Source: an optimization exercise on an open RTL-to-GDS flow (aim: small area). Production flows keep margins and buffers that such runs may drop. RTL that was checked went through simulation tests only; none was proved equivalent to the original. Not every run is shown, and edits may drop behaviour that the tests do not exercise. The RTL of run 2 was laid out without a check of its function. Power figures rest on the tool's default switching activity, not on a simulated workload.

**design/flow/design.v**
```verilog
module pause_manager(
    input      clk_in,
    input      rst_in,
    input      pause_0_in,
    input      unpause_0_in,
    input      pause_unpause_0_in,
    output     inject_pause_out
);
    reg  pause_0_reg;
    reg  unpause_0_reg;
    wire set_pause_0;
    wire reset_pause_0;
    reg  pause_unpause_0_gen;
    reg  pause_unpause_0_reg;
    assign set_pause_0   = !pause_0_reg && pause_0_in;
    assign reset_pause_0 = !unpause_0_reg && unpause_0_in;
    always @(posedge clk_in) begin
        if(rst_in) begin
            pause_unpause_0_gen <= 1'b0;
            pause_0_reg         <= 1'b0;
            unpause_0_reg       <= 1'b0;
            pause_unpause_0_reg <= 1'b0;
        end
        else begin
            pause_0_reg   <= pause_0_in;
            unpause_0_reg <= unpause_0_in;
            case({set_pause_0,reset_pause_0})
                2'b00: pause_unpause_0_gen <= pause_unpause_0_gen;
                2'b01: pause_unpause_0_gen <= 1'b0;
                2'b10: pause_unpause_0_gen <= 1'b1;
                2'b11: pause_unpause_0_gen <= pause_unpause_0_gen;
            endcase
            pause_unpause_0_reg <= pause_unpause_0_in;
        end
    end
    assign inject_pause_out = pause_unpause_0_gen ||
                              pause_unpause_0_reg;
endmodule
module payload_encoder(
    input             clk_in,
    input             rst_in,
    input      [63:0] s_axis_tdata,
    input       [7:0] s_axis_tkeep,
    input       [7:0] s_axis_tuser,
    input       [7:0] s_axis_tdest,
    input             s_axis_tlast,
    input             s_axis_tvalid,
    output            s_axis_tready,
    input             inject_pause_in,
    input             pause_in,
    output reg [63:0] payload_out,
    output reg  [1:0] header_out
);
    localparam T_S1    = 8'h1e;
    localparam T_S2    = 8'h2d;
    localparam T_S3    = 8'h33;
    localparam T_S4    = 8'h4b;
    localparam T_S5    = 8'h55;
    localparam T_T0    = 8'h66;
    localparam T_T1    = 8'h78;
    localparam T_T2    = 8'h87;
    localparam T_T3    = 8'h99;
    localparam T_T4    = 8'haa;
    localparam T_T5    = 8'hb4;
    localparam T_T6    = 8'hcc;
    localparam T_T7    = 8'hd2;
    localparam T_IDLE  = 8'h00;
    localparam T_ERROR = 8'he1;
    localparam T_PAUSE = 8'hff;
    localparam H_DATA  = 2'b01;
    localparam H_CTRL  = 2'b10;
    wire [63:0] PAUSE   = {T_PAUSE,s_axis_tuser,{8{1'b0}},{32{1'b1}},{8{1'b0}}};
    wire [63:0] UNPAUSE = {T_PAUSE,s_axis_tuser,{8{1'b0}},{32{1'b0}},{8{1'b0}}};
    wire [63:0] IDLE    = {T_IDLE,{56{1'b0}}};
    wire       load_buf;
    wire       load_from_buf;
    reg [63:0] s_axis_tdata_reg;
    reg  [7:0] s_axis_tkeep_reg;
    reg  [7:0] s_axis_tuser_reg;
    reg  [7:0] s_axis_tdest_reg;
    reg        s_axis_tlast_reg;
    reg        s_axis_tvalid_reg;
    reg        s_axis_tready_reg;
    reg [63:0] s_axis_tdata_buf;
    reg  [7:0] s_axis_tkeep_buf;
    reg  [7:0] s_axis_tuser_buf;
    reg  [7:0] s_axis_tdest_buf;
    reg        s_axis_tlast_buf;
    reg        s_axis_tvalid_buf;
    reg        s_axis_tready_int;
    reg        inject_pause_reg;
    reg        pause_reg;
    wire       inject_pause;
    wire       inject_unpause;
    reg [23:0] tdata_temp;
    reg  [2:0] tkeep_temp;
    localparam START       = 3'b001;
    localparam SEND_MIDDLE = 3'b010;
    localparam SEND_LAST   = 3'b100;
    reg  [2:0] state;
    reg  [2:0] next_state;
    function [63:0] start_payload;
        input  [7:0] tkeep;
        input  [7:0] tuser;
        input  [7:0] tdest;
        input [63:0] tdata;
            case(tkeep)
                8'h80: start_payload = {T_S1,tuser,tdest,tdata[63:56],{32{1'b0}}};
                8'hc0: start_payload = {T_S2,tuser,tdest,tdata[63:48],{24{1'b0}}};
                8'he0: start_payload = {T_S3,tuser,tdest,tdata[63:40],{16{1'b0}}};
                8'hf0: start_payload = {T_S4,tuser,tdest,tdata[63:32],{8{1'b0}}};
                8'hf8: start_payload = {T_S5,tuser,tdest,tdata[63:24]};
                8'hfc: start_payload = {T_S5,tuser,tdest,tdata[63:24]};
                8'hfe: start_payload = {T_S5,tuser,tdest,tdata[63:24]};
                8'hff: start_payload = {T_S5,tuser,tdest,tdata[63:24]};
                default: start_payload = {T_ERROR,{56{1'b0}}};
            endcase
    endfunction
    function [63:0] end_payload;
        input  [7:0] tkeep;
        input [63:0] tdata;
            case(tkeep)
                8'h00: end_payload = {T_T0,{56{1'b0}}};
                8'h80: end_payload = {T_T1,tdata[63:56],{48{1'b0}}};
                8'hc0: end_payload = {T_T2,tdata[63:48],{40{1'b0}}};
                8'he0: end_payload = {T_T3,tdata[63:40],{32{1'b0}}};
                8'hf0: end_payload = {T_T4,tdata[63:32],{24{1'b0}}};
                8'hf8: end_payload = {T_T5,tdata[63:24],{16{1'b0}}};
                8'hfc: end_payload = {T_T6,tdata[63:16],{8{1'b0}}};
                8'hfe: end_payload = {T_T7,tdata[63:8]};
                default: end_payload = {T_ERROR,{56{1'b0}}};
            endcase
    endfunction
    assign s_axis_tready  = s_axis_tready_reg;
    assign inject_pause   = !inject_pause_reg && inject_pause_in;
    assign inject_unpause = inject_pause_reg && !inject_pause_in;
    assign load_buf       = s_axis_tready_reg && !s_axis_tready_int;
    assign load_from_buf  = !s_axis_tready_reg && s_axis_tready_int;
    always @(*) begin
        s_axis_tready_int = 1'b1;
        header_out        = H_CTRL;
        payload_out       = IDLE;
        next_state        = state;
        if(inject_pause || inject_unpause) begin
            s_axis_tready_int = 1'b0;
            header_out        = H_CTRL;
            payload_out       = inject_pause_in ? PAUSE : UNPAUSE;
        end
        else if(pause_in) begin
            s_axis_tready_int = 1'b0;
            header_out        = H_CTRL;
            payload_out       = IDLE;
        end
        else begin
            case(state)
                START: begin
                    if(s_axis_tvalid_reg) begin
                        header_out  = H_CTRL;
                        payload_out = start_payload(s_axis_tkeep_reg,s_axis_tuser_reg,s_axis_tdest_reg,s_axis_tdata_reg);
                        next_state  = s_axis_tkeep_reg[3] ? (s_axis_tlast_reg ? SEND_LAST : SEND_MIDDLE) : START;
                    end
                    else begin
                        header_out  = H_CTRL;
                        payload_out = IDLE;
                        next_state  = START;
                    end
                end
                SEND_MIDDLE: begin
                    if(s_axis_tvalid_reg) begin
                        if(s_axis_tlast_reg) begin
                            if(s_axis_tkeep_reg[3]) begin
                                header_out  = H_DATA;
                                payload_out = {tdata_temp,s_axis_tdata_reg[63:24]};
                                next_state  = SEND_LAST;
                            end
                            else begin
                                header_out  = H_CTRL;
                                payload_out = end_payload({tkeep_temp,s_axis_tkeep_reg[7:3]},{tdata_temp,s_axis_tdata_reg[63:24]});
                                next_state  = s_axis_tkeep_reg[4] ? SEND_LAST : START;
                            end
                        end
                        else begin
                            header_out  = H_DATA;
                            payload_out = {tdata_temp,s_axis_tdata_reg[63:24]};
                            next_state  = SEND_MIDDLE;
                        end
                    end
                    else begin
                        header_out  = H_CTRL;
                        payload_out = IDLE;
                        next_state  = SEND_MIDDLE;
                    end
                end
                SEND_LAST: begin
                    s_axis_tready_int = 1'b0;
                    header_out        = H_CTRL;
                    payload_out       = end_payload({tkeep_temp,{5{1'b0}}},{tdata_temp,{40{1'b0}}});
                    next_state        = START;
                end
            endcase
        end
    end
    always @(posedge clk_in) begin
        if(load_from_buf)begin
            s_axis_tdata_reg  <= s_axis_tdata_buf;
            s_axis_tkeep_reg  <= s_axis_tkeep_buf;
            s_axis_tuser_reg  <= s_axis_tuser_buf;
            s_axis_tdest_reg  <= s_axis_tdest_buf;
            s_axis_tlast_reg  <= s_axis_tlast_buf;
            s_axis_tvalid_reg <= s_axis_tvalid_buf;
        end
        else if(!s_axis_tready_int) begin
            s_axis_tdata_reg  <= s_axis_tdata_reg;
            s_axis_tkeep_reg  <= s_axis_tkeep_reg;
            s_axis_tuser_reg  <= s_axis_tuser_reg;
            s_axis_tdest_reg  <= s_axis_tdest_reg;
            s_axis_tlast_reg  <= s_axis_tlast_reg;
            s_axis_tvalid_reg <= s_axis_tvalid_reg;
        end
        else begin
            s_axis_tdata_reg  <= s_axis_tdata;
            s_axis_tkeep_reg  <= s_axis_tkeep;
            s_axis_tuser_reg  <= s_axis_tuser;
            s_axis_tdest_reg  <= s_axis_tdest;
            s_axis_tlast_reg  <= s_axis_tlast;
            s_axis_tvalid_reg <= s_axis_tvalid;
        end
        s_axis_tready_reg <= s_axis_tready_int;
    end
    always @(posedge clk_in) begin
        if(rst_in) begin
            s_axis_tdata_buf  <= {64{1'b0}};
            s_axis_tkeep_buf  <= {8{1'b0}};
            s_axis_tuser_buf  <= {8{1'b0}};
            s_axis_tdest_buf  <= {8{1'b0}};
            s_axis_tlast_buf  <= {8{1'b0}};
            s_axis_tvalid_buf <= 1'b0;
        end
        else if(load_buf)begin
            s_axis_tdata_buf  <= s_axis_tdata;
            s_axis_tkeep_buf  <= s_axis_tkeep;
            s_axis_tuser_buf  <= s_axis_tuser;
            s_axis_tdest_buf  <= s_axis_tdest;
            s_axis_tlast_buf  <= s_axis_tlast;
            s_axis_tvalid_buf <= s_axis_tvalid;
        end
    end
    always @(posedge clk_in) begin
        if(rst_in) begin
            inject_pause_reg <= 1'b0;
            pause_reg        <= 1'b0;
        end
        else begin
            inject_pause_reg <= inject_pause_in;
            pause_reg        <= pause_in;
        end
    end
    always @(posedge clk_in) begin
        if(rst_in) begin
            tdata_temp <= {24{1'b0}};
            tkeep_temp <= {3{1'b0}};
        end
        else if(s_axis_tvalid_reg) begin
            tdata_temp <= s_axis_tdata_reg[23:0];
            tkeep_temp <= s_axis_tkeep_reg[2:0];
        end
    end
    always @(posedge clk_in) begin
        if(rst_in) state <= START;
        else    state <= next_state;
    end
endmodule
module payload_manager(
    input  [63:0] payload_in,
    input   [1:0] header_in,
    output [63:0] payload_out,
    output  [1:0] header_out,
    output        valid_out
);
    localparam H_CTRL = 2'b10;
    localparam T_IDLE = 8'h00;
    assign valid_out = !(header_in == H_CTRL && payload_in[63:56] == T_IDLE);
    assign header_out = header_in;
    assign payload_out = payload_in;
endmodule
module payload_decoder(
    input             clk_in,
    input             rst_in,
    input      [63:0] payload_in,
    input       [1:0] header_in,
    input             valid_in,
    output     [63:0] m_axis_tdata,
    output      [7:0] m_axis_tkeep,
    output      [7:0] m_axis_tuser,
    output      [7:0] m_axis_tdest,
    output            m_axis_tlast,
    output            m_axis_tvalid,
    output            m_error,
    output            pause_out,
    output            unpause_out,
    output      [7:0] pause_src_out
);
    reg [63:0] payload_reg;
    reg  [1:0] header_reg;
    reg        valid_reg;
    reg [63:0] m_axis_tdata_reg;
    reg  [7:0] m_axis_tkeep_reg;
    reg  [7:0] m_axis_tuser_reg;
    reg  [7:0] m_axis_tdest_reg;
    reg        m_axis_tlast_reg;
    reg        m_axis_tvalid_reg;
    reg        m_error_reg;
    reg        pause_reg;
    reg        unpause_reg;
    reg  [7:0] pause_src_reg;
    reg [63:0] m_axis_tdata_int;
    reg  [7:0] m_axis_tkeep_int;
    reg  [7:0] m_axis_tuser_int;
    reg  [7:0] m_axis_tdest_int;
    reg        m_axis_tlast_int;
    reg        m_axis_tvalid_int;
    reg        m_error_int;
    reg        pause_int;
    reg        unpause_int;
    reg  [7:0] pause_src_int;
    reg        load_buf;
    localparam T_S1    = 8'h1e;
    localparam T_S2    = 8'h2d;
    localparam T_S3    = 8'h33;
    localparam T_S4    = 8'h4b;
    localparam T_S5    = 8'h55;
    localparam T_T0    = 8'h66;
    localparam T_T1    = 8'h78;
    localparam T_T2    = 8'h87;
    localparam T_T3    = 8'h99;
    localparam T_T4    = 8'haa;
    localparam T_T5    = 8'hb4;
    localparam T_T6    = 8'hcc;
    localparam T_T7    = 8'hd2;
    localparam T_IDLE  = 8'h00;
    localparam T_ERROR = 8'he1;
    localparam T_PAUSE = 8'hff;
    localparam H_DATA  = 2'b01;
    localparam H_CTRL  = 2'b10;
    localparam START       = 4'b0001;
    localparam SEND_MIDDLE = 4'b0010;
    localparam SEND_LAST   = 4'b0100;
    localparam END         = 4'b1000;
    reg  [3:0] state;
    reg  [3:0] next_state;
    assign m_axis_tdata  = m_axis_tdata_reg;
    assign m_axis_tkeep  = m_axis_tkeep_reg;
    assign m_axis_tuser  = m_axis_tuser_reg;
    assign m_axis_tdest  = m_axis_tdest_reg;
    assign m_axis_tlast  = m_axis_tlast_reg;
    assign m_axis_tvalid = m_axis_tvalid_reg;
    assign m_error       = m_error_reg;
    assign pause_out     = pause_reg;
    assign unpause_out   = unpause_reg;
    assign pause_src_out = pause_src_reg;
    always @(*) begin
        load_buf          = 1'b1;
        m_axis_tdata_int  = {64{1'b0}};
        m_axis_tkeep_int  = {8{1'b0}};
        m_axis_tuser_int  = m_axis_tuser_reg;
        m_axis_tdest_int  = m_axis_tdest_reg;
        m_axis_tlast_int  = 1'b0;
        m_axis_tvalid_int = 1'b0;
        m_error_int       = 1'b0;
        pause_int         = 1'b0;
        unpause_int       = 1'b0;
        pause_src_int     = {8{1'b0}};
        next_state        = state;
        if(valid_reg) begin
            if(header_reg == H_CTRL && (payload_reg[63:56] == T_PAUSE || payload_reg[63:56] == T_IDLE)) begin
                case(payload_reg[63:56])
                    T_PAUSE: begin
                        pause_int     = &payload_reg[39:8];
                        unpause_int   = !(&payload_reg[39:8]);
                        pause_src_int = payload_reg[55:48];
                    end
                    T_IDLE: begin
                        ;  
                    end
                endcase
            end
            else begin
                case(state)
                    START: begin
                        case({header_reg,payload_reg[63:56]})
                            {H_CTRL,T_ERROR}: begin
                                m_error_int       = 1'b1;
                                next_state        = START;
                            end
                            {H_CTRL,T_S1}: begin
                                m_axis_tdata_int  = {payload_reg[39:32],{56{1'b0}}};
                                m_axis_tkeep_int  = 8'h80;
                                m_axis_tuser_int  = payload_reg[55:48];
                                m_axis_tdest_int  = payload_reg[47:40];
                                m_axis_tlast_int  = 1'b1;
                                m_axis_tvalid_int = 1'b1;
                                next_state        = START;
                            end
                            {H_CTRL,T_S2}: begin
                                m_axis_tdata_int  = {payload_reg[39:24],{48{1'b0}}};
                                m_axis_tkeep_int  = 8'hc0;
                                m_axis_tuser_int  = payload_reg[55:48];
                                m_axis_tdest_int  = payload_reg[47:40];
                                m_axis_tlast_int  = 1'b1;
                                m_axis_tvalid_int = 1'b1;
                                next_state        = START;
                            end
                            {H_CTRL,T_S3}: begin
                                m_axis_tdata_int  = {payload_reg[39:16],{40{1'b0}}};
                                m_axis_tkeep_int  = 8'he0;
                                m_axis_tuser_int  = payload_reg[55:48];
                                m_axis_tdest_int  = payload_reg[47:40];
                                m_axis_tlast_int  = 1'b1;
                                m_axis_tvalid_int = 1'b1;
                                next_state        = START;
                            end
                            {H_CTRL,T_S4}: begin
                                m_axis_tdata_int  = {payload_reg[39:8],{32{1'b0}}};
                                m_axis_tkeep_int  = 8'hf0;
                                m_axis_tuser_int  = payload_reg[55:48];
                                m_axis_tdest_int  = payload_reg[47:40];
                                m_axis_tlast_int  = 1'b1;
                                m_axis_tvalid_int = 1'b1;
                                next_state        = START;
                            end
                            {H_CTRL,T_S5}: begin
                                if(valid_in) begin
                                    if(header_in == H_DATA) begin
                                        m_axis_tdata_int  = {payload_reg[39:0],payload_in[63:40]};
                                        m_axis_tkeep_int  = 8'hff;
                                        m_axis_tuser_int  = payload_reg[55:48];
                                        m_axis_tdest_int  = payload_reg[47:40];
                                        m_axis_tlast_int  = 1'b0;
                                        m_axis_tvalid_int = 1'b1;
                                        next_state        = SEND_MIDDLE;
                                    end
                                    else begin
                                        case({header_in,payload_in[63:56]})
                                            {H_CTRL,T_ERROR}: begin
                                                m_error_int       = 1'b1;
                                                next_state        = START;
                                            end
                                            {H_CTRL,T_PAUSE}: begin
                                                load_buf          = 1'b0;
                                                pause_int         = &payload_in[39:8];
                                                unpause_int       = !(&payload_in[39:8]);
                                                pause_src_int     = payload_in[55:48];
                                                next_state        = START;
                                            end
                                            {H_CTRL,T_IDLE}: begin
                                                load_buf          = 1'b0;
                                                next_state        = START;
                                            end
                                            {H_CTRL,T_T0}: begin
                                                m_axis_tdata_int  = {payload_reg[39:0],{24{1'b0}}};
                                                m_axis_tkeep_int  = 8'hf8;
                                                m_axis_tuser_int  = payload_reg[55:48];
                                                m_axis_tdest_int  = payload_reg[47:40];
                                                m_axis_tlast_int  = 1'b1;
                                                m_axis_tvalid_int = 1'b1;
                                                next_state        = END;
                                            end
                                            {H_CTRL,T_T1}: begin
                                                m_axis_tdata_int  = {payload_reg[39:0],payload_in[55:48],{16{1'b0}}};
                                                m_axis_tkeep_int  = 8'hfc;
                                                m_axis_tuser_int  = payload_reg[55:48];
                                                m_axis_tdest_int  = payload_reg[47:40];
                                                m_axis_tlast_int  = 1'b1;
                                                m_axis_tvalid_int = 1'b1;
                                                next_state        = END;
                                            end
                                            {H_CTRL,T_T2}: begin
                                                m_axis_tdata_int  = {payload_reg[39:0],payload_in[55:40],{8{1'b0}}};
                                                m_axis_tkeep_int  = 8'hfe;
                                                m_axis_tuser_int  = payload_reg[55:48];
                                                m_axis_tdest_int  = payload_reg[47:40];
                                                m_axis_tlast_int  = 1'b1;
                                                m_axis_tvalid_int = 1'b1;
                                                next_state        = END;
                                            end
                                            {H_CTRL,T_T3}: begin
                                                m_axis_tdata_int  = {payload_reg[39:0],payload_in[55:32]};
                                                m_axis_tkeep_int  = 8'hff;
                                                m_axis_tuser_int  = payload_reg[55:48];
                                                m_axis_tdest_int  = payload_reg[47:40];
                                                m_axis_tlast_int  = 1'b1;
                                                m_axis_tvalid_int = 1'b1;
                                                next_state        = END;
                                            end
                                            {H_CTRL,T_T4}: begin
                                                m_axis_tdata_int  = {payload_reg[39:0],payload_in[55:32]};
                                                m_axis_tkeep_int  = 8'hff;
                                                m_axis_tuser_int  = payload_reg[55:48];
                                                m_axis_tdest_int  = payload_reg[47:40];
                                                m_axis_tlast_int  = 1'b0;
                                                m_axis_tvalid_int = 1'b1;
                                                next_state        = SEND_LAST;
                                            end
                                            {H_CTRL,T_T5}: begin
                                                m_axis_tdata_int  = {payload_reg[39:0],payload_in[55:32]};
                                                m_axis_tkeep_int  = 8'hff;
                                                m_axis_tuser_int  = payload_reg[55:48];
                                                m_axis_tdest_int  = payload_reg[47:40];
                                                m_axis_tlast_int  = 1'b0;
                                                m_axis_tvalid_int = 1'b1;
                                                next_state        = SEND_LAST;
                                            end
                                            {H_CTRL,T_T6}: begin
                                                m_axis_tdata_int  = {payload_reg[39:0],payload_in[55:32]};
                                                m_axis_tkeep_int  = 8'hff;
                                                m_axis_tuser_int  = payload_reg[55:48];
                                                m_axis_tdest_int  = payload_reg[47:40];
                                                m_axis_tlast_int  = 1'b0;
                                                m_axis_tvalid_int = 1'b1;
                                                next_state        = SEND_LAST;
                                            end
                                            {H_CTRL,T_T7}: begin
                                                m_axis_tdata_int  = {payload_reg[39:0],payload_in[55:32]};
                                                m_axis_tkeep_int  = 8'hff;
                                                m_axis_tuser_int  = payload_reg[55:48];
                                                m_axis_tdest_int  = payload_reg[47:40];
                                                m_axis_tlast_int  = 1'b0;
                                                m_axis_tvalid_int = 1'b1;
                                                next_state        = SEND_LAST;
                                            end
                                            default: begin
                                                m_error_int = 1'b1;
                                                next_state  = START;
                                            end
                                        endcase
                                    end
                                end
                                else begin
                                    load_buf   = 1'b0;
                                    next_state = START;
                                end
                            end
                            default: begin
                                m_error_int = 1'b1;
                                next_state  = START;
                            end
                        endcase
                    end
                    SEND_MIDDLE: begin
                        if(valid_in) begin
                            if(header_in == H_DATA) begin
                                m_axis_tdata_int  = {payload_reg[39:0],payload_in[63:40]};
                                m_axis_tkeep_int  = 8'hff;
                                m_axis_tuser_int  = payload_reg[55:48];
                                m_axis_tdest_int  = payload_reg[47:40];
                                m_axis_tlast_int  = 1'b0;
                                m_axis_tvalid_int = 1'b1;
                                next_state        = SEND_MIDDLE;
                            end
                            else begin
                                case({header_in,payload_in[63:56]})
                                    {H_CTRL,T_ERROR}: begin
                                        m_error_int       = 1'b1;
                                        next_state        = START;
                                    end
                                    {H_CTRL,T_PAUSE}: begin
                                        load_buf          = 1'b0;
                                        pause_int         = &payload_in[39:8];
                                        unpause_int       = !(&payload_in[39:8]);
                                        pause_src_int     = payload_in[55:48];
                                        next_state        = SEND_MIDDLE;
                                    end
                                    {H_CTRL,T_IDLE}: begin
                                        load_buf          = 1'b0;
                                        next_state        = SEND_MIDDLE;
                                    end
                                    {H_CTRL,T_T0}: begin
                                        m_axis_tdata_int  = {payload_reg[39:0],{24{1'b0}}};
                                        m_axis_tkeep_int  = 8'hf8;
                                        m_axis_tlast_int  = 1'b1;
                                        m_axis_tvalid_int = 1'b1;
                                        next_state        = END;
                                    end
                                    {H_CTRL,T_T1}: begin
                                        m_axis_tdata_int  = {payload_reg[39:0],payload_in[55:48],{16{1'b0}}};
                                        m_axis_tkeep_int  = 8'hfc;
                                        m_axis_tlast_int  = 1'b1;
                                        m_axis_tvalid_int = 1'b1;
                                        next_state        = END;
                                    end
                                    {H_CTRL,T_T2}: begin
                                        m_axis_tdata_int  = {payload_reg[39:0],payload_in[55:40],{8{1'b0}}};
                                        m_axis_tkeep_int  = 8'hfe;
                                        m_axis_tlast_int  = 1'b1;
                                        m_axis_tvalid_int = 1'b1;
                                        next_state        = END;
                                    end
                                    {H_CTRL,T_T3}: begin
                                        m_axis_tdata_int  = {payload_reg[39:0],payload_in[55:32]};
                                        m_axis_tkeep_int  = 8'hff;
                                        m_axis_tlast_int  = 1'b1;
                                        m_axis_tvalid_int = 1'b1;
                                        next_state        = END;
                                    end
                                    {H_CTRL,T_T4}: begin
                                        m_axis_tdata_int  = {payload_reg[39:0],payload_in[55:32]};
                                        m_axis_tkeep_int  = 8'hff;
                                        m_axis_tlast_int  = 1'b0;
                                        m_axis_tvalid_int = 1'b1;
                                        next_state        = SEND_LAST;
                                    end
                                    {H_CTRL,T_T5}: begin
                                        m_axis_tdata_int  = {payload_reg[39:0],payload_in[55:32]};
                                        m_axis_tkeep_int  = 8'hff;
                                        m_axis_tlast_int  = 1'b0;
                                        m_axis_tvalid_int = 1'b1;
                                        next_state        = SEND_LAST;
                                    end
                                    {H_CTRL,T_T6}: begin
                                        m_axis_tdata_int  = {payload_reg[39:0],payload_in[55:32]};
                                        m_axis_tkeep_int  = 8'hff;
                                        m_axis_tlast_int  = 1'b0;
                                        m_axis_tvalid_int = 1'b1;
                                        next_state        = SEND_LAST;
                                    end
                                    {H_CTRL,T_T7}: begin
                                        m_axis_tdata_int  = {payload_reg[39:0],payload_in[55:32]};
                                        m_axis_tkeep_int  = 8'hff;
                                        m_axis_tlast_int  = 1'b0;
                                        m_axis_tvalid_int = 1'b1;
                                        next_state        = SEND_LAST;
                                    end
                                    default: begin
                                        m_error_int = 1'b1;
                                        next_state  = START;
                                    end
                                endcase
                            end
                        end
                        else begin
                            load_buf   = 1'b0;
                            next_state = SEND_MIDDLE;
                        end
                    end
                    SEND_LAST: begin
                        case({header_reg,payload_reg[63:56]})
                            {H_CTRL,T_T4}: begin
                                m_axis_tdata_int  = {payload_reg[31:24],{56{1'b0}}};
                                m_axis_tkeep_int  = 8'h80;
                                m_axis_tlast_int  = 1'b1;
                                m_axis_tvalid_int = 1'b1;
                                next_state        = START;
                            end
                            {H_CTRL,T_T5}: begin
                                m_axis_tdata_int  = {payload_reg[31:16],{48{1'b0}}};
                                m_axis_tkeep_int  = 8'hc0;
                                m_axis_tlast_int  = 1'b1;
                                m_axis_tvalid_int = 1'b1;
                                next_state        = START;
                            end
                            {H_CTRL,T_T6}: begin
                                m_axis_tdata_int  = {payload_reg[31:8],{40{1'b0}}};
                                m_axis_tkeep_int  = 8'he0;
                                m_axis_tlast_int  = 1'b1;
                                m_axis_tvalid_int = 1'b1;
                                next_state        = START;
                            end
                            {H_CTRL,T_T7}: begin
                                if(valid_in) begin
                                    case({header_in,payload_in[63:56]})
                                        {H_CTRL,T_ERROR}: begin
                                            m_error_int       = 1'b1;
                                            next_state        = START;
                                        end
                                        {H_CTRL,T_PAUSE}: begin
                                            load_buf          = 1'b0;
                                            pause_int         = &payload_in[39:8];
                                            unpause_int       = !(&payload_in[39:8]);
                                            pause_src_int     = payload_in[55:48];
                                            next_state        = SEND_LAST;
                                        end
                                        {H_CTRL,T_IDLE}: begin
                                            load_buf          = 1'b0;
                                            next_state        = SEND_LAST;
                                        end
                                        {H_CTRL,T_T0}: begin
                                            m_axis_tdata_int  = {payload_reg[31:0],{32{1'b0}}};
                                            m_axis_tkeep_int  = 8'hf0;
                                            m_axis_tlast_int  = 1'b1;
                                            m_axis_tvalid_int = 1'b1;
                                            next_state        = END;
                                        end
                                        default: begin
                                            m_error_int = 1'b1;
                                            next_state  = START;
                                        end
                                    endcase
                                end
                                else begin
                                    load_buf   = 1'b0;
                                    next_state = SEND_LAST;
                                end
                            end
                            default: begin
                                m_error_int = 1'b1;
                                next_state  = START;
                            end
                        endcase
                    end
                    END: begin
                        m_axis_tvalid_int = 1'b0;
                        next_state        = START;
                    end
                endcase
            end
        end
    end
    always @(posedge clk_in) begin
        if(rst_in) begin
            m_axis_tdata_reg  <= {64{1'b0}};
            m_axis_tkeep_reg  <= {8{1'b0}};
            m_axis_tuser_reg  <= {8{1'b0}};
            m_axis_tdest_reg  <= {8{1'b0}};
            m_axis_tlast_reg  <= {8{1'b0}};
            m_axis_tvalid_reg <= 1'b0;
            m_error_reg       <= 1'b0;
        end
        else begin
            m_axis_tdata_reg  <= m_axis_tdata_int;
            m_axis_tkeep_reg  <= m_axis_tkeep_int;
            m_axis_tuser_reg  <= m_axis_tuser_int;
            m_axis_tdest_reg  <= m_axis_tdest_int;
            m_axis_tlast_reg  <= m_axis_tlast_int;
            m_axis_tvalid_reg <= m_axis_tvalid_int;
            m_error_reg       <= m_error_int;
        end
    end
    always @(posedge clk_in) begin
        if(rst_in) begin
            payload_reg <= {64{1'b0}};
            header_reg  <= {2{1'b0}};
            valid_reg   <= 1'b0;
        end
        else if(load_buf) begin
            payload_reg <= payload_in;
            header_reg  <= header_in;
            valid_reg   <= valid_in;
        end
    end
    always @(posedge clk_in) begin
        if(rst_in) begin
            pause_reg     <= 1'b0;
            unpause_reg   <= 1'b0;
            pause_src_reg <= {8{1'b0}};
        end
        else begin
            pause_reg     <= pause_int;
            unpause_reg   <= unpause_int;
            pause_src_reg <= pause_src_int;
        end
    end
    always @(posedge clk_in) begin
        if(rst_in) state <= START;
        else       state <= next_state;
    end
endmodule
module aqueduct_codec(
    input         clk,
    input         rst,
    input  [63:0] s_axis_tdata,
    input   [7:0] s_axis_tkeep,
    input   [7:0] s_axis_tuser,
    input   [7:0] s_axis_tdest,
    input         s_axis_tlast,
    input         s_axis_tvalid,
    output        s_axis_tready,
    input         s_pause,
    input         s_send_pause,
    input         rx_almost_full,
    input         rx_almost_empty,
    output [63:0] tx_payload,
    output  [1:0] tx_header,
    input  [63:0] rx_payload,
    input   [1:0] rx_header,
    input         rx_valid,
    output [63:0] m_axis_tdata,
    output  [7:0] m_axis_tkeep,
    output  [7:0] m_axis_tuser,
    output  [7:0] m_axis_tdest,
    output        m_axis_tlast,
    output        m_axis_tvalid,
    output        m_error,
    output        m_pause,
    output        m_unpause,
    output  [7:0] m_pause_src
);
    wire        inject_pause;
    wire [63:0] rx_pm_payload;
    wire  [1:0] rx_pm_header;
    wire        rx_pm_valid;
    pause_manager pause_manager_inst(
        .clk_in(clk),
        .rst_in(rst),
        .pause_0_in(rx_almost_full),
        .unpause_0_in(rx_almost_empty),
        .pause_unpause_0_in(s_send_pause),
        .inject_pause_out(inject_pause)
    );
    payload_encoder payload_encoder_inst(
        .clk_in(clk),
        .rst_in(rst),
        .s_axis_tdata(s_axis_tdata),
        .s_axis_tkeep(s_axis_tkeep),
        .s_axis_tuser(s_axis_tuser),
        .s_axis_tdest(s_axis_tdest),
        .s_axis_tlast(s_axis_tlast),
        .s_axis_tvalid(s_axis_tvalid),
        .s_axis_tready(s_axis_tready),
        .inject_pause_in(inject_pause),
        .pause_in(s_pause),
        .payload_out(tx_payload),
        .header_out(tx_header)
    );
    payload_manager payload_manager_inst(
        .payload_in(rx_payload),
        .header_in(rx_header),
        .payload_out(rx_pm_payload),
        .header_out(rx_pm_header),
        .valid_out(rx_pm_valid)
    );
    payload_decoder payload_decoder_inst(
        .clk_in(clk),
        .rst_in(rst),
        .payload_in(rx_pm_payload),
        .header_in(rx_pm_header),
        .valid_in(rx_valid && rx_pm_valid),
        .m_axis_tdata(m_axis_tdata),
        .m_axis_tkeep(m_axis_tkeep),
        .m_axis_tuser(m_axis_tuser),
        .m_axis_tdest(m_axis_tdest),
        .m_axis_tlast(m_axis_tlast),
        .m_axis_tvalid(m_axis_tvalid),
        .m_error(m_error),
        .pause_out(m_pause),
        .unpause_out(m_unpause),
        .pause_src_out(m_pause_src)
    );
endmodule
```
**design/flow/run.sh**
```bash
#!/bin/bash
# synth_recipe.tcl (not shown) runs the flow's synth.tcl, then flattens the netlist and writes it again
# the make line also repeats each setting of config.mk as NAME=value (left out here)
make -C /OpenROAD-flow-scripts/flow DESIGN_CONFIG=/design/flow/config.mk WORK_HOME=/design/flow/orfs CLKGATE_MAP_FILE= SYNTH_SCRIPT=/design/flow/synth_recipe.tcl finish
```
**design/flow/config.mk**
```make
export PLATFORM = sky130hd
export DESIGN_NAME = aqueduct_codec
export DESIGN_NICKNAME = aqueduct_codec
export VERILOG_FILES = /design/flow/design.v
export SDC_FILE = /design/flow/constraint.sdc
export NUM_CORES = 4
export LEC_CHECK = 0
export CAP_MARGIN = 20
export CORE_MARGIN = 2
export CORE_UTILIZATION = 40
export SLEW_MARGIN = 20
```
**design/flow/constraint.sdc**
```tcl
create_clock -name core_clock -period 4.5 [get_ports {clk}]
set_input_delay 0.9000 -clock core_clock [delete_from_list [all_inputs] [get_ports {clk}]]
set_output_delay 0.9000 -clock core_clock [all_outputs]
set_load 0.01 [all_outputs]
```
run_1/io_fan.png
Scale bar: 50 um.
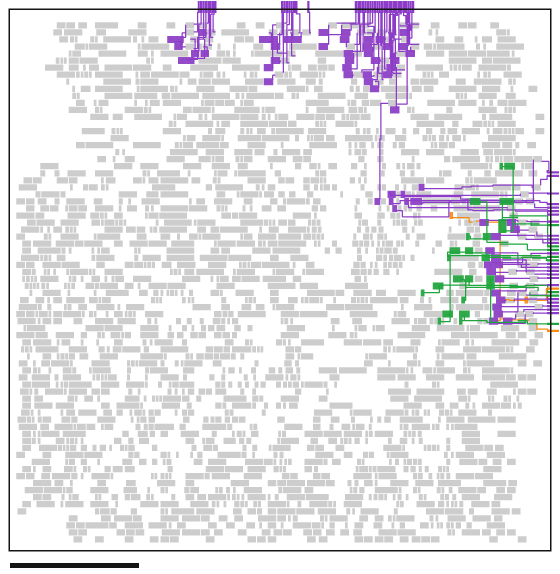
port	colour	bits	direction	edge	end cells	buffers	wire
s_axis_tuser	green	8	input	right	24	8	443 um
tx_header	orange	2	output	right	2	3	101 um
tx_payload	purple	64	output	41 top, 23 right	64	64	1630 um

run_1/io_placement.png
Scale bar: 50 um. Pins as bars across the die edge, other pins in grey.
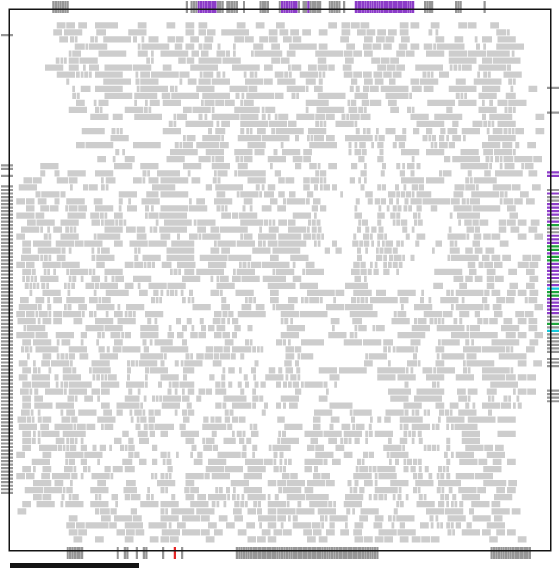
port	colour	pins	direction	edge
tx_payload	purple	64	output	41 top, 23 right
s_axis_tuser	green	8	input	right
tx_header	cyan	2	output	right
m_pause	red	1	output	bottom
all pins by edge	93 bottom, 92 left, 88 top, 58 right
port buffer count: 330
Die Y: 209 um

run_1/flops_by_reg.png
Other sequential cells in the stronger grey, the rest of the logic in the fainter grey.
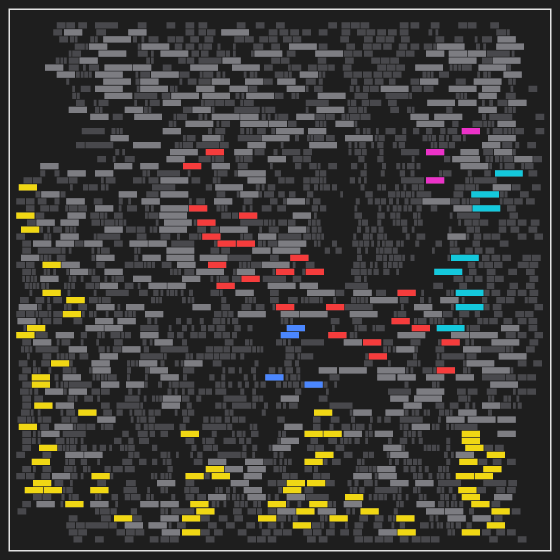
netlist name	colour	flops
payload_encoder_inst.tkeep_temp	magenta	3
payload_encoder_inst.tdata_temp	red	24
payload_decoder_inst.m_axis_tdata_reg	yellow	64
payload_encoder_inst.s_axis_tuser_reg	cyan	8
payload_decoder_inst.state	blue	4
not coloured	285
FF+latch area: 0.00867 sq mm
fin util: 53.9%
fraction of area in registers: 39.1%

==> impl_results.md, run 1 <==
* Critical path class: reg2out
* P&R area growth vs syn at 32.3%
* Ys flop type: dfxtp_1
* Sink Count at 388
* Area leader, netlist: dfxtp_1
* EDFF count, synth at 90
* Reg2Reg Depth at 6
* Reg power frac at 46.0%
* Yosys warns at 3
* P_sw at 2.22 mW
* # nets final at 2252
* P_leak at 8.15 nW
* Ys async rst share at 0%
* Arrival time at the worst endpoint at 3.47 ns
* Mean post-synth cell area at 9.38 sq um
* Initial antenna violation count at 3
* Io pins at 331
* DRC Markers at 0
* CP Depth at 7
* Crit-path max FO at 9
* First-pass GRT wire length at 86600 um
* Final worst path period share at 97.1%
* Vias in the first global route at 14388
* Core area at 0.0411 sq mm
* F_max at 229 MHz
* Syn Nets at 1948
* Post-Syn Area at 0.0167 sq mm
* Max_cap viols at 0
* Hold Path Class: reg2reg
* Pins over their slew limit at 0
* Die Area at 0.0435 sq mm
* Footprint of the multi-input gates at 0.00760 sq mm
* Outcome: no timing/DRC/antenna violations
* Clock Path Buffers at 3
* # rows at 74
* Initial DRC Count at 1248
* Vias per cell at 5.59
* Combinational Power Share at 12.3%
* Half-perimeter wire length after placement at 39900 um
* Die width at 209 um
* Tmin final at 4.37 ns
* Largest net degree at the start of global routing at 213
* Initial Utilization at 40.7%
* CTS clk-pin slew, worst paths at 0.06 ns
* Switching share of power at 25.7%
* Internal cell power at 6.42 mW
* Buffers plus inverters on the worst setup path at 1
* Tot Pwr at 8.63 mW
* DRT Pass-1 Iters at 6
* CTS Buf Count at 44
## run 1: cells in the mapped netlist (4+ instances only)
cell      count
a211oi_1      8
mux2_2       90
nor4_1       15
or4bb_1       6
a32o_1        8
or3_1         6
nand4_1      22
and2_1       17
a22oi_1      18
or3b_2        4
nor2_1      113
o21a_1        4
o21bai_1      5
nor2b_1       9
a22o_1       33
clkbuf_1     96
nand2b_1      9
or2_2         6
nor4bb_1      6
edfxtp_1     90
nand3_1      24
inv_1        12
nor3b_1       5
o21ai_0      38
nand2_1     399
buf_6         7
a21oi_1     221
and3_1       14
mux2i_1      45
nor3_1       12
dfxtp_1     298
a221o_1      48
a31oi_1      15
or4_1         6
buf_2        13
## run 1: cell families after synthesis
logic type / synth area share (%)
simple gates: 18.9
compound gates: 16.9
flops: 51.8
mux: 8.74
buf+inv: 3.38
xor+xnor: 0.209
fa+ha+maj: 0.0747
## run 1: worst min-delay path, stage by stage (launching register included)
cell	delay (ns)
dfxtp_1	0.31
nand2_1	0.05
a21oi_1	0.05
## run 1: cell type report
class,instances,share of cell area [%]
Sequential cell,388,39.1
Tap cell,532,3.01
Clock inverter,21,0.983
Multi-Input combinational cell,1264,34.3
Timing Repair Buffer,378,16.7
Inverter,12,0.209
Clock buffer,59,5.59
Antenna cell,2,0.0226
## run 1: power by group through the flow
stage | registers (mW) | clock network (mW) | logic (mW)
after CTS | 3.97 | 3.67 | 1.04
after detailed placement | 4.05 | 0 | 1.03
after floorplan | 3.94 | 0 | 0.610
final | 3.97 | 3.60 | 1.06
after global placement | 4.04 | 0 | 1.02
after global routing | 3.99 | 3.82 | 1.15
## run 1: routing by layer
layer | track usage (%) | up-vias | share of wire, %
met1 | 35.2 | 7180 | 45
met4 | 6.87 | 2 | 2.5
met2 | 38.9 | 518 | 44
met5 | 0 | - | 0.023
met3 | 6.82 | 99 | 8.0
li1 | - | 7042 | -
## run 1: path summary, 6_finish.rpt
check,from,to,slack [ns]
setup / recovery,payload_encoder_inst.s_axis_tkeep_reg[6],tx_payload[60],0.13
hold reg to reg,payload_decoder_inst.payload_reg[44],payload_decoder_inst.payload_reg[44],0.45
hold / removal,payload_decoder_inst.payload_reg[44],payload_decoder_inst.payload_reg[44],0.45
setup reg to reg,payload_decoder_inst.state[0],payload_decoder_inst.m_axis_tdest_reg[1],1.46
## run 1: per-stage QoR
step	setup TNS (ns)	instance area, sq um	instances	setup WS, ns	hold slack (ns)
after detailed placement	0	20500	2561	0.108	0.443
after CTS	-0.0301	22000	2645	-0.0229	0.453
after global placement	0	20500	2561	0.244	0.438
after floorplan	0	16700	1784	1.13	0.431
after global routing	0	22100	2654	0.00398	0.466
final	0	22100	2656	0.129	0.450
## run 1: timing repair
item / in CTS / in global routing
setup endpoints to repair: 26 / 41
pin swaps: 2 / 3
gates cloned: 0 / 0
setup buffers: 4 / 8
hold endpoints to repair: 0 / 0
resized for setup: 6 / 8
## run 1: placed cells by master (no fill, tap or decap), types with 5 or more instances in the layout
cell type / count
a211oi_1: 8
a21oi_1: 220
a221o_1: 48
a22o_1: 33
a22oi_1: 17
a31oi_1: 14
a32o_1: 8
and2_1: 16
and3_1: 14
buf_4: 45
clkbuf_1: 8
clkbuf_16: 45
clkbuf_8: 6
clkdlybuf4s50_1: 328
clkinv_2: 8
dfxtp_1: 298
edfxtp_1: 90
inv_1: 11
mux2_2: 90
mux2i_1: 45
nand2_1: 398
nand2b_1: 9
nand3_1: 24
nand4_1: 22
nor2_1: 109
nor2b_1: 8
nor3_1: 11
nor3b_1: 5
nor4_1: 14
nor4bb_1: 6
o21ai_0: 37
o21bai_1: 5
or2_2: 6
or3_1: 5
or4bb_1: 6
run_1/wires.png
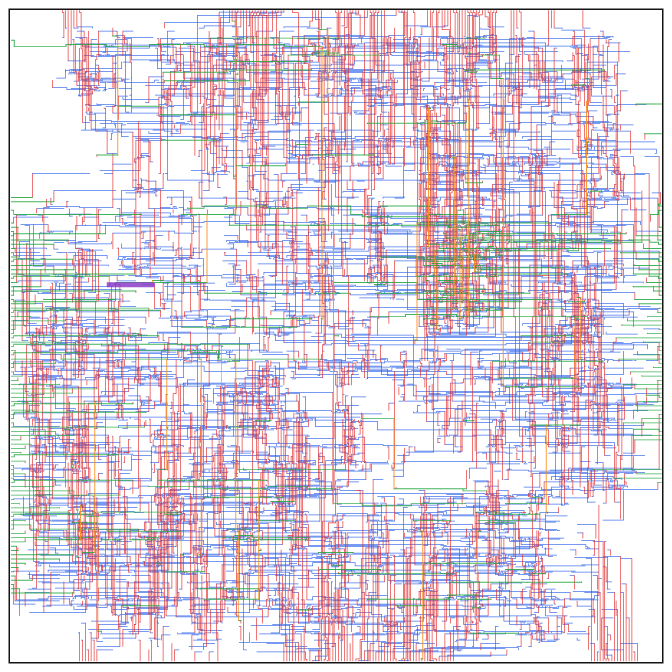

--- run 2 (changed files replaced; the others as in run 1) ---
==> design/flow/design.v <==
module pause_manager(
    input      clk_in,
    input      rst_in,
    input      pause_0_in,
    input      unpause_0_in,
    input      pause_unpause_0_in,
    output     inject_pause_out
);
    reg  pause_0_reg;
    reg  unpause_0_reg;
    wire set_pause_0;
    wire reset_pause_0;
    reg  pause_unpause_0_gen;
    reg  pause_unpause_0_reg;
    assign set_pause_0   = !pause_0_reg && pause_0_in;
    assign reset_pause_0 = !unpause_0_reg && unpause_0_in;
    always @(posedge clk_in) begin
        if(rst_in) begin
            pause_unpause_0_gen <= 1'b0;
            pause_0_reg         <= 1'b0;
            unpause_0_reg       <= 1'b0;
            pause_unpause_0_reg <= 1'b0;
        end
        else begin
            pause_0_reg   <= pause_0_in;
            unpause_0_reg <= unpause_0_in;
            case({set_pause_0,reset_pause_0})
                2'b00: pause_unpause_0_gen <= pause_unpause_0_gen;
                2'b01: pause_unpause_0_gen <= 1'b0;
                2'b10: pause_unpause_0_gen <= 1'b1;
                2'b11: pause_unpause_0_gen <= pause_unpause_0_gen;
            endcase
            pause_unpause_0_reg <= pause_unpause_0_in;
        end
    end
    assign inject_pause_out = pause_unpause_0_gen ||
                              pause_unpause_0_reg;
endmodule
module payload_encoder(
    input             clk_in,
    input             rst_in,
    input      [63:0] s_axis_tdata,
    input       [7:0] s_axis_tkeep,
    input       [7:0] s_axis_tuser,
    input       [7:0] s_axis_tdest,
    input             s_axis_tlast,
    input             s_axis_tvalid,
    output            s_axis_tready,
    input             inject_pause_in,
    input             pause_in,
    output reg [63:0] payload_out,
    output reg  [1:0] header_out
);
    localparam T_S1    = 8'h1e;
    localparam T_S2    = 8'h2d;
    localparam T_S3    = 8'h33;
    localparam T_S4    = 8'h4b;
    localparam T_S5    = 8'h55;
    localparam T_T0    = 8'h66;
    localparam T_T1    = 8'h78;
    localparam T_T2    = 8'h87;
    localparam T_T3    = 8'h99;
    localparam T_T4    = 8'haa;
    localparam T_T5    = 8'hb4;
    localparam T_T6    = 8'hcc;
    localparam T_T7    = 8'hd2;
    localparam T_IDLE  = 8'h00;
    localparam T_ERROR = 8'he1;
    localparam T_PAUSE = 8'hff;
    localparam H_DATA  = 2'b01;
    localparam H_CTRL  = 2'b10;
    localparam START       = 2'd0;
    localparam SEND_MIDDLE = 2'd1;
    localparam SEND_LAST   = 2'd2;
    reg        tready_reg;
    reg [63:0] b_data;
    reg  [7:0] b_keep;
    reg  [7:0] b_user;
    reg  [7:0] b_dest;
    reg        b_last;
    reg        b_valid;
    reg [63:0] h_data;
    reg  [7:0] h_keep;
    reg  [7:0] h_user;
    reg  [7:0] h_dest;
    reg        h_last;
    reg        h_valid;
    wire [63:0] c_data  = tready_reg ? b_data  : h_data;
    wire  [7:0] c_keep  = tready_reg ? b_keep  : h_keep;
    wire  [7:0] c_user  = tready_reg ? b_user  : h_user;
    wire  [7:0] c_dest  = tready_reg ? b_dest  : h_dest;
    wire        c_last  = tready_reg ? b_last  : h_last;
    wire        c_valid = tready_reg ? b_valid : h_valid;
    reg        inject_pause_reg;
    reg [23:0] tdata_temp;
    reg  [2:0] tkeep_temp;
    reg  [1:0] state;
    reg  [1:0] next_state;
    reg        tready_int;
    function [63:0] start_payload;
        input  [7:0] tkeep;
        input  [7:0] tuser;
        input  [7:0] tdest;
        input [63:0] tdata;
            case(tkeep)
                8'h80: start_payload = {T_S1,tuser,tdest,tdata[63:56],{32{1'b0}}};
                8'hc0: start_payload = {T_S2,tuser,tdest,tdata[63:48],{24{1'b0}}};
                8'he0: start_payload = {T_S3,tuser,tdest,tdata[63:40],{16{1'b0}}};
                8'hf0: start_payload = {T_S4,tuser,tdest,tdata[63:32],{8{1'b0}}};
                8'hf8: start_payload = {T_S5,tuser,tdest,tdata[63:24]};
                8'hfc: start_payload = {T_S5,tuser,tdest,tdata[63:24]};
                8'hfe: start_payload = {T_S5,tuser,tdest,tdata[63:24]};
                8'hff: start_payload = {T_S5,tuser,tdest,tdata[63:24]};
                default: start_payload = {T_ERROR,{56{1'b0}}};
            endcase
    endfunction
    function [63:0] end_payload;
        input  [7:0] tkeep;
        input [63:0] tdata;
            case(tkeep)
                8'h00: end_payload = {T_T0,{56{1'b0}}};
                8'h80: end_payload = {T_T1,tdata[63:56],{48{1'b0}}};
                8'hc0: end_payload = {T_T2,tdata[63:48],{40{1'b0}}};
                8'he0: end_payload = {T_T3,tdata[63:40],{32{1'b0}}};
                8'hf0: end_payload = {T_T4,tdata[63:32],{24{1'b0}}};
                8'hf8: end_payload = {T_T5,tdata[63:24],{16{1'b0}}};
                8'hfc: end_payload = {T_T6,tdata[63:16],{8{1'b0}}};
                8'hfe: end_payload = {T_T7,tdata[63:8]};
                default: end_payload = {T_ERROR,{56{1'b0}}};
            endcase
    endfunction
    assign s_axis_tready = tready_reg;
    wire inject = inject_pause_reg ^ inject_pause_in;
    always @(*) begin
        tready_int  = 1'b1;
        header_out  = H_CTRL;
        payload_out = {T_IDLE,{56{1'b0}}};
        next_state  = state;
        if(inject) begin
            tready_int  = 1'b0;
            payload_out = {T_PAUSE,s_axis_tuser,{8{1'b0}},{32{inject_pause_in}},{8{1'b0}}};
        end
        else if(pause_in) begin
            tready_int  = 1'b0;
        end
        else begin
            case(state)
                START: begin
                    if(c_valid) begin
                        payload_out = start_payload(c_keep,c_user,c_dest,c_data);
                        next_state  = c_keep[3] ? (c_last ? SEND_LAST : SEND_MIDDLE) : START;
                    end
                end
                SEND_MIDDLE: begin
                    if(c_valid) begin
                        if(c_last && !c_keep[3]) begin
                            payload_out = end_payload({tkeep_temp,c_keep[7:3]},{tdata_temp,c_data[63:24]});
                            next_state  = c_keep[4] ? SEND_LAST : START;
                        end
                        else begin
                            header_out  = H_DATA;
                            payload_out = {tdata_temp,c_data[63:24]};
                            next_state  = c_last ? SEND_LAST : SEND_MIDDLE;
                        end
                    end
                end
                default: begin
                    tready_int  = 1'b0;
                    payload_out = end_payload({tkeep_temp,{5{1'b0}}},{tdata_temp,{40{1'b0}}});
                    next_state  = START;
                end
            endcase
        end
    end
    always @(posedge clk_in) begin
        if(tready_reg) begin
            b_data <= s_axis_tdata;
            b_keep <= s_axis_tkeep;
            b_user <= s_axis_tuser;
            b_dest <= s_axis_tdest;
            b_last <= s_axis_tlast;
        end
        h_data  <= c_data;
        h_keep  <= c_keep;
        h_user  <= c_user;
        h_dest  <= c_dest;
        h_last  <= c_last;
        h_valid <= c_valid;
        if(c_valid) begin
            tdata_temp <= c_data[23:0];
            tkeep_temp <= c_keep[2:0];
        end
    end
    always @(posedge clk_in) begin
        if(rst_in) begin
            tready_reg       <= 1'b1;
            b_valid          <= 1'b0;
            inject_pause_reg <= 1'b0;
            state            <= START;
        end
        else begin
            tready_reg       <= tready_int;
            if(tready_reg)
                b_valid      <= s_axis_tvalid;
            inject_pause_reg <= inject_pause_in;
            state            <= next_state;
        end
    end
endmodule
module payload_manager(
    input  [63:0] payload_in,
    input   [1:0] header_in,
    output [63:0] payload_out,
    output  [1:0] header_out,
    output        valid_out
);
    localparam H_CTRL = 2'b10;
    localparam T_IDLE = 8'h00;
    assign valid_out = !(header_in == H_CTRL && payload_in[63:56] == T_IDLE);
    assign header_out = header_in;
    assign payload_out = payload_in;
endmodule
module payload_decoder(
    input             clk_in,
    input             rst_in,
    input      [63:0] payload_in,
    input       [1:0] header_in,
    input             valid_in,
    output reg [63:0] m_axis_tdata,
    output reg  [7:0] m_axis_tkeep,
    output      [7:0] m_axis_tuser,
    output      [7:0] m_axis_tdest,
    output reg        m_axis_tlast,
    output            m_axis_tvalid,
    output            m_error,
    output            pause_out,
    output            unpause_out,
    output      [7:0] pause_src_out
);
    localparam T_S1    = 8'h1e;
    localparam T_S2    = 8'h2d;
    localparam T_S3    = 8'h33;
    localparam T_S4    = 8'h4b;
    localparam T_S5    = 8'h55;
    localparam T_T0    = 8'h66;
    localparam T_T1    = 8'h78;
    localparam T_T2    = 8'h87;
    localparam T_T3    = 8'h99;
    localparam T_T4    = 8'haa;
    localparam T_T5    = 8'hb4;
    localparam T_T6    = 8'hcc;
    localparam T_T7    = 8'hd2;
    localparam T_IDLE  = 8'h00;
    localparam T_ERROR = 8'he1;
    localparam T_PAUSE = 8'hff;
    localparam H_DATA  = 2'b01;
    localparam H_CTRL  = 2'b10;
    localparam START       = 2'd0;
    localparam SEND_MIDDLE = 2'd1;
    localparam SEND_LAST   = 2'd2;
    localparam END         = 2'd3;
    localparam O_NONE = 4'd0;
    localparam O_ERR  = 4'd1;
    localparam O_S1   = 4'd2;
    localparam O_S2   = 4'd3;
    localparam O_S3   = 4'd4;
    localparam O_S4   = 4'd5;
    localparam O_DATA = 4'd6;
    localparam O_T0   = 4'd7;
    localparam O_T1   = 4'd8;
    localparam O_T2   = 4'd9;
    localparam O_T3   = 4'd10;
    localparam O_T47  = 4'd11;
    localparam O_L4   = 4'd12;
    localparam O_L5   = 4'd13;
    localparam O_L6   = 4'd14;
    localparam O_L70  = 4'd15;
    reg [63:0] payload_reg;
    reg        ctrl_reg;
    reg        valid_reg;
    reg [39:0] prev_data;
    reg  [3:0] out_code;
    reg  [7:0] m_axis_tuser_reg;
    reg  [7:0] m_axis_tdest_reg;
    reg        pause_reg;
    reg        unpause_reg;
    reg  [7:0] pause_src_reg;
    reg  [1:0] state;
    reg  [3:0] code_int;
    reg        load_buf;
    reg        load_ud;
    reg  [1:0] pause_sel;    
    reg  [1:0] next_state;
    wire [7:0] r_type = payload_reg[63:56];
    wire [7:0] i_type = payload_in[63:56];
    wire       i_data = header_in == H_DATA;
    wire       i_ctrl = header_in == H_CTRL;
    function [7:0] dec_in;
        input       ctrl;
        input [7:0] itype;
        input [1:0] stay;
            if(ctrl) begin
                case(itype)
                    T_PAUSE: dec_in = {O_NONE,stay,1'b0,1'b1};
                    T_IDLE:  dec_in = {O_NONE,stay,1'b0,1'b0};
                    T_T0:    dec_in = {O_T0,END,1'b1,1'b0};
                    T_T1:    dec_in = {O_T1,END,1'b1,1'b0};
                    T_T2:    dec_in = {O_T2,END,1'b1,1'b0};
                    T_T3:    dec_in = {O_T3,END,1'b1,1'b0};
                    T_T4, T_T5, T_T6, T_T7:
                             dec_in = {O_T47,SEND_LAST,1'b1,1'b0};
                    default: dec_in = {O_ERR,START,1'b1,1'b0};
                endcase
            end
            else dec_in = {O_ERR,START,1'b1,1'b0};
    endfunction
    wire [7:0] dec_start  = dec_in(i_ctrl,i_type,START);
    wire [7:0] dec_middle = dec_in(i_ctrl,i_type,SEND_MIDDLE);
    always @(*) begin
        code_int   = O_NONE;
        load_buf   = 1'b1;
        load_ud    = 1'b0;
        pause_sel  = 2'd0;
        next_state = state;
        if(valid_reg) begin
            if(ctrl_reg && r_type == T_PAUSE) begin
                pause_sel = 2'd1;
            end
            else if(ctrl_reg && r_type == T_IDLE) begin
                ;
            end
            else begin
                case(state)
                    START: begin
                        next_state = START;
                        if(ctrl_reg && r_type == T_S1) begin code_int = O_S1; load_ud = 1'b1; end
                        else if(ctrl_reg && r_type == T_S2) begin code_int = O_S2; load_ud = 1'b1; end
                        else if(ctrl_reg && r_type == T_S3) begin code_int = O_S3; load_ud = 1'b1; end
                        else if(ctrl_reg && r_type == T_S4) begin code_int = O_S4; load_ud = 1'b1; end
                        else if(ctrl_reg && r_type == T_S5) begin
                            if(valid_in) begin
                                if(i_data) begin
                                    code_int   = O_DATA;
                                    load_ud    = 1'b1;
                                    next_state = SEND_MIDDLE;
                                end
                                else begin
                                    {code_int,next_state,load_buf} = dec_start[7:1];
                                    pause_sel = {dec_start[0],1'b0};
                                    load_ud   = dec_start[7:4] != O_NONE && dec_start[7:4] != O_ERR;
                                end
                            end
                            else load_buf = 1'b0;
                        end
                        else code_int = O_ERR;
                    end
                    SEND_MIDDLE: begin
                        if(valid_in) begin
                            if(i_data) begin
                                code_int = O_DATA;
                                load_ud  = 1'b1;
                            end
                            else begin
                                {code_int,next_state,load_buf} = dec_middle[7:1];
                                pause_sel = {dec_middle[0],1'b0};
                            end
                        end
                        else load_buf = 1'b0;
                    end
                    SEND_LAST: begin
                        next_state = START;
                        if(ctrl_reg && r_type == T_T4) code_int = O_L4;
                        else if(ctrl_reg && r_type == T_T5) code_int = O_L5;
                        else if(ctrl_reg && r_type == T_T6) code_int = O_L6;
                        else if(ctrl_reg && r_type == T_T7) begin
                            next_state = SEND_LAST;
                            if(valid_in) begin
                                if(i_ctrl && i_type == T_PAUSE) begin
                                    load_buf = 1'b0; pause_sel = 2'd2;
                                end
                                else if(i_ctrl && i_type == T_IDLE) begin
                                    load_buf = 1'b0;
                                end
                                else if(i_ctrl && i_type == T_T0) begin
                                    code_int = O_L70; next_state = END;
                                end
                                else begin
                                    code_int = O_ERR; next_state = START;
                                end
                            end
                            else load_buf = 1'b0;
                        end
                        else code_int = O_ERR;
                    end
                    default: next_state = START;
                endcase
            end
        end
    end
    always @(posedge clk_in) begin
        if(load_buf) begin
            payload_reg <= payload_in;
            ctrl_reg    <= header_in == H_CTRL;
        end
        prev_data <= payload_reg[39:0];
    end
    always @(posedge clk_in) begin
        if(rst_in) begin
            valid_reg        <= 1'b0;
            out_code         <= O_NONE;
            m_axis_tuser_reg <= 8'd0;
            m_axis_tdest_reg <= 8'd0;
            pause_reg        <= 1'b0;
            unpause_reg      <= 1'b0;
            pause_src_reg    <= 8'd0;
            state            <= START;
        end
        else begin
            if(load_buf)
                valid_reg    <= valid_in;
            out_code         <= code_int;
            if(load_ud) begin
                m_axis_tuser_reg <= payload_reg[55:48];
                m_axis_tdest_reg <= payload_reg[47:40];
            end
            case(pause_sel)
                2'd1: begin
                    pause_reg     <= &payload_reg[39:8];
                    unpause_reg   <= !(&payload_reg[39:8]);
                    pause_src_reg <= payload_reg[55:48];
                end
                2'd2: begin
                    pause_reg     <= &payload_in[39:8];
                    unpause_reg   <= !(&payload_in[39:8]);
                    pause_src_reg <= payload_in[55:48];
                end
                default: begin
                    pause_reg     <= 1'b0;
                    unpause_reg   <= 1'b0;
                    pause_src_reg <= 8'd0;
                end
            endcase
            state            <= next_state;
        end
    end
    assign m_axis_tuser  = m_axis_tuser_reg;
    assign m_axis_tdest  = m_axis_tdest_reg;
    assign m_axis_tvalid = out_code[3:1] != 3'd0;
    assign m_error       = out_code == O_ERR;
    assign pause_out     = pause_reg;
    assign unpause_out   = unpause_reg;
    assign pause_src_out = pause_src_reg;
    always @(*) begin
        m_axis_tdata = {64{1'b0}};
        m_axis_tkeep = 8'h00;
        m_axis_tlast = 1'b1;
        case(out_code)
            O_NONE: m_axis_tlast = 1'b0;
            O_ERR:  m_axis_tlast = 1'b0;
            O_S1:   begin m_axis_tdata = {prev_data[39:32],{56{1'b0}}}; m_axis_tkeep = 8'h80; end
            O_S2:   begin m_axis_tdata = {prev_data[39:24],{48{1'b0}}}; m_axis_tkeep = 8'hc0; end
            O_S3:   begin m_axis_tdata = {prev_data[39:16],{40{1'b0}}}; m_axis_tkeep = 8'he0; end
            O_S4:   begin m_axis_tdata = {prev_data[39:8],{32{1'b0}}};  m_axis_tkeep = 8'hf0; end
            O_DATA: begin m_axis_tdata = {prev_data,payload_reg[63:40]}; m_axis_tkeep = 8'hff; m_axis_tlast = 1'b0; end
            O_T0:   begin m_axis_tdata = {prev_data,{24{1'b0}}}; m_axis_tkeep = 8'hf8; end
            O_T1:   begin m_axis_tdata = {prev_data,payload_reg[55:48],{16{1'b0}}}; m_axis_tkeep = 8'hfc; end
            O_T2:   begin m_axis_tdata = {prev_data,payload_reg[55:40],{8{1'b0}}}; m_axis_tkeep = 8'hfe; end
            O_T3:   begin m_axis_tdata = {prev_data,payload_reg[55:32]}; m_axis_tkeep = 8'hff; end
            O_T47:  begin m_axis_tdata = {prev_data,payload_reg[55:32]}; m_axis_tkeep = 8'hff; m_axis_tlast = 1'b0; end
            O_L4:   begin m_axis_tdata = {prev_data[31:24],{56{1'b0}}}; m_axis_tkeep = 8'h80; end
            O_L5:   begin m_axis_tdata = {prev_data[31:16],{48{1'b0}}}; m_axis_tkeep = 8'hc0; end
            O_L6:   begin m_axis_tdata = {prev_data[31:8],{40{1'b0}}};  m_axis_tkeep = 8'he0; end
            default: begin m_axis_tdata = {prev_data[31:0],{32{1'b0}}}; m_axis_tkeep = 8'hf0; end
        endcase
    end
endmodule
module aqueduct_codec(
    input         clk,
    input         rst,
    input  [63:0] s_axis_tdata,
    input   [7:0] s_axis_tkeep,
    input   [7:0] s_axis_tuser,
    input   [7:0] s_axis_tdest,
    input         s_axis_tlast,
    input         s_axis_tvalid,
    output        s_axis_tready,
    input         s_pause,
    input         s_send_pause,
    input         rx_almost_full,
    input         rx_almost_empty,
    output [63:0] tx_payload,
    output  [1:0] tx_header,
    input  [63:0] rx_payload,
    input   [1:0] rx_header,
    input         rx_valid,
    output [63:0] m_axis_tdata,
    output  [7:0] m_axis_tkeep,
    output  [7:0] m_axis_tuser,
    output  [7:0] m_axis_tdest,
    output        m_axis_tlast,
    output        m_axis_tvalid,
    output        m_error,
    output        m_pause,
    output        m_unpause,
    output  [7:0] m_pause_src
);
    wire        inject_pause;
    wire [63:0] rx_pm_payload;
    wire  [1:0] rx_pm_header;
    wire        rx_pm_valid;
    pause_manager pause_manager_inst(
        .clk_in(clk),
        .rst_in(rst),
        .pause_0_in(rx_almost_full),
        .unpause_0_in(rx_almost_empty),
        .pause_unpause_0_in(s_send_pause),
        .inject_pause_out(inject_pause)
    );
    payload_encoder payload_encoder_inst(
        .clk_in(clk),
        .rst_in(rst),
        .s_axis_tdata(s_axis_tdata),
        .s_axis_tkeep(s_axis_tkeep),
        .s_axis_tuser(s_axis_tuser),
        .s_axis_tdest(s_axis_tdest),
        .s_axis_tlast(s_axis_tlast),
        .s_axis_tvalid(s_axis_tvalid),
        .s_axis_tready(s_axis_tready),
        .inject_pause_in(inject_pause),
        .pause_in(s_pause),
        .payload_out(tx_payload),
        .header_out(tx_header)
    );
    payload_manager payload_manager_inst(
        .payload_in(rx_payload),
        .header_in(rx_header),
        .payload_out(rx_pm_payload),
        .header_out(rx_pm_header),
        .valid_out(rx_pm_valid)
    );
    payload_decoder payload_decoder_inst(
        .clk_in(clk),
        .rst_in(rst),
        .payload_in(rx_pm_payload),
        .header_in(rx_pm_header),
        .valid_in(rx_valid && rx_pm_valid),
        .m_axis_tdata(m_axis_tdata),
        .m_axis_tkeep(m_axis_tkeep),
        .m_axis_tuser(m_axis_tuser),
        .m_axis_tdest(m_axis_tdest),
        .m_axis_tlast(m_axis_tlast),
        .m_axis_tvalid(m_axis_tvalid),
        .m_error(m_error),
        .pause_out(m_pause),
        .unpause_out(m_unpause),
        .pause_src_out(m_pause_src)
    );
endmodule
run_2/wires.png
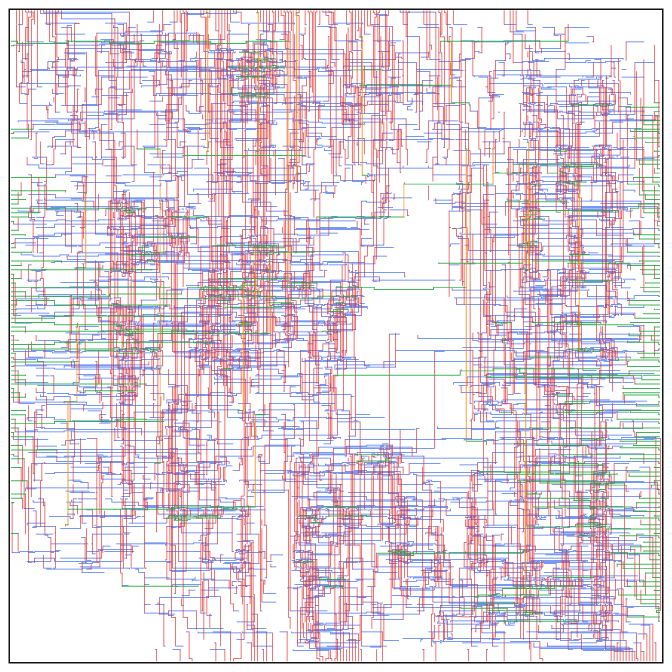
layer	colour	wire length
metal 3	green	3590 um
metal 2	red	23.2 mm
metal 4	orange	850 um
metal 1	blue	20.7 mm

run_2/placement.png
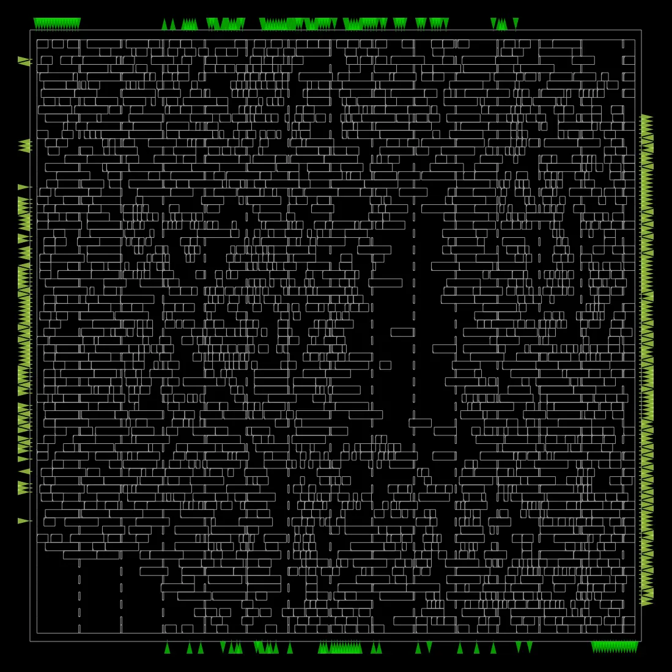
fin util: 54.1%
core area: 0.0386 sq mm

run_2/io_fan.png
Scale bar: 50 um.
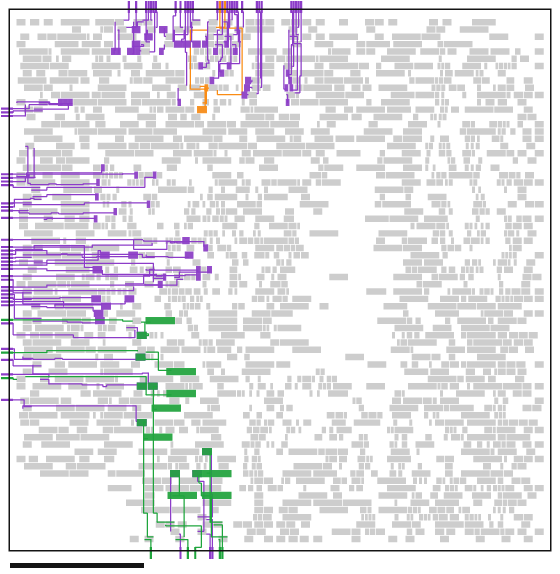
port	colour	bits	direction	edge	end cells	buffers	wire
tx_header	orange	2	output	top	2	3	113 um
tx_payload	purple	64	output	32 left, 29 top, 3 bottom	64	64	2460 um
s_axis_tuser	green	8	input	5 bottom, 3 left	16	8	451 um

==> run 2 against run 1 <==
Non-clock buffer count shrank 15. Worst hold slack got worse by 0.11 ns. Clock skew decreased by 0.0038 ns. Critical path type unchanged. Largest power group unchanged.
==> impl_results.md, run 2 <==
* Worst path max stage delay at 0.56 ns
* Root buffer cell: clkbuf_16
* Tmin final at 4.32 ns (-0.0509 ns)
* CP endpoint kind: output pin
* Clock Latency Late Sink at 0.55 ns
* Pins over their slew limit at 0 (unchanged)
* Dpl ws at 0.179 ns (+0.0713 ns)
* Largest net degree at the start of global routing at 110 (-48%)
* Die width at 202 um (-3.3%)
* Hold Buf Count CTS at 0
* Synth Instances at 1452
* Worst setup SP type: flip-flop
* DRC Markers at 0 (unchanged)
* WL final at 48300 um
* Io pins at 331 (unchanged)
* Sequential share of the synthesized area at 56.7%
* Most common cell after layout, fill and taps aside: clkdlybuf4s50_1
* Half-perimeter wire length after placement at 35600 um (-11%)
* P_leak at 7.95 nW (-2.4%)
* Synth cell count leaders: edfxtp_1, dfxtp_1, nor2_1
* Port buffer count at 330 (unchanged)
* Post-Syn Area at 0.0156 sq mm (-6.5%)
* Vias in the first global route at 12386 (-14%)
* Arrival time at the worst endpoint at 3.42 ns (-0.05 ns)
* Area contributors post-synth: edfxtp_1, dfxtp_1, mux2_2
* Layout Skew at 0.0178 ns
* CP delay by family, top: compound AO/OA/AOI/OAI gates
* CP max stage cell: clkdlybuf4s50_1
* Hold Path Class: reg2reg
* Mean post-synth cell area at 10.8 sq um (+15%)
* # setup viols final at 0
* VDD IR max at 0.000259 V
* RSZ-0062 raised after global routing: no
* GRT Util Overall at 22.9%
* Sink Count at 353 (-9.0%)
* Outcome: no timing/DRC/antenna violations
* Yosys top cell area share at 34.7%
* Htree depth at 2
* Worst Tran Pin Value at 0.923 ns
* Synth Register Bits at 353
* # nets final at 1939 (-14%)
* Internal cell power at 6.10 mW (-4.9%)
* Layout cells sized above 1 at 10.5%
* Clock Power Share at 41.2%
* F_max at 231 MHz (+1.2%)
* Ys async rst share at 0% (unchanged)
* Die Y at 202 um (-3.3%)
* Max_cap viols at 0 (unchanged)
* Syn Nets at 1616 (-17%)
* Crit-path max FO at 20 (+11)
* GP Congestion at 0.918
* PD cells at 382 mW/mm^2
* Final worst path period share at 96.0% (-1.1 points)
* Grt total ovfl at 0
* Reg power frac at 47.7% (+1.7 points)
* Antenna Nets Post-Route at 0
* Clock Path Buffers at 3 (unchanged)
* Critical path class: reg2out
* Ys flop type: edfxtp_1
* Initial Utilization at 40.5% (-0.23 points)
* CTS clk-pin slew, worst paths at 0.06 ns (about the same)
* First-pass GRT wire length at 72300 um (-17%)
* P_sw at 1.89 mW (-15%)
* CTS Buf Count at 40 (-9.1%)
* Combinational Power Share at 11.1% (-1.2 points)
* Slew HR at 38.5%
* Yosys cell types at 85
* Drt wl/cell at 20.8 um
* P&R area growth vs syn at 33.5%
* Yosys warns at 3 (unchanged)
* CTS tree: done
* Commonest non-fill, non-tap cells in the layout: clkdlybuf4s50_1, edfxtp_1, dfxtp_1
* Setup TNS at 0 ns (unchanged)
* Die Area at 0.0407 sq mm (-6.4%)
* Area leader, netlist: edfxtp_1
* Worst Path Required at 3.60 ns
* Switching share of power at 23.6% (-2.0 points)
* Final hold vios at 0
* DRT Pass-1 Iters at 5 (-1)
* Vias at 12792
* EDFF count, synth at 181 (+100%)
* # rows at 72 (-2.7%)
* Top-count cell post-synth: edfxtp_1
* Crit-path cells: mux2_2, mux2i_1, a32o_2, and2_1, a21o_4, a32o_1, clkdlybuf4s50_1
* Initial antenna violation count at 1 (-2)
* Buffers plus inverters on the worst setup path at 1 (unchanged)
* Worst setup margin at 0.180 ns (+0.0509 ns)
* Initial DRC Count at 1013 (-19%)
* Vias per cell at 5.50 (-1.5%)
-- run 2: cell count changes after synthesis, sizes merged, moves of 40 or more --
cell    before  now
o21ai       38  120
inv         12   94
dfxtp      298  172
nand2      399   91
edfxtp      90  181
clkbuf      97   57
a21oi      224   95
a221o       48    8
-- run 2: path summary, 6_finish.rpt --
| check | from | endpoint | slack, ns | cells after the start |
|---|---|---|---|---|
| min reg2reg | payload_decoder_inst.payload_reg[2] | payload_decoder_inst.prev_data[2] | 0.34 | 0 |
| max reg2reg | payload_decoder_inst.payload_reg[61] | payload_decoder_inst.m_axis_tdest_reg[3] | 1.64 | 5 |
| min | payload_decoder_inst.payload_reg[2] | payload_decoder_inst.prev_data[2] | 0.34 | 0 |
| max | payload_encoder_inst.tready_reg | tx_payload[53] | 0.18 | 7 |
-- run 2: stage by stage --
step | power [mW] | hold slack (ns) | util [%] | cells | area (sq um)
2_1_floorplan | 4.28 | 0.323 | - | 1452 | 15700
3_3_place_gp | 4.73 | 0.324 | 50.5 | 2250 | 19500
3_5_place_dp | 4.75 | 0.327 | 50.5 | 2250 | 19500
4_1_cts | 8.07 | 0.340 | 53.9 | 2322 | 20800
5_1_grt | 8.30 | 0.346 | 54.1 | 2324 | 20900
6_report | 7.99 | 0.340 | 54.1 | 2324 | 20900
-- run 2: area by class of cell --
class,instances,area [sq um]
fill,3364,17700
tap,518,648
multi-input combinational,922,6090
clock buffer,52,1100
inverter,95,357
timing repair buffer,363,3580
antenna,1,2.50
sequential,353,8880
clock inverter,20,231
-- run 2: timing repair --
| action | CTS | global route |
|---|---|---|
| buffers inserted | 0 | 1 |
| endpoints found under the setup margin | 0 | 53 |
| resized for setup | 0 | 9 |
-- run 2: power groups by stage --
| stage | Combinational, mW | Clock, mW | Sequential, mW |
|---|---|---|---|
| floorplan | 0.456 | 0 | 3.83 |
| global placement | 0.865 | 0 | 3.87 |
| detailed placement | 0.873 | 0 | 3.88 |
| CTS | 0.880 | 3.38 | 3.81 |
| global route | 0.964 | 3.50 | 3.83 |
| finish | 0.889 | 3.29 | 3.81 |
-- run 2: layer usage --
layer	part of all wire [%]	global-route usage, %
met4	1.8	6.43
met3	7.4	5.16
met1	43	30.0
met2	48	38.1
met5	0	0
-- run 2: logic make-up after synthesis --
group           share of synthesized area, %
fa+ha+maj                             0.0799
xor+xnor                               0.168
simple gates                            12.7
mux                                     6.45
flops                                   56.7
buf+inv                                 4.62
compound gates                          19.3
-- run 2: worst reg2reg max path: stages, from the launching register on --
cell and delay [ns]:
edfxtp_1 0.54, nor4bb_1 0.21, o2111ai_1 0.42, o2111ai_2 0.59
o21ai_2 0.79, o21ai_0 0.17
run_2/flops_by_reg.png
Other sequential cells in the stronger grey, the rest of the logic in the fainter grey.
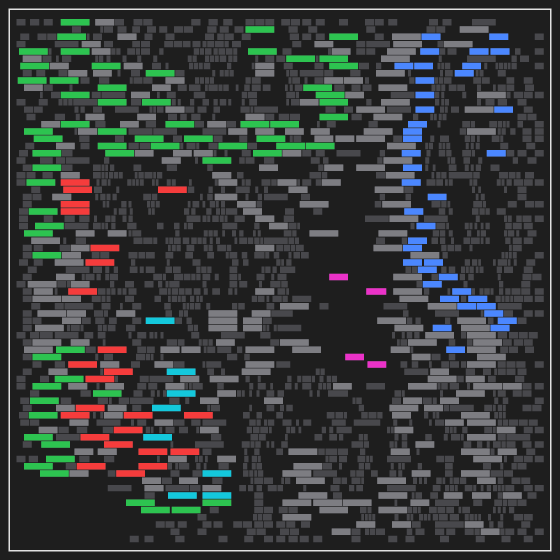

==> run 3, diff against run 2 <==
--- a/design/flow/design.v
+++ b/design/flow/design.v
@@ -87,8 +87,11 @@
     reg        h_valid;
-    wire [63:0] c_data  = tready_reg ? b_data  : h_data;
-    wire  [7:0] c_keep  = tready_reg ? b_keep  : h_keep;
-    wire  [7:0] c_user  = tready_reg ? b_user  : h_user;
-    wire  [7:0] c_dest  = tready_reg ? b_dest  : h_dest;
-    wire        c_last  = tready_reg ? b_last  : h_last;
-    wire        c_valid = tready_reg ? b_valid : h_valid;
+    wire [89:0] b_beat = {b_data,b_keep,b_user,b_dest,b_last,b_valid};
+    wire [89:0] h_beat = {h_data,h_keep,h_user,h_dest,h_last,h_valid};
+    wire [89:0] c_beat = ({90{tready_reg}} & b_beat) | ({90{!tready_reg}} & h_beat);
+    wire [63:0] c_data  = c_beat[89:26];
+    wire  [7:0] c_keep  = c_beat[25:18];
+    wire  [7:0] c_user  = c_beat[17:10];
+    wire  [7:0] c_dest  = c_beat[9:2];
+    wire        c_last  = c_beat[1];
+    wire        c_valid = c_beat[0];
     reg        inject_pause_reg;
==> design/flow/flow/run.sh (new file) <==
#!/bin/bash
# The standard layout with two changes:
#  - synthesis maps the logic with an area-oriented ABC script (flow/area.abc);
#    everything else in synthesis (registers, flattening, renaming) is the standard flow's own
#  - port buffers are made of the smallest buffer cell
set -euo pipefail
HERE=$(pwd)
FLOWDIR=$(cd "$(dirname "$0")" && pwd)
cp "$FLOWDIR/area.abc" "$HERE/area.abc"
{
  echo "proc abc {args} {"
  echo "  set i [lsearch -exact \$args -script]"
  echo "  if {\$i >= 0} { lset args [expr {\$i + 1}] $HERE/area.abc }"
  echo "  yosys abc {*}\$args"
  echo "}"
  cat "$HERE/synth_recipe.tcl"
} > "$HERE/area_synth.tcl"
sed "s#SYNTH_SCRIPT=[^ ]*#SYNTH_SCRIPT=$HERE/area_synth.tcl#" standard.sh > my_standard.sh
grep -q "SYNTH_SCRIPT=$HERE/area_synth.tcl" my_standard.sh
export BUFFER_PORTS_ARGS="-buffer_cell sky130_fd_sc_hd__buf_1"
bash my_standard.sh > flow_run.log 2>&1
==> design/flow/flow/area.abc (new file) <==
strash
&get -n
&fraig -x
&put
scorr
dc2
dretime
strash
&get -n
&dch -f
&nf -R 1000
&put
strash
&get -n
&dch -f
&nf -R 1000
&put
==> design/flow/standard.sh (new file) <==
#!/bin/bash
# synth_recipe.tcl (not shown) runs the flow's synth.tcl, then flattens the netlist and writes it again
# the make line also repeats each setting of config.mk as NAME=value (left out here)
make -C /OpenROAD-flow-scripts/flow DESIGN_CONFIG=/design/flow/config.mk WORK_HOME=/design/flow/orfs CLKGATE_MAP_FILE= SYNTH_SCRIPT=/design/flow/synth_recipe.tcl "${@:-finish}"
--- a/design/flow/config.mk
+++ b/design/flow/config.mk
@@ -9,3 +9,6 @@
 export CORE_MARGIN = 2
-export CORE_UTILIZATION = 40
+export CORE_UTILIZATION = 65
+export CTS_BUF_LIST = sky130_fd_sc_hd__clkbuf_16
+export CTS_CLUSTER_DIAMETER = 150
+export CTS_CLUSTER_SIZE = 24
 export SLEW_MARGIN = 20
removed: design/flow/run.sh
run_3/flops_by_reg.png
Other sequential cells in the stronger grey, the rest of the logic in the fainter grey.
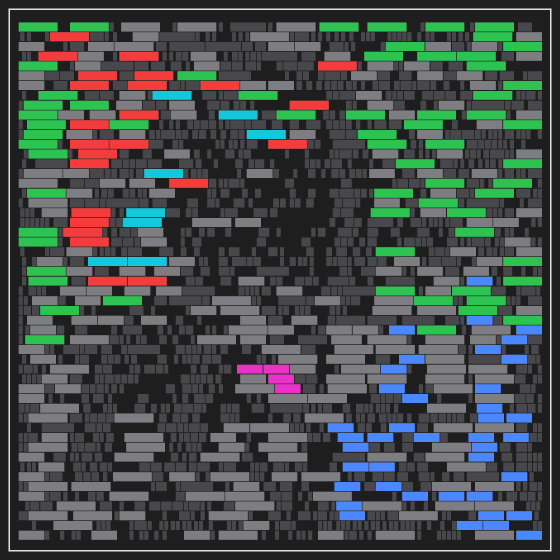
netlist name	colour	flops
payload_encoder_inst.b_data	green	64
payload_encoder_inst.tdata_temp	red	24
payload_encoder_inst.b_user	cyan	8
payload_decoder_inst.out_code	magenta	4
payload_decoder_inst.prev_data	blue	40
not coloured	213

run_3/placement.png
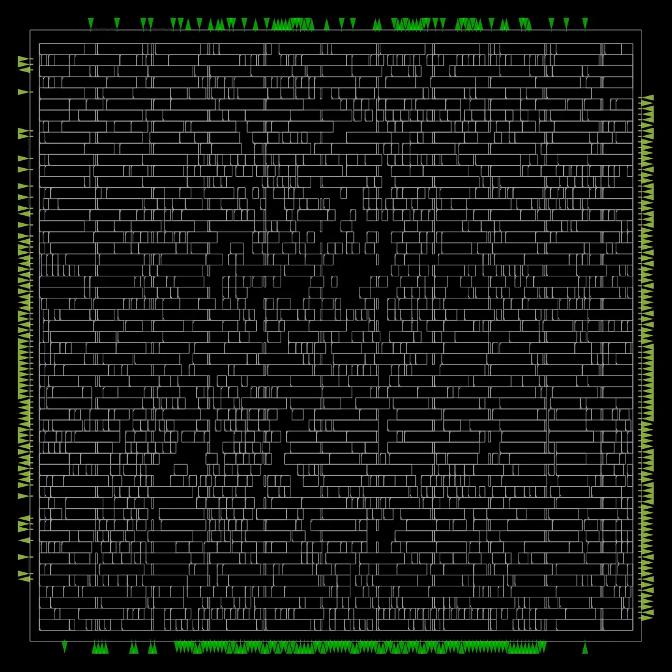
# rows: 53
Finished Layout Cells: 1817
Tapcell Cnt: 275

run_3/io_placement.png
Scale bar: 50 um. Pins as bars across the die edge, other pins in grey.
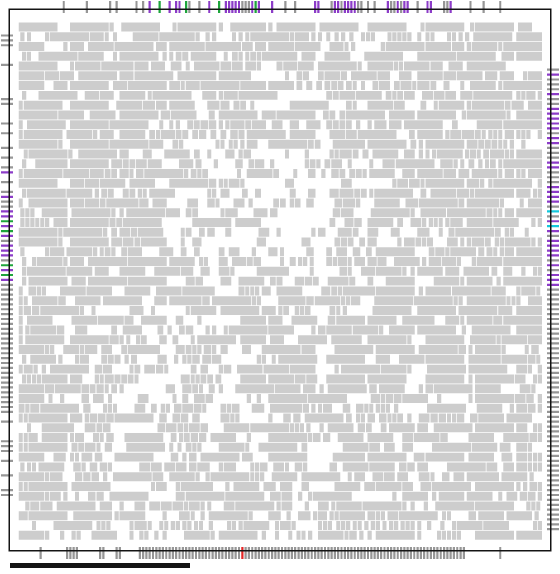
die width: 150 um
Die Y: 150 um

==> run 3 against run 2 <==
Total power fell by 20%. First-iteration DRC count up 10%. Global-route usage is 9.9 points higher. Synthesized area decreased by 11%. Setup slack got worse by 0.062 ns. Sequential cell count unchanged. Critical endpoint is now tx_payload[41]. Highest routed layer is now met5.
==> impl_results.md, run 3 <==
* Largest net degree at the start of global routing at 51 (-54%)
* Commonest non-fill, non-tap cells in the layout: buf_1, edfxtp_1, dfxtp_1
* Ys flop type: edfxtp_1
* Pins over their slew limit at 0 (unchanged)
* Final worst path period share at 97.4% (+1.4 points)
* Sink Count at 353 (unchanged)
* Worst Path Required at 3.60 ns (about the same)
* GRT Util Overall at 32.8% (+9.9 points)
* Vias at 11192 (-13%)
* Synth Register Bits at 353 (unchanged)
* Post-Place Cells at 1782 (-21%)
* Cell Area, Placed at 0.0159 sq mm (-19%)
* Crit-path max FO at 16 (-20%)
* Initial Utilization at 66.1% (+26 points)
* WL final at 38400 um (-21%)
* Grt total ovfl at 0 (unchanged)
* Area contributors post-synth: edfxtp_1, dfxtp_1, mux2_1
* Antenna Nets Post-Route at 0 (unchanged)
* Half-perimeter wire length after placement at 27700 um (-22%)
* Critical path class: reg2out
* PD cells at 385 mW/mm^2 (+0.78%)
* Synth cell count leaders: edfxtp_1, dfxtp_1, nand2_1
* Clock Path Buffers at 3 (unchanged)
* Final hold vios at 0 (unchanged)
* Port buffer count at 330 (unchanged)
* Core area at 0.0210 sq mm (-46%)
* Yosys warns at 3 (unchanged)
* Syn Nets at 1318 (-18%)
* VDD IR max at 0.000406 V (+57%)
* Ys async rst share at 0% (unchanged)
* FF+latch area at 0.00888 sq mm (about the same)
* Area leader, netlist: edfxtp_1
* Top-count cell post-synth: edfxtp_1
* Footprint of the multi-input gates at 0.00516 sq mm (-15%)
* Worst setup SP type: flip-flop
* DRC Markers at 0 (unchanged)
* Hold WS at 0.348 ns (+0.00854 ns)
* CTS clk-pin slew, worst paths at 0.09 ns (+0.03 ns)
* Sequential share of the synthesized area at 63.9% (+7.1 points)
* P&R area growth vs syn at 18.8%
* P_leak at 6.01 nW (-24%)
* Io pins at 331 (unchanged)
* Mean post-synth cell area at 12.0 sq um (+12%)
* Vias per cell at 6.16 (+12%)
* DRT Pass-1 Iters at 5 (unchanged)
* Arrival time at the worst endpoint at 3.48 ns (+0.06 ns)
* GP Congestion at 0.939 (+2.2%)
* CTS Buf Count at 18 (-55%)
* Most common cell after layout, fill and taps aside: buf_1
* Initial antenna violation count at 2 (+1)
* Fin util at 78.6% (+25 points)
* Yosys top cell area share at 39.1% (+4.4 points)
* Root buffer cell: clkbuf_16
* Slew HR at 36.6% (-1.9 points)
* Max_cap viols at 0 (unchanged)
* Worst Tran Pin Value at 0.942 ns (+0.0185 ns)
* Yosys cell types at 49 (-42%)
* RSZ-0062 raised after global routing: yes
* Htree depth at 1 (-1)
* Post-Syn Area at 0.0139 sq mm (-11%)
* # nets final at 1693 (-13%)
* Hold Path Class: reg2reg
* Design Area, Final at 0.0165 sq mm (-21%)
* Initial DRC Count at 1118 (+10%)
* EDFF count, synth at 181 (unchanged)
* Fillers at 1350 (-60%)
* Clock Latency Late Sink at 0.52 ns (-0.03 ns)
* Layout Skew at 0.0147 ns (-0.00307 ns)
* CTS tree: done
* Tmin final at 4.38 ns (+0.0617 ns)
* Drt wl/cell at 21.1 um (+1.5%)
* Layout cells sized above 1 at 5.84% (-4.6 points)
* Vias in the first global route at 10560 (-15%)
* Outcome: no timing/DRC/antenna violations
* Die Area at 0.0226 sq mm (-45%)
* F_max at 228 MHz (-1.4%)
* # setup viols final at 0 (unchanged)
* First-pass GRT wire length at 57200 um (-21%)
* CP endpoint kind: output pin
* Synth Instances at 1154 (-21%)
## run 3: where the power goes
part           total, mW  switching (mW)  internal [mW]  leakage, nW
registers           3.85           0.153           3.70         3.27
clock network       1.75           0.978          0.774        0.297
logic              0.761           0.499          0.262         2.45
## run 3: final cells by class
| cell class | instances | area share (%) |
|---|---|---|
| antenna | 2 | 0.0303 |
| clock buffer | 19 | 2.88 |
| clock inverter | 12 | 0.303 |
| inverter | 39 | 0.932 |
| multi-input combinational | 762 | 31.3 |
| sequential | 353 | 53.8 |
| tap | 275 | 2.08 |
| timing repair buffer | 355 | 8.74 |
## run 3: per-stage QoR
stage	TNS [ns]	worst slack, ns	power [mW]
floorplan	-2.38	-0.101	4.32
global placement	0	0.441	4.61
detailed placement	0	0.411	4.65
CTS	0	0.0110	6.35
global route	-0.172	-0.0743	6.58
finish	0	0.119	6.36
## run 3: per-layer routing
| layer | up-vias | share of wire (%) | routed length [um] | global-route usage (%) |
|---|---|---|---|---|
| met5 | - | 0.037 | 14 | 0 |
| met4 | 2 | 2.6 | 1010 | 9.10 |
| met3 | 86 | 9.2 | 3520 | 5.67 |
| met2 | 621 | 47 | 18200 | 53.5 |
| met1 | 5329 | 41 | 15600 | 45.9 |
| li1 | 5154 | - | - | - |
## run 3: path summary, 6_finish.rpt
check	from	end	slack [ns]	depth (start not counted)
hold reg to reg	payload_decoder_inst.payload_reg[5]	payload_decoder_inst.prev_data[5]	0.35	0
setup / recovery	payload_encoder_inst.tready_reg	tx_payload[41]	0.12	11
hold / removal	payload_decoder_inst.payload_reg[5]	payload_decoder_inst.prev_data[5]	0.35	0
setup reg to reg	payload_encoder_inst.tready_reg	payload_encoder_inst.state[0]	1.81	8
## run 3: critical path, stage by stage, from the launching register on
cell,delay (ns)
dfxtp_4,0.54
mux2i_4,0.36
clkinv_1,0.18
nor3_1,0.21
nand3_1,0.25
nor2_2,0.22
nor2_1,0.12
nor2_4,0.26
a22o_1,0.19
a21oi_1,0.10
a2111oi_4,0.34
buf_1,0.19
## run 3: what timing repair did
item	CTS	global route
hold buffers	0	0
pin swaps	0	2
setup buffers	0	2
hold endpoints to repair	0	0
endpoints found under the setup margin	10	32
gates cloned	0	0
resized for setup	3	10
## run 3: logic make-up (layout without fill, tap and decap cells)
group	count (synthesis)	count (layout)	synth area share, %
buffers and inverters	39	425	1.05
adder cells (fa/ha/maj)	1	1	0.0900
flip-flops	353	353	63.9
multiplexers	108	108	8.33
AND/OR/NAND/NOR	344	344	11.6
AO/OA/AOI/OAI	309	309	15.0
other	0	2	0
run_3/wires.png
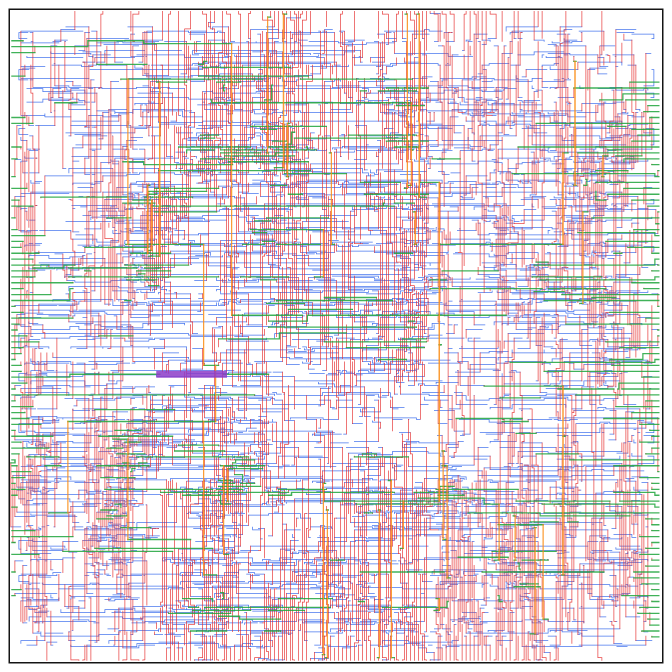

==> run 4, diff against run 3 <==
--- a/design/flow/design.v
+++ b/design/flow/design.v
@@ -198,3 +198,2 @@
         if(rst_in) begin
-            tready_reg       <= 1'b1;
             b_valid          <= 1'b0;
@@ -204,3 +203,2 @@
         else begin
-            tready_reg       <= tready_int;
             if(tready_reg)
@@ -211,2 +209,4 @@
     end
+    always @(posedge clk_in)
+        tready_reg <= tready_int;
 endmodule
@@ -412,8 +412,4 @@
             valid_reg        <= 1'b0;
-            out_code         <= O_NONE;
             m_axis_tuser_reg <= 8'd0;
             m_axis_tdest_reg <= 8'd0;
-            pause_reg        <= 1'b0;
-            unpause_reg      <= 1'b0;
-            pause_src_reg    <= 8'd0;
             state            <= START;
@@ -423,3 +419,2 @@
                 valid_reg    <= valid_in;
-            out_code         <= code_int;
             if(load_ud) begin
@@ -428,2 +423,7 @@
             end
+            state            <= next_state;
+        end
+    end
+    always @(posedge clk_in) begin
+            out_code         <= code_int;
             case(pause_sel)
@@ -445,4 +445,2 @@
             endcase
-            state            <= next_state;
-        end
     end
run_4/wires.png
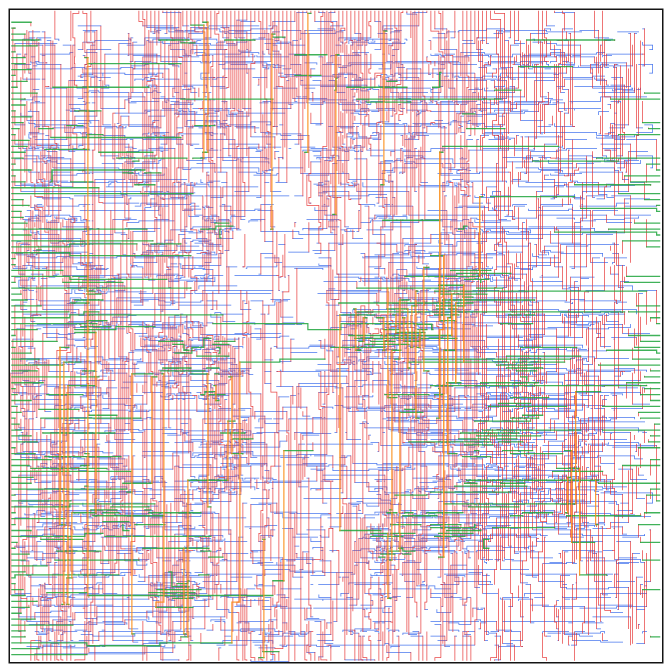
layer	colour	wire length
metal 1	blue	14500 um
metal 3	green	3510 um
metal 2	red	20.2 mm
metal 4	orange	1530 um
vias: 11426
drt wl/cell: 21.8 um

run_4/flops_by_reg.png
Other sequential cells in the stronger grey, the rest of the logic in the fainter grey.
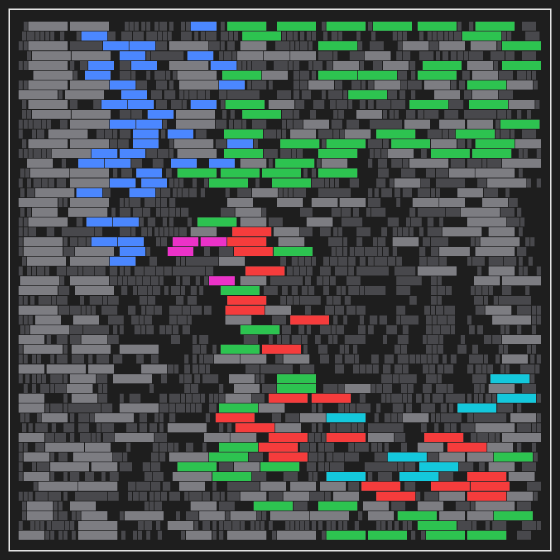
netlist name	colour	flops
payload_encoder_inst.tdata_temp	red	24
payload_decoder_inst.out_code	magenta	4
payload_decoder_inst.prev_data	blue	40
payload_encoder_inst.b_user	cyan	8
payload_encoder_inst.b_data	green	64
FF+latch area: 0.00888 sq mm
fin util: 78.9%

==> run 4 against run 3 <==
Cell count is 0.11% higher. Die area is 0.25% lower. Maximum frequency is 2.0% higher. Core utilization is 0.34 points higher. Cell area is 0.11% higher. Critical endpoint is now tx_payload[28]. Highest routed layer is now met4.
==> impl_results.md, run 4 <==
* Outcome: no timing/DRC/antenna violations
* Setup TNS at 0 ns (unchanged)
* EDFF count, synth at 181 (unchanged)
* Clock Latency Late Sink at 0.52 ns (about the same)
* Synth Register Bits at 353 (unchanged)
* Ys async rst share at 0% (unchanged)
* RR Startpoint: payload_decoder_inst.payload_reg[61]
* Root buffer cell: clkbuf_16
* Sequential share of the synthesized area at 64.0% (+0.17 points)
* Most common cell after layout, fill and taps aside: buf_1
* Io pins at 331 (unchanged)
* Yosys warns at 3 (unchanged)
* Vias per cell at 6.28 (+2.0%)
* Htree depth at 1 (unchanged)
* GP Congestion at 0.958 (+2.0%)
* # setup viols final at 0 (unchanged)
* CP startpoint: payload_encoder_inst.tready_reg
* Design Area, Final at 0.0165 sq mm (+0.11%)
* Top-count cell post-synth: edfxtp_1
* Worst path max stage delay at 0.50 ns (-0.04 ns)
* Critical path class: reg2out
* Synth cell count leaders: edfxtp_1, dfxtp_1, nor2_1
* CP endpoint kind: output pin
* Buffers plus inverters on the worst setup path at 3 (+1)
* P_leak at 5.78 nW (-3.9%)
* Syn Nets at 1312 (-0.46%)
* Worst setup SP type: flip-flop
* Initial Utilization at 66.2% (about the same)
* Die Area at 0.0225 sq mm (-0.25%)
* Commonest non-fill, non-tap cells in the layout: buf_1, edfxtp_1, dfxtp_1
* GRT Util Overall at 34.3% (+1.5 points)
* Synth Instances at 1146 (-0.69%)
* Post-Syn Area at 0.0139 sq mm (-0.26%)
* # rows at 53 (unchanged)
* Arrival time at the worst endpoint at 3.40 ns (-0.08 ns)
* Core area at 0.0210 sq mm (-0.32%)
* Layout cells sized above 1 at 7.19% (+1.3 points)
* Port buffer count at 330 (unchanged)
* First-pass GRT wire length at 60000 um (+4.8%)
* CTS tree: done
* CTS Buf Count at 18 (unchanged)
* Hold Buf Count CTS at 0 (unchanged)
* Crit-path max FO at 15 (-1)
* DRC Markers at 0 (unchanged)
* Cell Area, Placed at 0.0160 sq mm (+0.59%)
* Layout Skew at 0.0197 ns (+0.00497 ns)
* Fillers at 1298 (-3.9%)
* Yosys top cell area share at 39.2% (+0.10 points)
* DRT Pass-1 Iters at 8 (+3)
* RSZ-0062 raised after global routing: no
* Half-perimeter wire length after placement at 29400 um (+5.9%)
* Ys flop type: edfxtp_1
* Worst Tran Pin Value at 1.06 ns (+0.116 ns)
* CP delay by family, top: simple AND/OR/NAND/NOR gates
* Antenna Nets Post-Route at 0 (unchanged)
* Area leader, netlist: edfxtp_1
* Final worst path period share at 95.5% (-1.9 points)
* CTS clk-pin slew, worst paths at 0.10 ns (about the same)
* Yosys cell types at 47 (-4.1%)
* Vias in the first global route at 11190 (+6.0%)
* Worst Path Required at 3.60 ns (about the same)
* Crit-path cells: mux2_1, nor2_1, a21oi_1, or4_4, nand2b_4, nand2_4, a21oi_2, clkinv_2, a21oi_2, clkinv_2, a32oi_1, o21ai_1, buf_1
* Mean post-synth cell area at 12.1 sq um (+0.44%)
* Largest net degree at the start of global routing at 76 (+49%)
* P&R area growth vs syn at 19.3%
* Sink Count at 353 (unchanged)
* Tot Pwr at 6.55 mW (+2.9%)
* Final hold vios at 0 (unchanged)
* # nets final at 1699 (+0.35%)
* Hold WS at 0.343 ns (-0.00565 ns)
* Initial DRC Count at 1202 (+7.5%)
* Initial antenna violation count at 0 (-2)
* Die Y at 150 um (-0.13%)
* WL final at 39700 um (+3.4%)
* Area contributors post-synth: edfxtp_1, dfxtp_1, mux2_1
* Tmin final at 4.30 ns (-0.0859 ns)
* Hold path start: payload_decoder_inst.payload_reg[2]
* Pins over their slew limit at 0 (unchanged)
* Clock Path Buffers at 3 (unchanged)
* PD cells at 396 mW/mm^2 (+2.8%)
* CP max stage cell: dfxtp_4
* Die width at 150 um (-0.13%)
* Hold Path Class: reg2reg
* Max_cap viols at 0 (unchanged)
* Slew HR at 28.7% (-7.8 points)
* VDD IR max at 0.000331 V (-19%)
* F_max at 233 MHz (+2.0%)
* Grt total ovfl at 0 (unchanged)
run_4/io_placement.png
Scale bar: 50 um. Pins as bars across the die edge, other pins in grey.
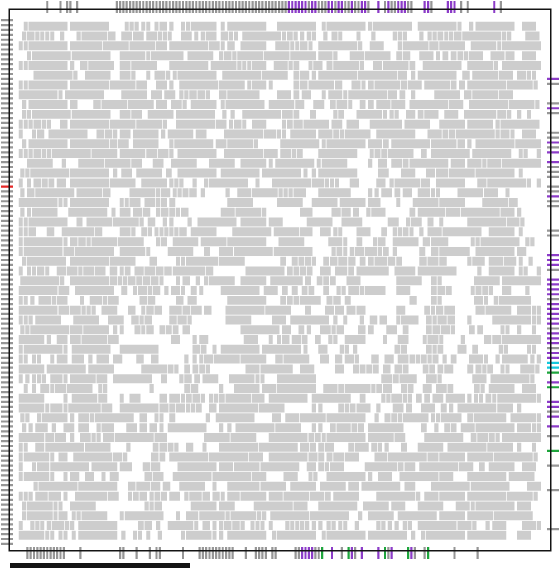
port	colour	pins	direction	edge
tx_payload	purple	64	output	28 right, 26 top, 10 bottom
tx_header	cyan	2	output	right
s_axis_tuser	green	8	input	5 bottom, 3 right
m_pause	red	1	output	left
all pins by edge	108 left, 102 top, 64 bottom, 57 right

[run 4: cell count changes after synthesis, moves of 16 or more]
cell | previous run | this run
mux2_1 | 61 | 78
o22a_1 | 16 | 0
nor2_1 | 94 | 117
mux2i_1 | 47 | 30
nand2_1 | 101 | 74
[run 4: final cells by class]
cell class / instances / area [sq um] / share of cell area, %
Antenna cell: 1 / 2.50 / 0.0151
Tap cell: 275 / 344 / 2.08
Sequential cell: 353 / 8880 / 53.7
Multi-Input combinational cell: 769 / 5150 / 31.2
Inverter: 24 / 98.8 / 0.598
Clock inverter: 12 / 62.6 / 0.378
Clock buffer: 18 / 450 / 2.72
Timing Repair Buffer: 367 / 1540 / 9.32
[run 4: power by group]
group | switching, mW | leakage [nW] | internal (mW) | total, mW
registers | 0.153 | 3.22 | 3.76 | 3.91
logic | 0.600 | 2.27 | 0.330 | 0.929
clock network | 0.965 | 0.287 | 0.742 | 1.71
total | 1.72 | 5.78 | 4.83 | 6.55
[run 4: worst paths after layout]
check | endpoint | slack (ns) | cells after the start
setup reg to reg | payload_decoder_inst.payload_reg[12] | 1.76 | 6
setup / recovery | tx_payload[28] | 0.20 | 13
hold reg to reg | payload_decoder_inst.prev_data[2] | 0.34 | 0
hold / removal | payload_decoder_inst.prev_data[2] | 0.34 | 0
[run 4: cells by family after synthesis]
group | Yosys count | synth area share (%)
simple gates | 352 | 12.1
fa+ha+maj | 3 | 0.271
mux | 108 | 8.50
flops | 353 | 64.0
compound gates | 306 | 14.5
buf+inv | 24 | 0.650
[run 4: stage by stage]
stage	setup slack, ns	instances	util, %
after floorplan	-0.472	1146	-
after global placement	0.707	1786	76.3
after detailed placement	0.617	1786	76.3
after CTS	0.0517	1816	78.7
after global routing	0.00414	1818	78.9
final	0.204	1819	78.9
[run 4: layer usage]
metal / GRT usage [%] / vias to the layer above / wire [um]
met4: 12.4 / 0 / 1530
li1: - / 5158 / -
met3: 6.40 / 117 / 3510
met2: 61.0 / 676 / 20200
met1: 41.8 / 5475 / 14500
met5: 0 / - / 0
[run 4: timing repair]
action,4_1_cts,5_1_grt
setup endpoints to repair,0,25
gates resized for setup,0,3
setup buffers,0,2
run_4/placement.png
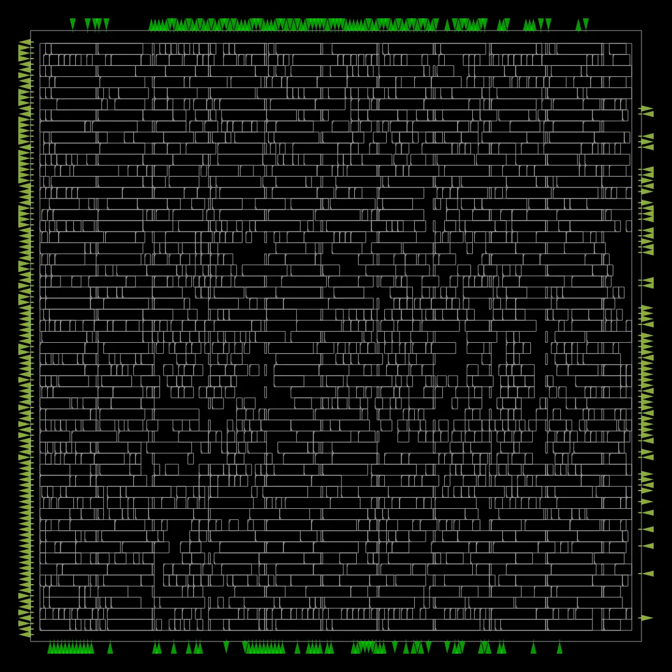

==> run 5, diff against run 4 <==
--- a/design/flow/config.mk
+++ b/design/flow/config.mk
@@ -12,3 +12,3 @@
 export CTS_CLUSTER_DIAMETER = 150
-export CTS_CLUSTER_SIZE = 24
+export CTS_CLUSTER_SIZE = 28
 export SLEW_MARGIN = 20
run_5/placement.png
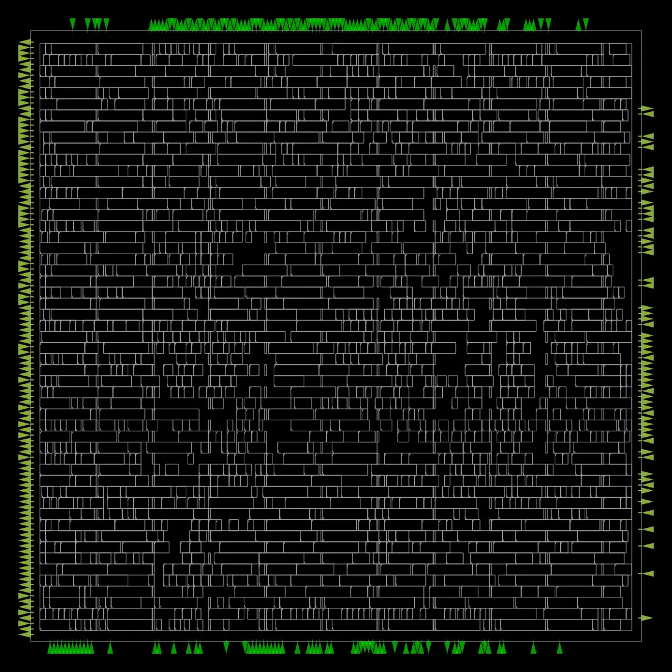
Finished Layout Cells: 1816
fillers: 1307
fraction of area in registers: 53.9%
final sequential cell count: 353
core area: 0.0210 sq mm

run_5/io_placement.png
Scale bar: 50 um. Pins as bars across the die edge, other pins in grey.
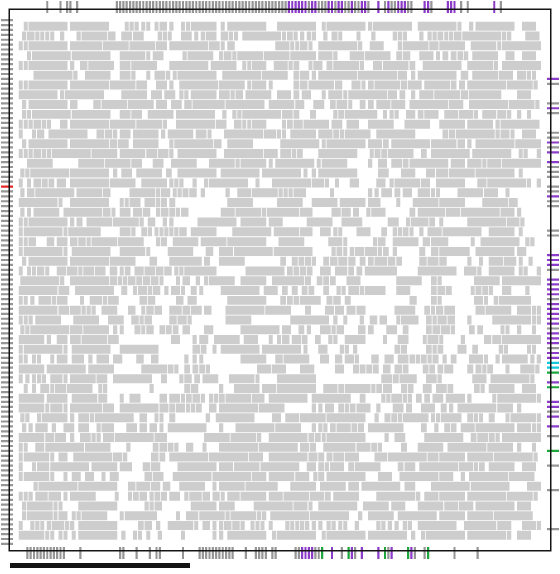
port	colour	pins	direction	edge
tx_payload	purple	64	output	28 right, 26 top, 10 bottom
tx_header	cyan	2	output	right
s_axis_tuser	green	8	input	5 bottom, 3 right
m_pause	red	1	output	left

==> run 5 against run 4 <==
Still clean. Cell count down 0.16%. Die area did not move. Largest cell class unchanged. Cell area is 0.28% lower. Register-to-register slack about the same. Clock skew shrank 0.0052 ns. Synthesized area did not move. Clock power shrank 4%.
==> impl_results.md, run 5 <==
* Synth Instances at 1146 (unchanged)
* RSZ-0062 raised after global routing: no
* # nets final at 1696 (-0.18%)
* Clock Path Buffers at 3 (unchanged)
* CP delay by family, top: simple AND/OR/NAND/NOR gates
* Area leader, netlist: edfxtp_1
* Fin util at 78.7% (-0.22 points)
* Slew HR at 29.5% (+0.78 points)
* Final hold vios at 0 (unchanged)
* Top-count cell post-synth: edfxtp_1
* Tot Pwr at 6.49 mW (-0.98%)
* Yosys cell types at 47 (unchanged)
* CP max stage cell: dfxtp_4
* Switching share of power at 26.6% (+0.40 points)
* CP endpoint kind: output pin
* EDFF count, synth at 181 (unchanged)
* Worst Tran Pin Value at 1.05 ns (-0.0116 ns)
* P_sw at 1.73 mW (+0.52%)
* Antenna Nets Post-Route at 0 (unchanged)
* Yosys warns at 3 (unchanged)
* Vias per cell at 6.26 (-0.27%)
* Htree depth at 1 (unchanged)
* Die Area at 0.0225 sq mm (unchanged)
* Area contributors post-synth: edfxtp_1, dfxtp_1, mux2_1
* VDD IR max at 0.000319 V (-3.6%)
* Ys async rst share at 0% (unchanged)
* Yosys top cell area share at 39.2% (unchanged)
* Critical path class: reg2out
* Grt total ovfl at 0 (unchanged)
* Die width at 150 um (unchanged)
* Layout Skew at 0.0145 ns (-0.00521 ns)
* F_max at 233 MHz (+0.20%)
* # setup viols final at 0 (unchanged)
* Port buffer count at 330 (unchanged)
* Final worst path period share at 95.3% (-0.19 points)
* Die Y at 150 um (unchanged)
* P&R area growth vs syn at 19.0%
* Clock Latency Late Sink at 0.53 ns (about the same)
* # rows at 53 (unchanged)
* Buffers plus inverters on the worst setup path at 3 (unchanged)
* Worst setup SP type: flip-flop
* Hold Path Class: reg2reg
* Syn Nets at 1312 (unchanged)
* Synth cell count leaders: edfxtp_1, dfxtp_1, nor2_1
* DRC Markers at 0 (unchanged)
* PD cells at 393 mW/mm^2 (-0.70%)
* CTS Buf Count at 16 (-2)
* GP Congestion at 0.958 (unchanged)
* Internal cell power at 4.76 mW (-1.5%)
* Dpl ws at 0.617 ns (unchanged)
* P_leak at 5.74 nW (-0.57%)
* Initial Utilization at 66.2% (unchanged)
* Crit-path max FO at 15 (unchanged)
* Root buffer cell: clkbuf_16
* DRT Pass-1 Iters at 7 (-1)
* Sequential share of the synthesized area at 64.0% (unchanged)
* Commonest non-fill, non-tap cells in the layout: buf_1, edfxtp_1, dfxtp_1
* Largest net degree at the start of global routing at 76 (unchanged)
* Initial antenna violation count at 1 (+1)
* Pins over their slew limit at 0 (unchanged)
* Worst Path Required at 3.60 ns (about the same)
* Tmin final at 4.29 ns (-0.00838 ns)
* Max_cap viols at 0 (unchanged)
* Initial DRC Count at 1089 (-9.4%)
* Clock Power Share at 25.3% (-0.8 points)
* Post-Syn Area at 0.0139 sq mm (unchanged)
* Ys flop type: edfxtp_1
* Vias in the first global route at 11098 (-0.82%)
* Synth Register Bits at 353 (unchanged)
* Setup TNS at 0 ns (unchanged)
* Mean post-synth cell area at 12.1 sq um (unchanged)
* Crit-path cells: mux2_1, nor2_1, a21oi_1, or4_4, nand2b_4, nand2_4, a21oi_2, clkinv_2, a21oi_2, clkinv_2, a32oi_1, o21ai_1, buf_1
* Io pins at 331 (unchanged)
* Arrival time at the worst endpoint at 3.39 ns (about the same)
* Layout cells sized above 1 at 7.02% (-0.18 points)
* CTS tree: done
* First-pass GRT wire length at 60200 um (+0.40%)
* Most common cell after layout, fill and taps aside: buf_1
* Reg power frac at 60.4% (+0.6 points)
* Combinational Power Share at 14.3% (about the same)
* Outcome: no timing/DRC/antenna violations
* WL final at 39900 um (+0.57%)
* Sink Count at 353 (unchanged)
* Worst path max stage delay at 0.50 ns (about the same)
* Worst setup margin at 0.213 ns (+0.00839 ns)
* Half-perimeter wire length after placement at 29400 um (unchanged)
* CTS clk-pin slew, worst paths at 0.11 ns (about the same)
* Hold Buf Count CTS at 0 (unchanged)
run_5/wires.png
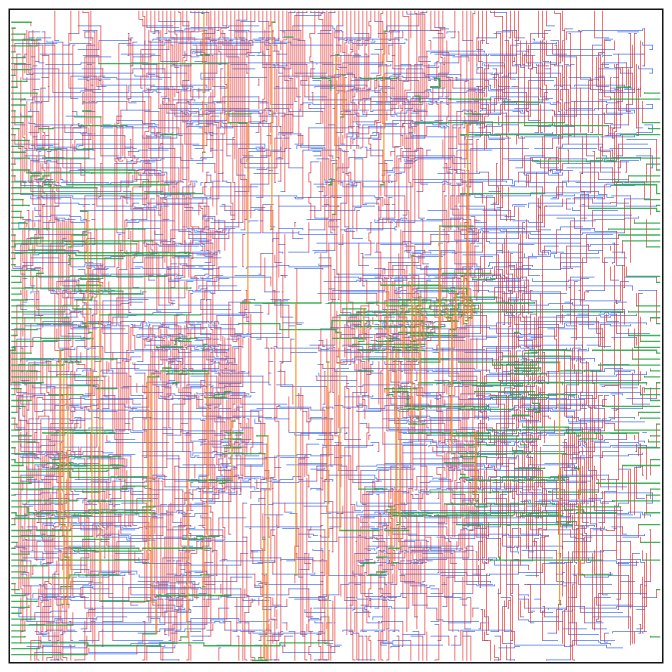
layer	colour	wire length
metal 3	green	3280 um
metal 2	red	20.2 mm
metal 1	blue	15000 um
metal 4	orange	1420 um
drt wl/cell: 22.0 um
GRT Util Overall: 34.5%
vias: 11376

## run 5: cell counts after synthesis
Identical to the previous run, type by type.
## run 5: power groups by stage
stage / clock network, mW / registers [mW] / logic, mW
global placement: 0 / 3.96 / 0.878
floorplan: 0 / 3.96 / 0.532
finish: 1.64 / 3.92 / 0.929
CTS: 1.64 / 3.91 / 0.907
global route: 1.76 / 3.94 / 1.01
detailed placement: 0 / 3.98 / 0.901
## run 5: worst paths after layout
| check | from | to | slack (ns) | depth (start not counted) |
|---|---|---|---|---|
| worst max-delay path | payload_encoder_inst.tready_reg | tx_payload[28] | 0.21 | 13 |
| worst min-delay path | payload_decoder_inst.payload_reg[4] | payload_decoder_inst.prev_data[4] | 0.35 | 0 |
| worst max register to register | payload_decoder_inst.payload_reg[60] | payload_decoder_inst.payload_reg[12] | 1.76 | 6 |
| worst min register to register | payload_decoder_inst.payload_reg[4] | payload_decoder_inst.prev_data[4] | 0.35 | 0 |
## run 5: per-layer routing
metal / global-route usage, % / routed length, um / vias to the layer above
met3: 6.22 / 3280 / 98
met4: 12.5 / 1420 / 0
met2: 60.6 / 20200 / 623
li1: - / - / 5162
met5: 0 / 0 / -
met1: 42.9 / 15000 / 5493
## run 5: cell type report
cell class / count / area (sq um)
diodes: 2 / 5.00
flip-flops and latches: 353 / 8880
multi-input cells: 769 / 5160
inverters: 24 / 98.8
well taps: 275 / 344
fillers: 1307 / 4460
clock inverters: 11 / 66.3
repair buffers: 366 / 1530
clock buffers: 16 / 400
## run 5: per-stage QoR
stage | hold WS [ns] | cells | instance area (sq um)
after floorplan | 0.323 | 1146 | 14100
after global placement | 0.325 | 1786 | 16000
after detailed placement | 0.328 | 1786 | 16000
after CTS | 0.350 | 1813 | 16400
after global routing | 0.356 | 1815 | 16500
final | 0.351 | 1816 | 16500
## run 5: worst reg2reg max path, stage by stage (launching register included)
cell	delay (ns)
edfxtp_1	0.53
nor2b_1	0.22
nor3b_1	0.30
nand4_1	0.17
o21bai_1	0.20
nand4_1	0.59
buf_12	0.45
## run 5: cells by family (layout without fill, tap and decap cells)
| group | count (synthesis) | after routing | synth area share, % |
|---|---|---|---|
| compound gates | 306 | 306 | 14.5 |
| fa+ha+maj | 3 | 3 | 0.271 |
| buf+inv | 24 | 417 | 0.650 |
| flops | 353 | 353 | 64.0 |
| mux | 108 | 108 | 8.50 |
| other cells | 0 | 2 | 0 |
| simple gates | 352 | 352 | 12.1 |
## run 5: what timing repair did
action                     4_1_cts  5_1_grt
buffers inserted                 0        1
setup endpoints to repair        0       29
resized for setup                0        4
hold endpoints to repair         0        0
run_5/flops_by_reg.png
Other sequential cells in the stronger grey, the rest of the logic in the fainter grey.
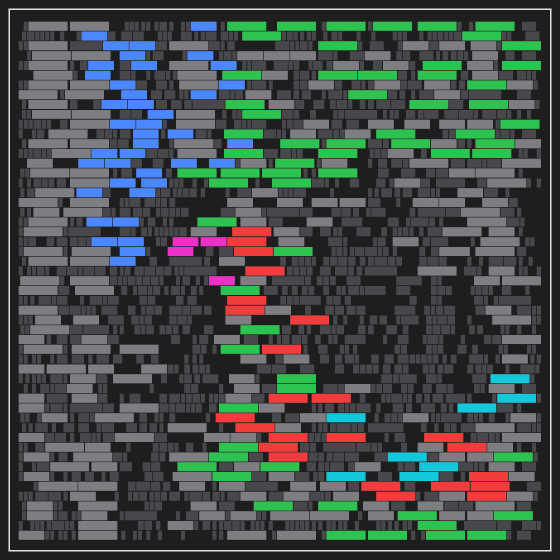

==> run 6, diff against run 5 <==
==> design/flow/flow/area.abc (replaced) <==
strash
&get -n
&fraig -x
&put
scorr
dc2
dretime
strash
&get -n
&deepsyn -T 60
&put
strash
&get -n
&dch -f
&nf -R 1000
&put
run_6/flops_by_reg.png
Other sequential cells in the stronger grey, the rest of the logic in the fainter grey.
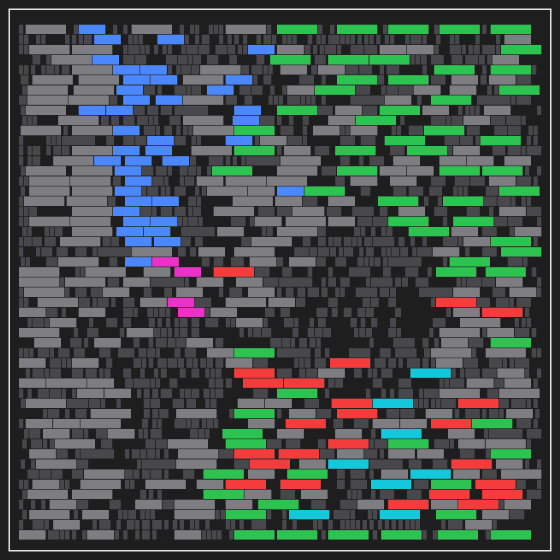
netlist name	colour	flops
payload_decoder_inst.out_code	magenta	4
payload_encoder_inst.tdata_temp	red	24
payload_encoder_inst.b_user	cyan	8
payload_decoder_inst.prev_data	blue	40
payload_encoder_inst.b_data	green	64
not coloured	213

run_6/io_placement.png
Scale bar: 50 um. Pins as bars across the die edge, other pins in grey.
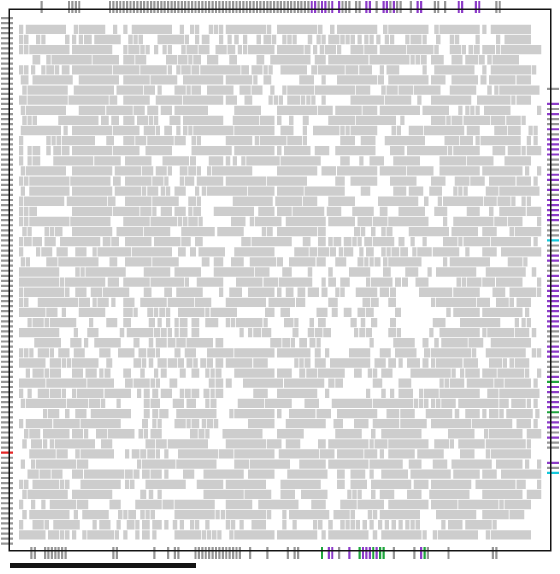
port	colour	pins	direction	edge
s_axis_tuser	green	8	input	6 bottom, 2 right
m_pause	red	1	output	left
tx_payload	purple	64	output	39 right, 17 top, 8 bottom
tx_header	cyan	2	output	right
Die Y: 145 um
die width: 145 um

==> run 6 against run 5 <==
Still clean. Sequential power down 1%. Clock skew up 0.0069 ns. Total power down 5.0%. Wire length down 16%. Largest power group unchanged.
==> impl_results.md, run 6 <==
* Synth Register Bits at 353 (unchanged)
* Buffers plus inverters on the worst setup path at 3 (unchanged)
* Xor/xnor cell area share of the yosys netlist at 0.0675% (+0.067 points)
* CTS tree: done
* Ys async rst share at 0% (unchanged)
* GP Congestion at 0.936 (-2.2%)
* Clock Path Buffers at 3 (unchanged)
* Worst Path Required at 3.60 ns (about the same)
* Port buffer count at 330 (unchanged)
* Crit-path cells: nor2_1, or2_0, buf_4, nand2_1, nor3_1, buf_4, nand2_1, o21ai_4, o21bai_2, a221o_1, buf_1
* Area leader, netlist: edfxtp_1
* Final worst path period share at 95.4% (+0.13 points)
* Root buffer cell: clkbuf_16
* Top-count cell post-synth: edfxtp_1
* Antenna Nets Post-Route at 0 (unchanged)
* Design Area, Final at 0.0153 sq mm (-7.3%)
* GRT Util Overall at 30.9% (-3.6 points)
* Met2 Use GR at 54.3% (-6.3 points)
* CP startpoint: pause_manager_inst.pause_unpause_0_gen
* EDFF count, synth at 181 (unchanged)
* Layout cells sized above 1 at 4.63% (-2.4 points)
* Grt total ovfl at 0 (unchanged)
* WHS Endpoint: payload_decoder_inst.prev_data[7]
* Largest net degree at the start of global routing at 55 (-28%)
* DRT Pass-1 Iters at 7 (unchanged)
* Hold Path Class: reg2reg
* Vias in the first global route at 9505 (-14%)
* # rows at 51 (-3.8%)
* RR Startpoint: payload_decoder_inst.payload_reg[56]
* Met1 Usage GRT at 38.4% (-4.5 points)
* # setup viols final at 0 (unchanged)
* Yosys cell types at 41 (-13%)
* Slew HR at 21.8% (-7.7 points)
* Pins over their slew limit at 0 (unchanged)
* Syn Nets at 1111 (-15%)
* Drt wl/cell at 21.2 um (-3.6%)
* CP endpoint kind: output pin
* Largest family of logic cells by synthesized area: compound AO/OA/AOI/OAI gates
* Initial antenna violation count at 1 (unchanged)
* CTS Buf Count at 16 (unchanged)
* Layout Skew at 0.0214 ns (+0.00693 ns)
* Outcome: no timing/DRC/antenna violations
* Area contributors post-synth: edfxtp_1, dfxtp_1, mux2_1
* Core area at 0.0195 sq mm (-6.8%)
* WL final at 33600 um (-16%)
* Worst Tran Pin Value at 1.17 ns (+0.122 ns)
* R2r endpoint: payload_decoder_inst.payload_reg[49]
* Sequential share of the synthesized area at 68.4% (+4.4 points)
* Yosys warns at 3 (unchanged)
* Hold WS at 0.351 ns (+0.000739 ns)
* RSZ-0062 raised after global routing: no
* Critical path class: reg2out
* Synth Area in Simple Gates at 9.25% (-2.8 points)
* Met3 Use GR at 7.11% (+0.89 points)
* P_leak at 5.41 nW (-5.8%)
* Commonest non-fill, non-tap cells in the layout: buf_1, edfxtp_1, dfxtp_1
run_6/placement.png
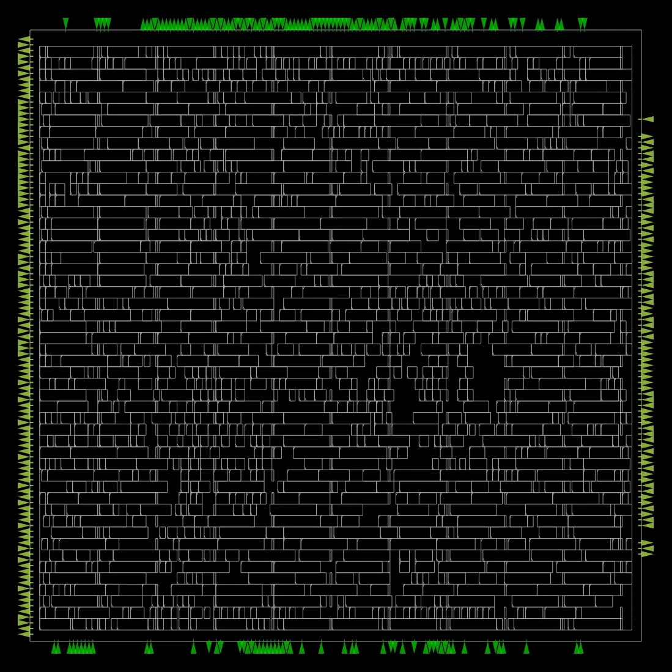
fraction of area in registers: 58.1%
fin util: 78.3%
Tapcell Cnt: 265
Finished Layout Cells: 1584

run 6: worst register-to-register path, cell delays in order, from the launching register on:
cell      delay, ns
edfxtp_1       0.51
nor3b_1        0.27
nor4b_1        0.34
and2_0         0.22
or2_0          0.26
o21bai_1       0.20
nand2b_1       0.12
nor2_1         0.17
clkinv_2       0.72
buf_4          0.51
run 6: area by class of cell:
cell class                      instances  area (sq um)
Clock buffer                           16           400
Multi-Input combinational cell        563          4120
Sequential cell                       353          8880
Clock inverter                         12          70.1
Inverter                               29           116
Antenna cell                            1          2.50
Timing Repair Buffer                  345          1360
Fill cell                            1307          4240
Tap cell                              265           332
run 6: power breakdown:
part	total [mW]	switching, mW	internal (mW)
combinational	0.674	0.425	0.249
clock	1.62	0.948	0.670
sequential	3.87	0.136	3.73
total	6.16	1.51	4.65
run 6: kinds of logic after synthesis:
| group | after synthesis |
|---|---|
| and+or+nand+nor | 245 |
| muxes | 94 |
| xor gates and xnor gates | 1 |
| adders and majority gates | 3 |
| DFF | 353 |
| buffers and inverters | 29 |
| AOI/OAI and AO/OA | 220 |
run 6: timing repair:
item / 4_1_cts / 5_1_grt
setup buffers: 2 / 1
hold buffers: 0 / 0
gates resized for setup: 2 / 10
pin swaps: 1 / 0
setup endpoints to repair: 16 / 48
run 6: metrics by stage:
stage / setup TNS (ns) / setup WS, ns / cells / power (mW)
after floorplan: -0.947 / -0.0409 / 945 / 4.30
after global placement: 0 / 0.457 / 1552 / 4.56
after detailed placement: 0 / 0.352 / 1552 / 4.60
after CTS: -0.0386 / -0.0206 / 1582 / 6.17
after global routing: 0 / 0.00631 / 1584 / 6.38
final: 0 / 0.207 / 1584 / 6.16
run 6: how the worst max path moves through the flow:
stage                     slack, ns             end  cells after the start
after floorplan               -0.04  tx_payload[10]                      8
after global placement         0.46  tx_payload[15]                      8
after detailed placement       0.35  tx_payload[13]                      8
after CTS                     -0.02  tx_payload[47]                     11
after global routing          0.006  tx_payload[17]                     11
final                          0.21  tx_payload[19]                     11
run 6: layer usage:
metal	vias to the layer above	part of all wire (%)	routed length [um]
li1	4397	-	-
met1	4575	38	12900
met2	486	50	16700
met3	73	8.9	2990
met4	0	2.9	982
met5	-	0	0

## what the ideal ports hide
The flow's constraints put no driver on any port. The routed layouts listed below were extracted and timed again, unchanged, in two steps.
Step 1, drivers: a clkbuf_16 drives clk and a buf_2 each remaining input, both assumed.
Step 2 moves the port delays by t, midway between the first and last clock arrival at a register: inputs arrive t later, outputs are due t later. That takes back most of the time a late clock gives input paths.
a / b / c = ideal / step 1 / step 2; a / b = the first two.
run | t, ns | setup WS [ns] | hold WS [ns]
run 1 | 0.625 | 0.129 / 0.070 / 0.230 | 0.450 / 0.450 / 0.450
run 2 | 0.593 | 0.180 / 0.125 / 0.201 | 0.340 / 0.340 / 0.340
run 3 | 0.561 | 0.119 / 0.070 / 0.473 | 0.348 / 0.348 / 0.348
run 4 | 0.563 | 0.204 / 0.157 / 0.663 | 0.343 / 0.343 / 0.343
run 5 | 0.569 | 0.213 / 0.165 / 0.649 | 0.351 / 0.351 / 0.351
run 6 | 0.556 | 0.207 / 0.158 / 0.349 | 0.351 / 0.351 / 0.351
After both steps setup and hold are still met in every run listed.
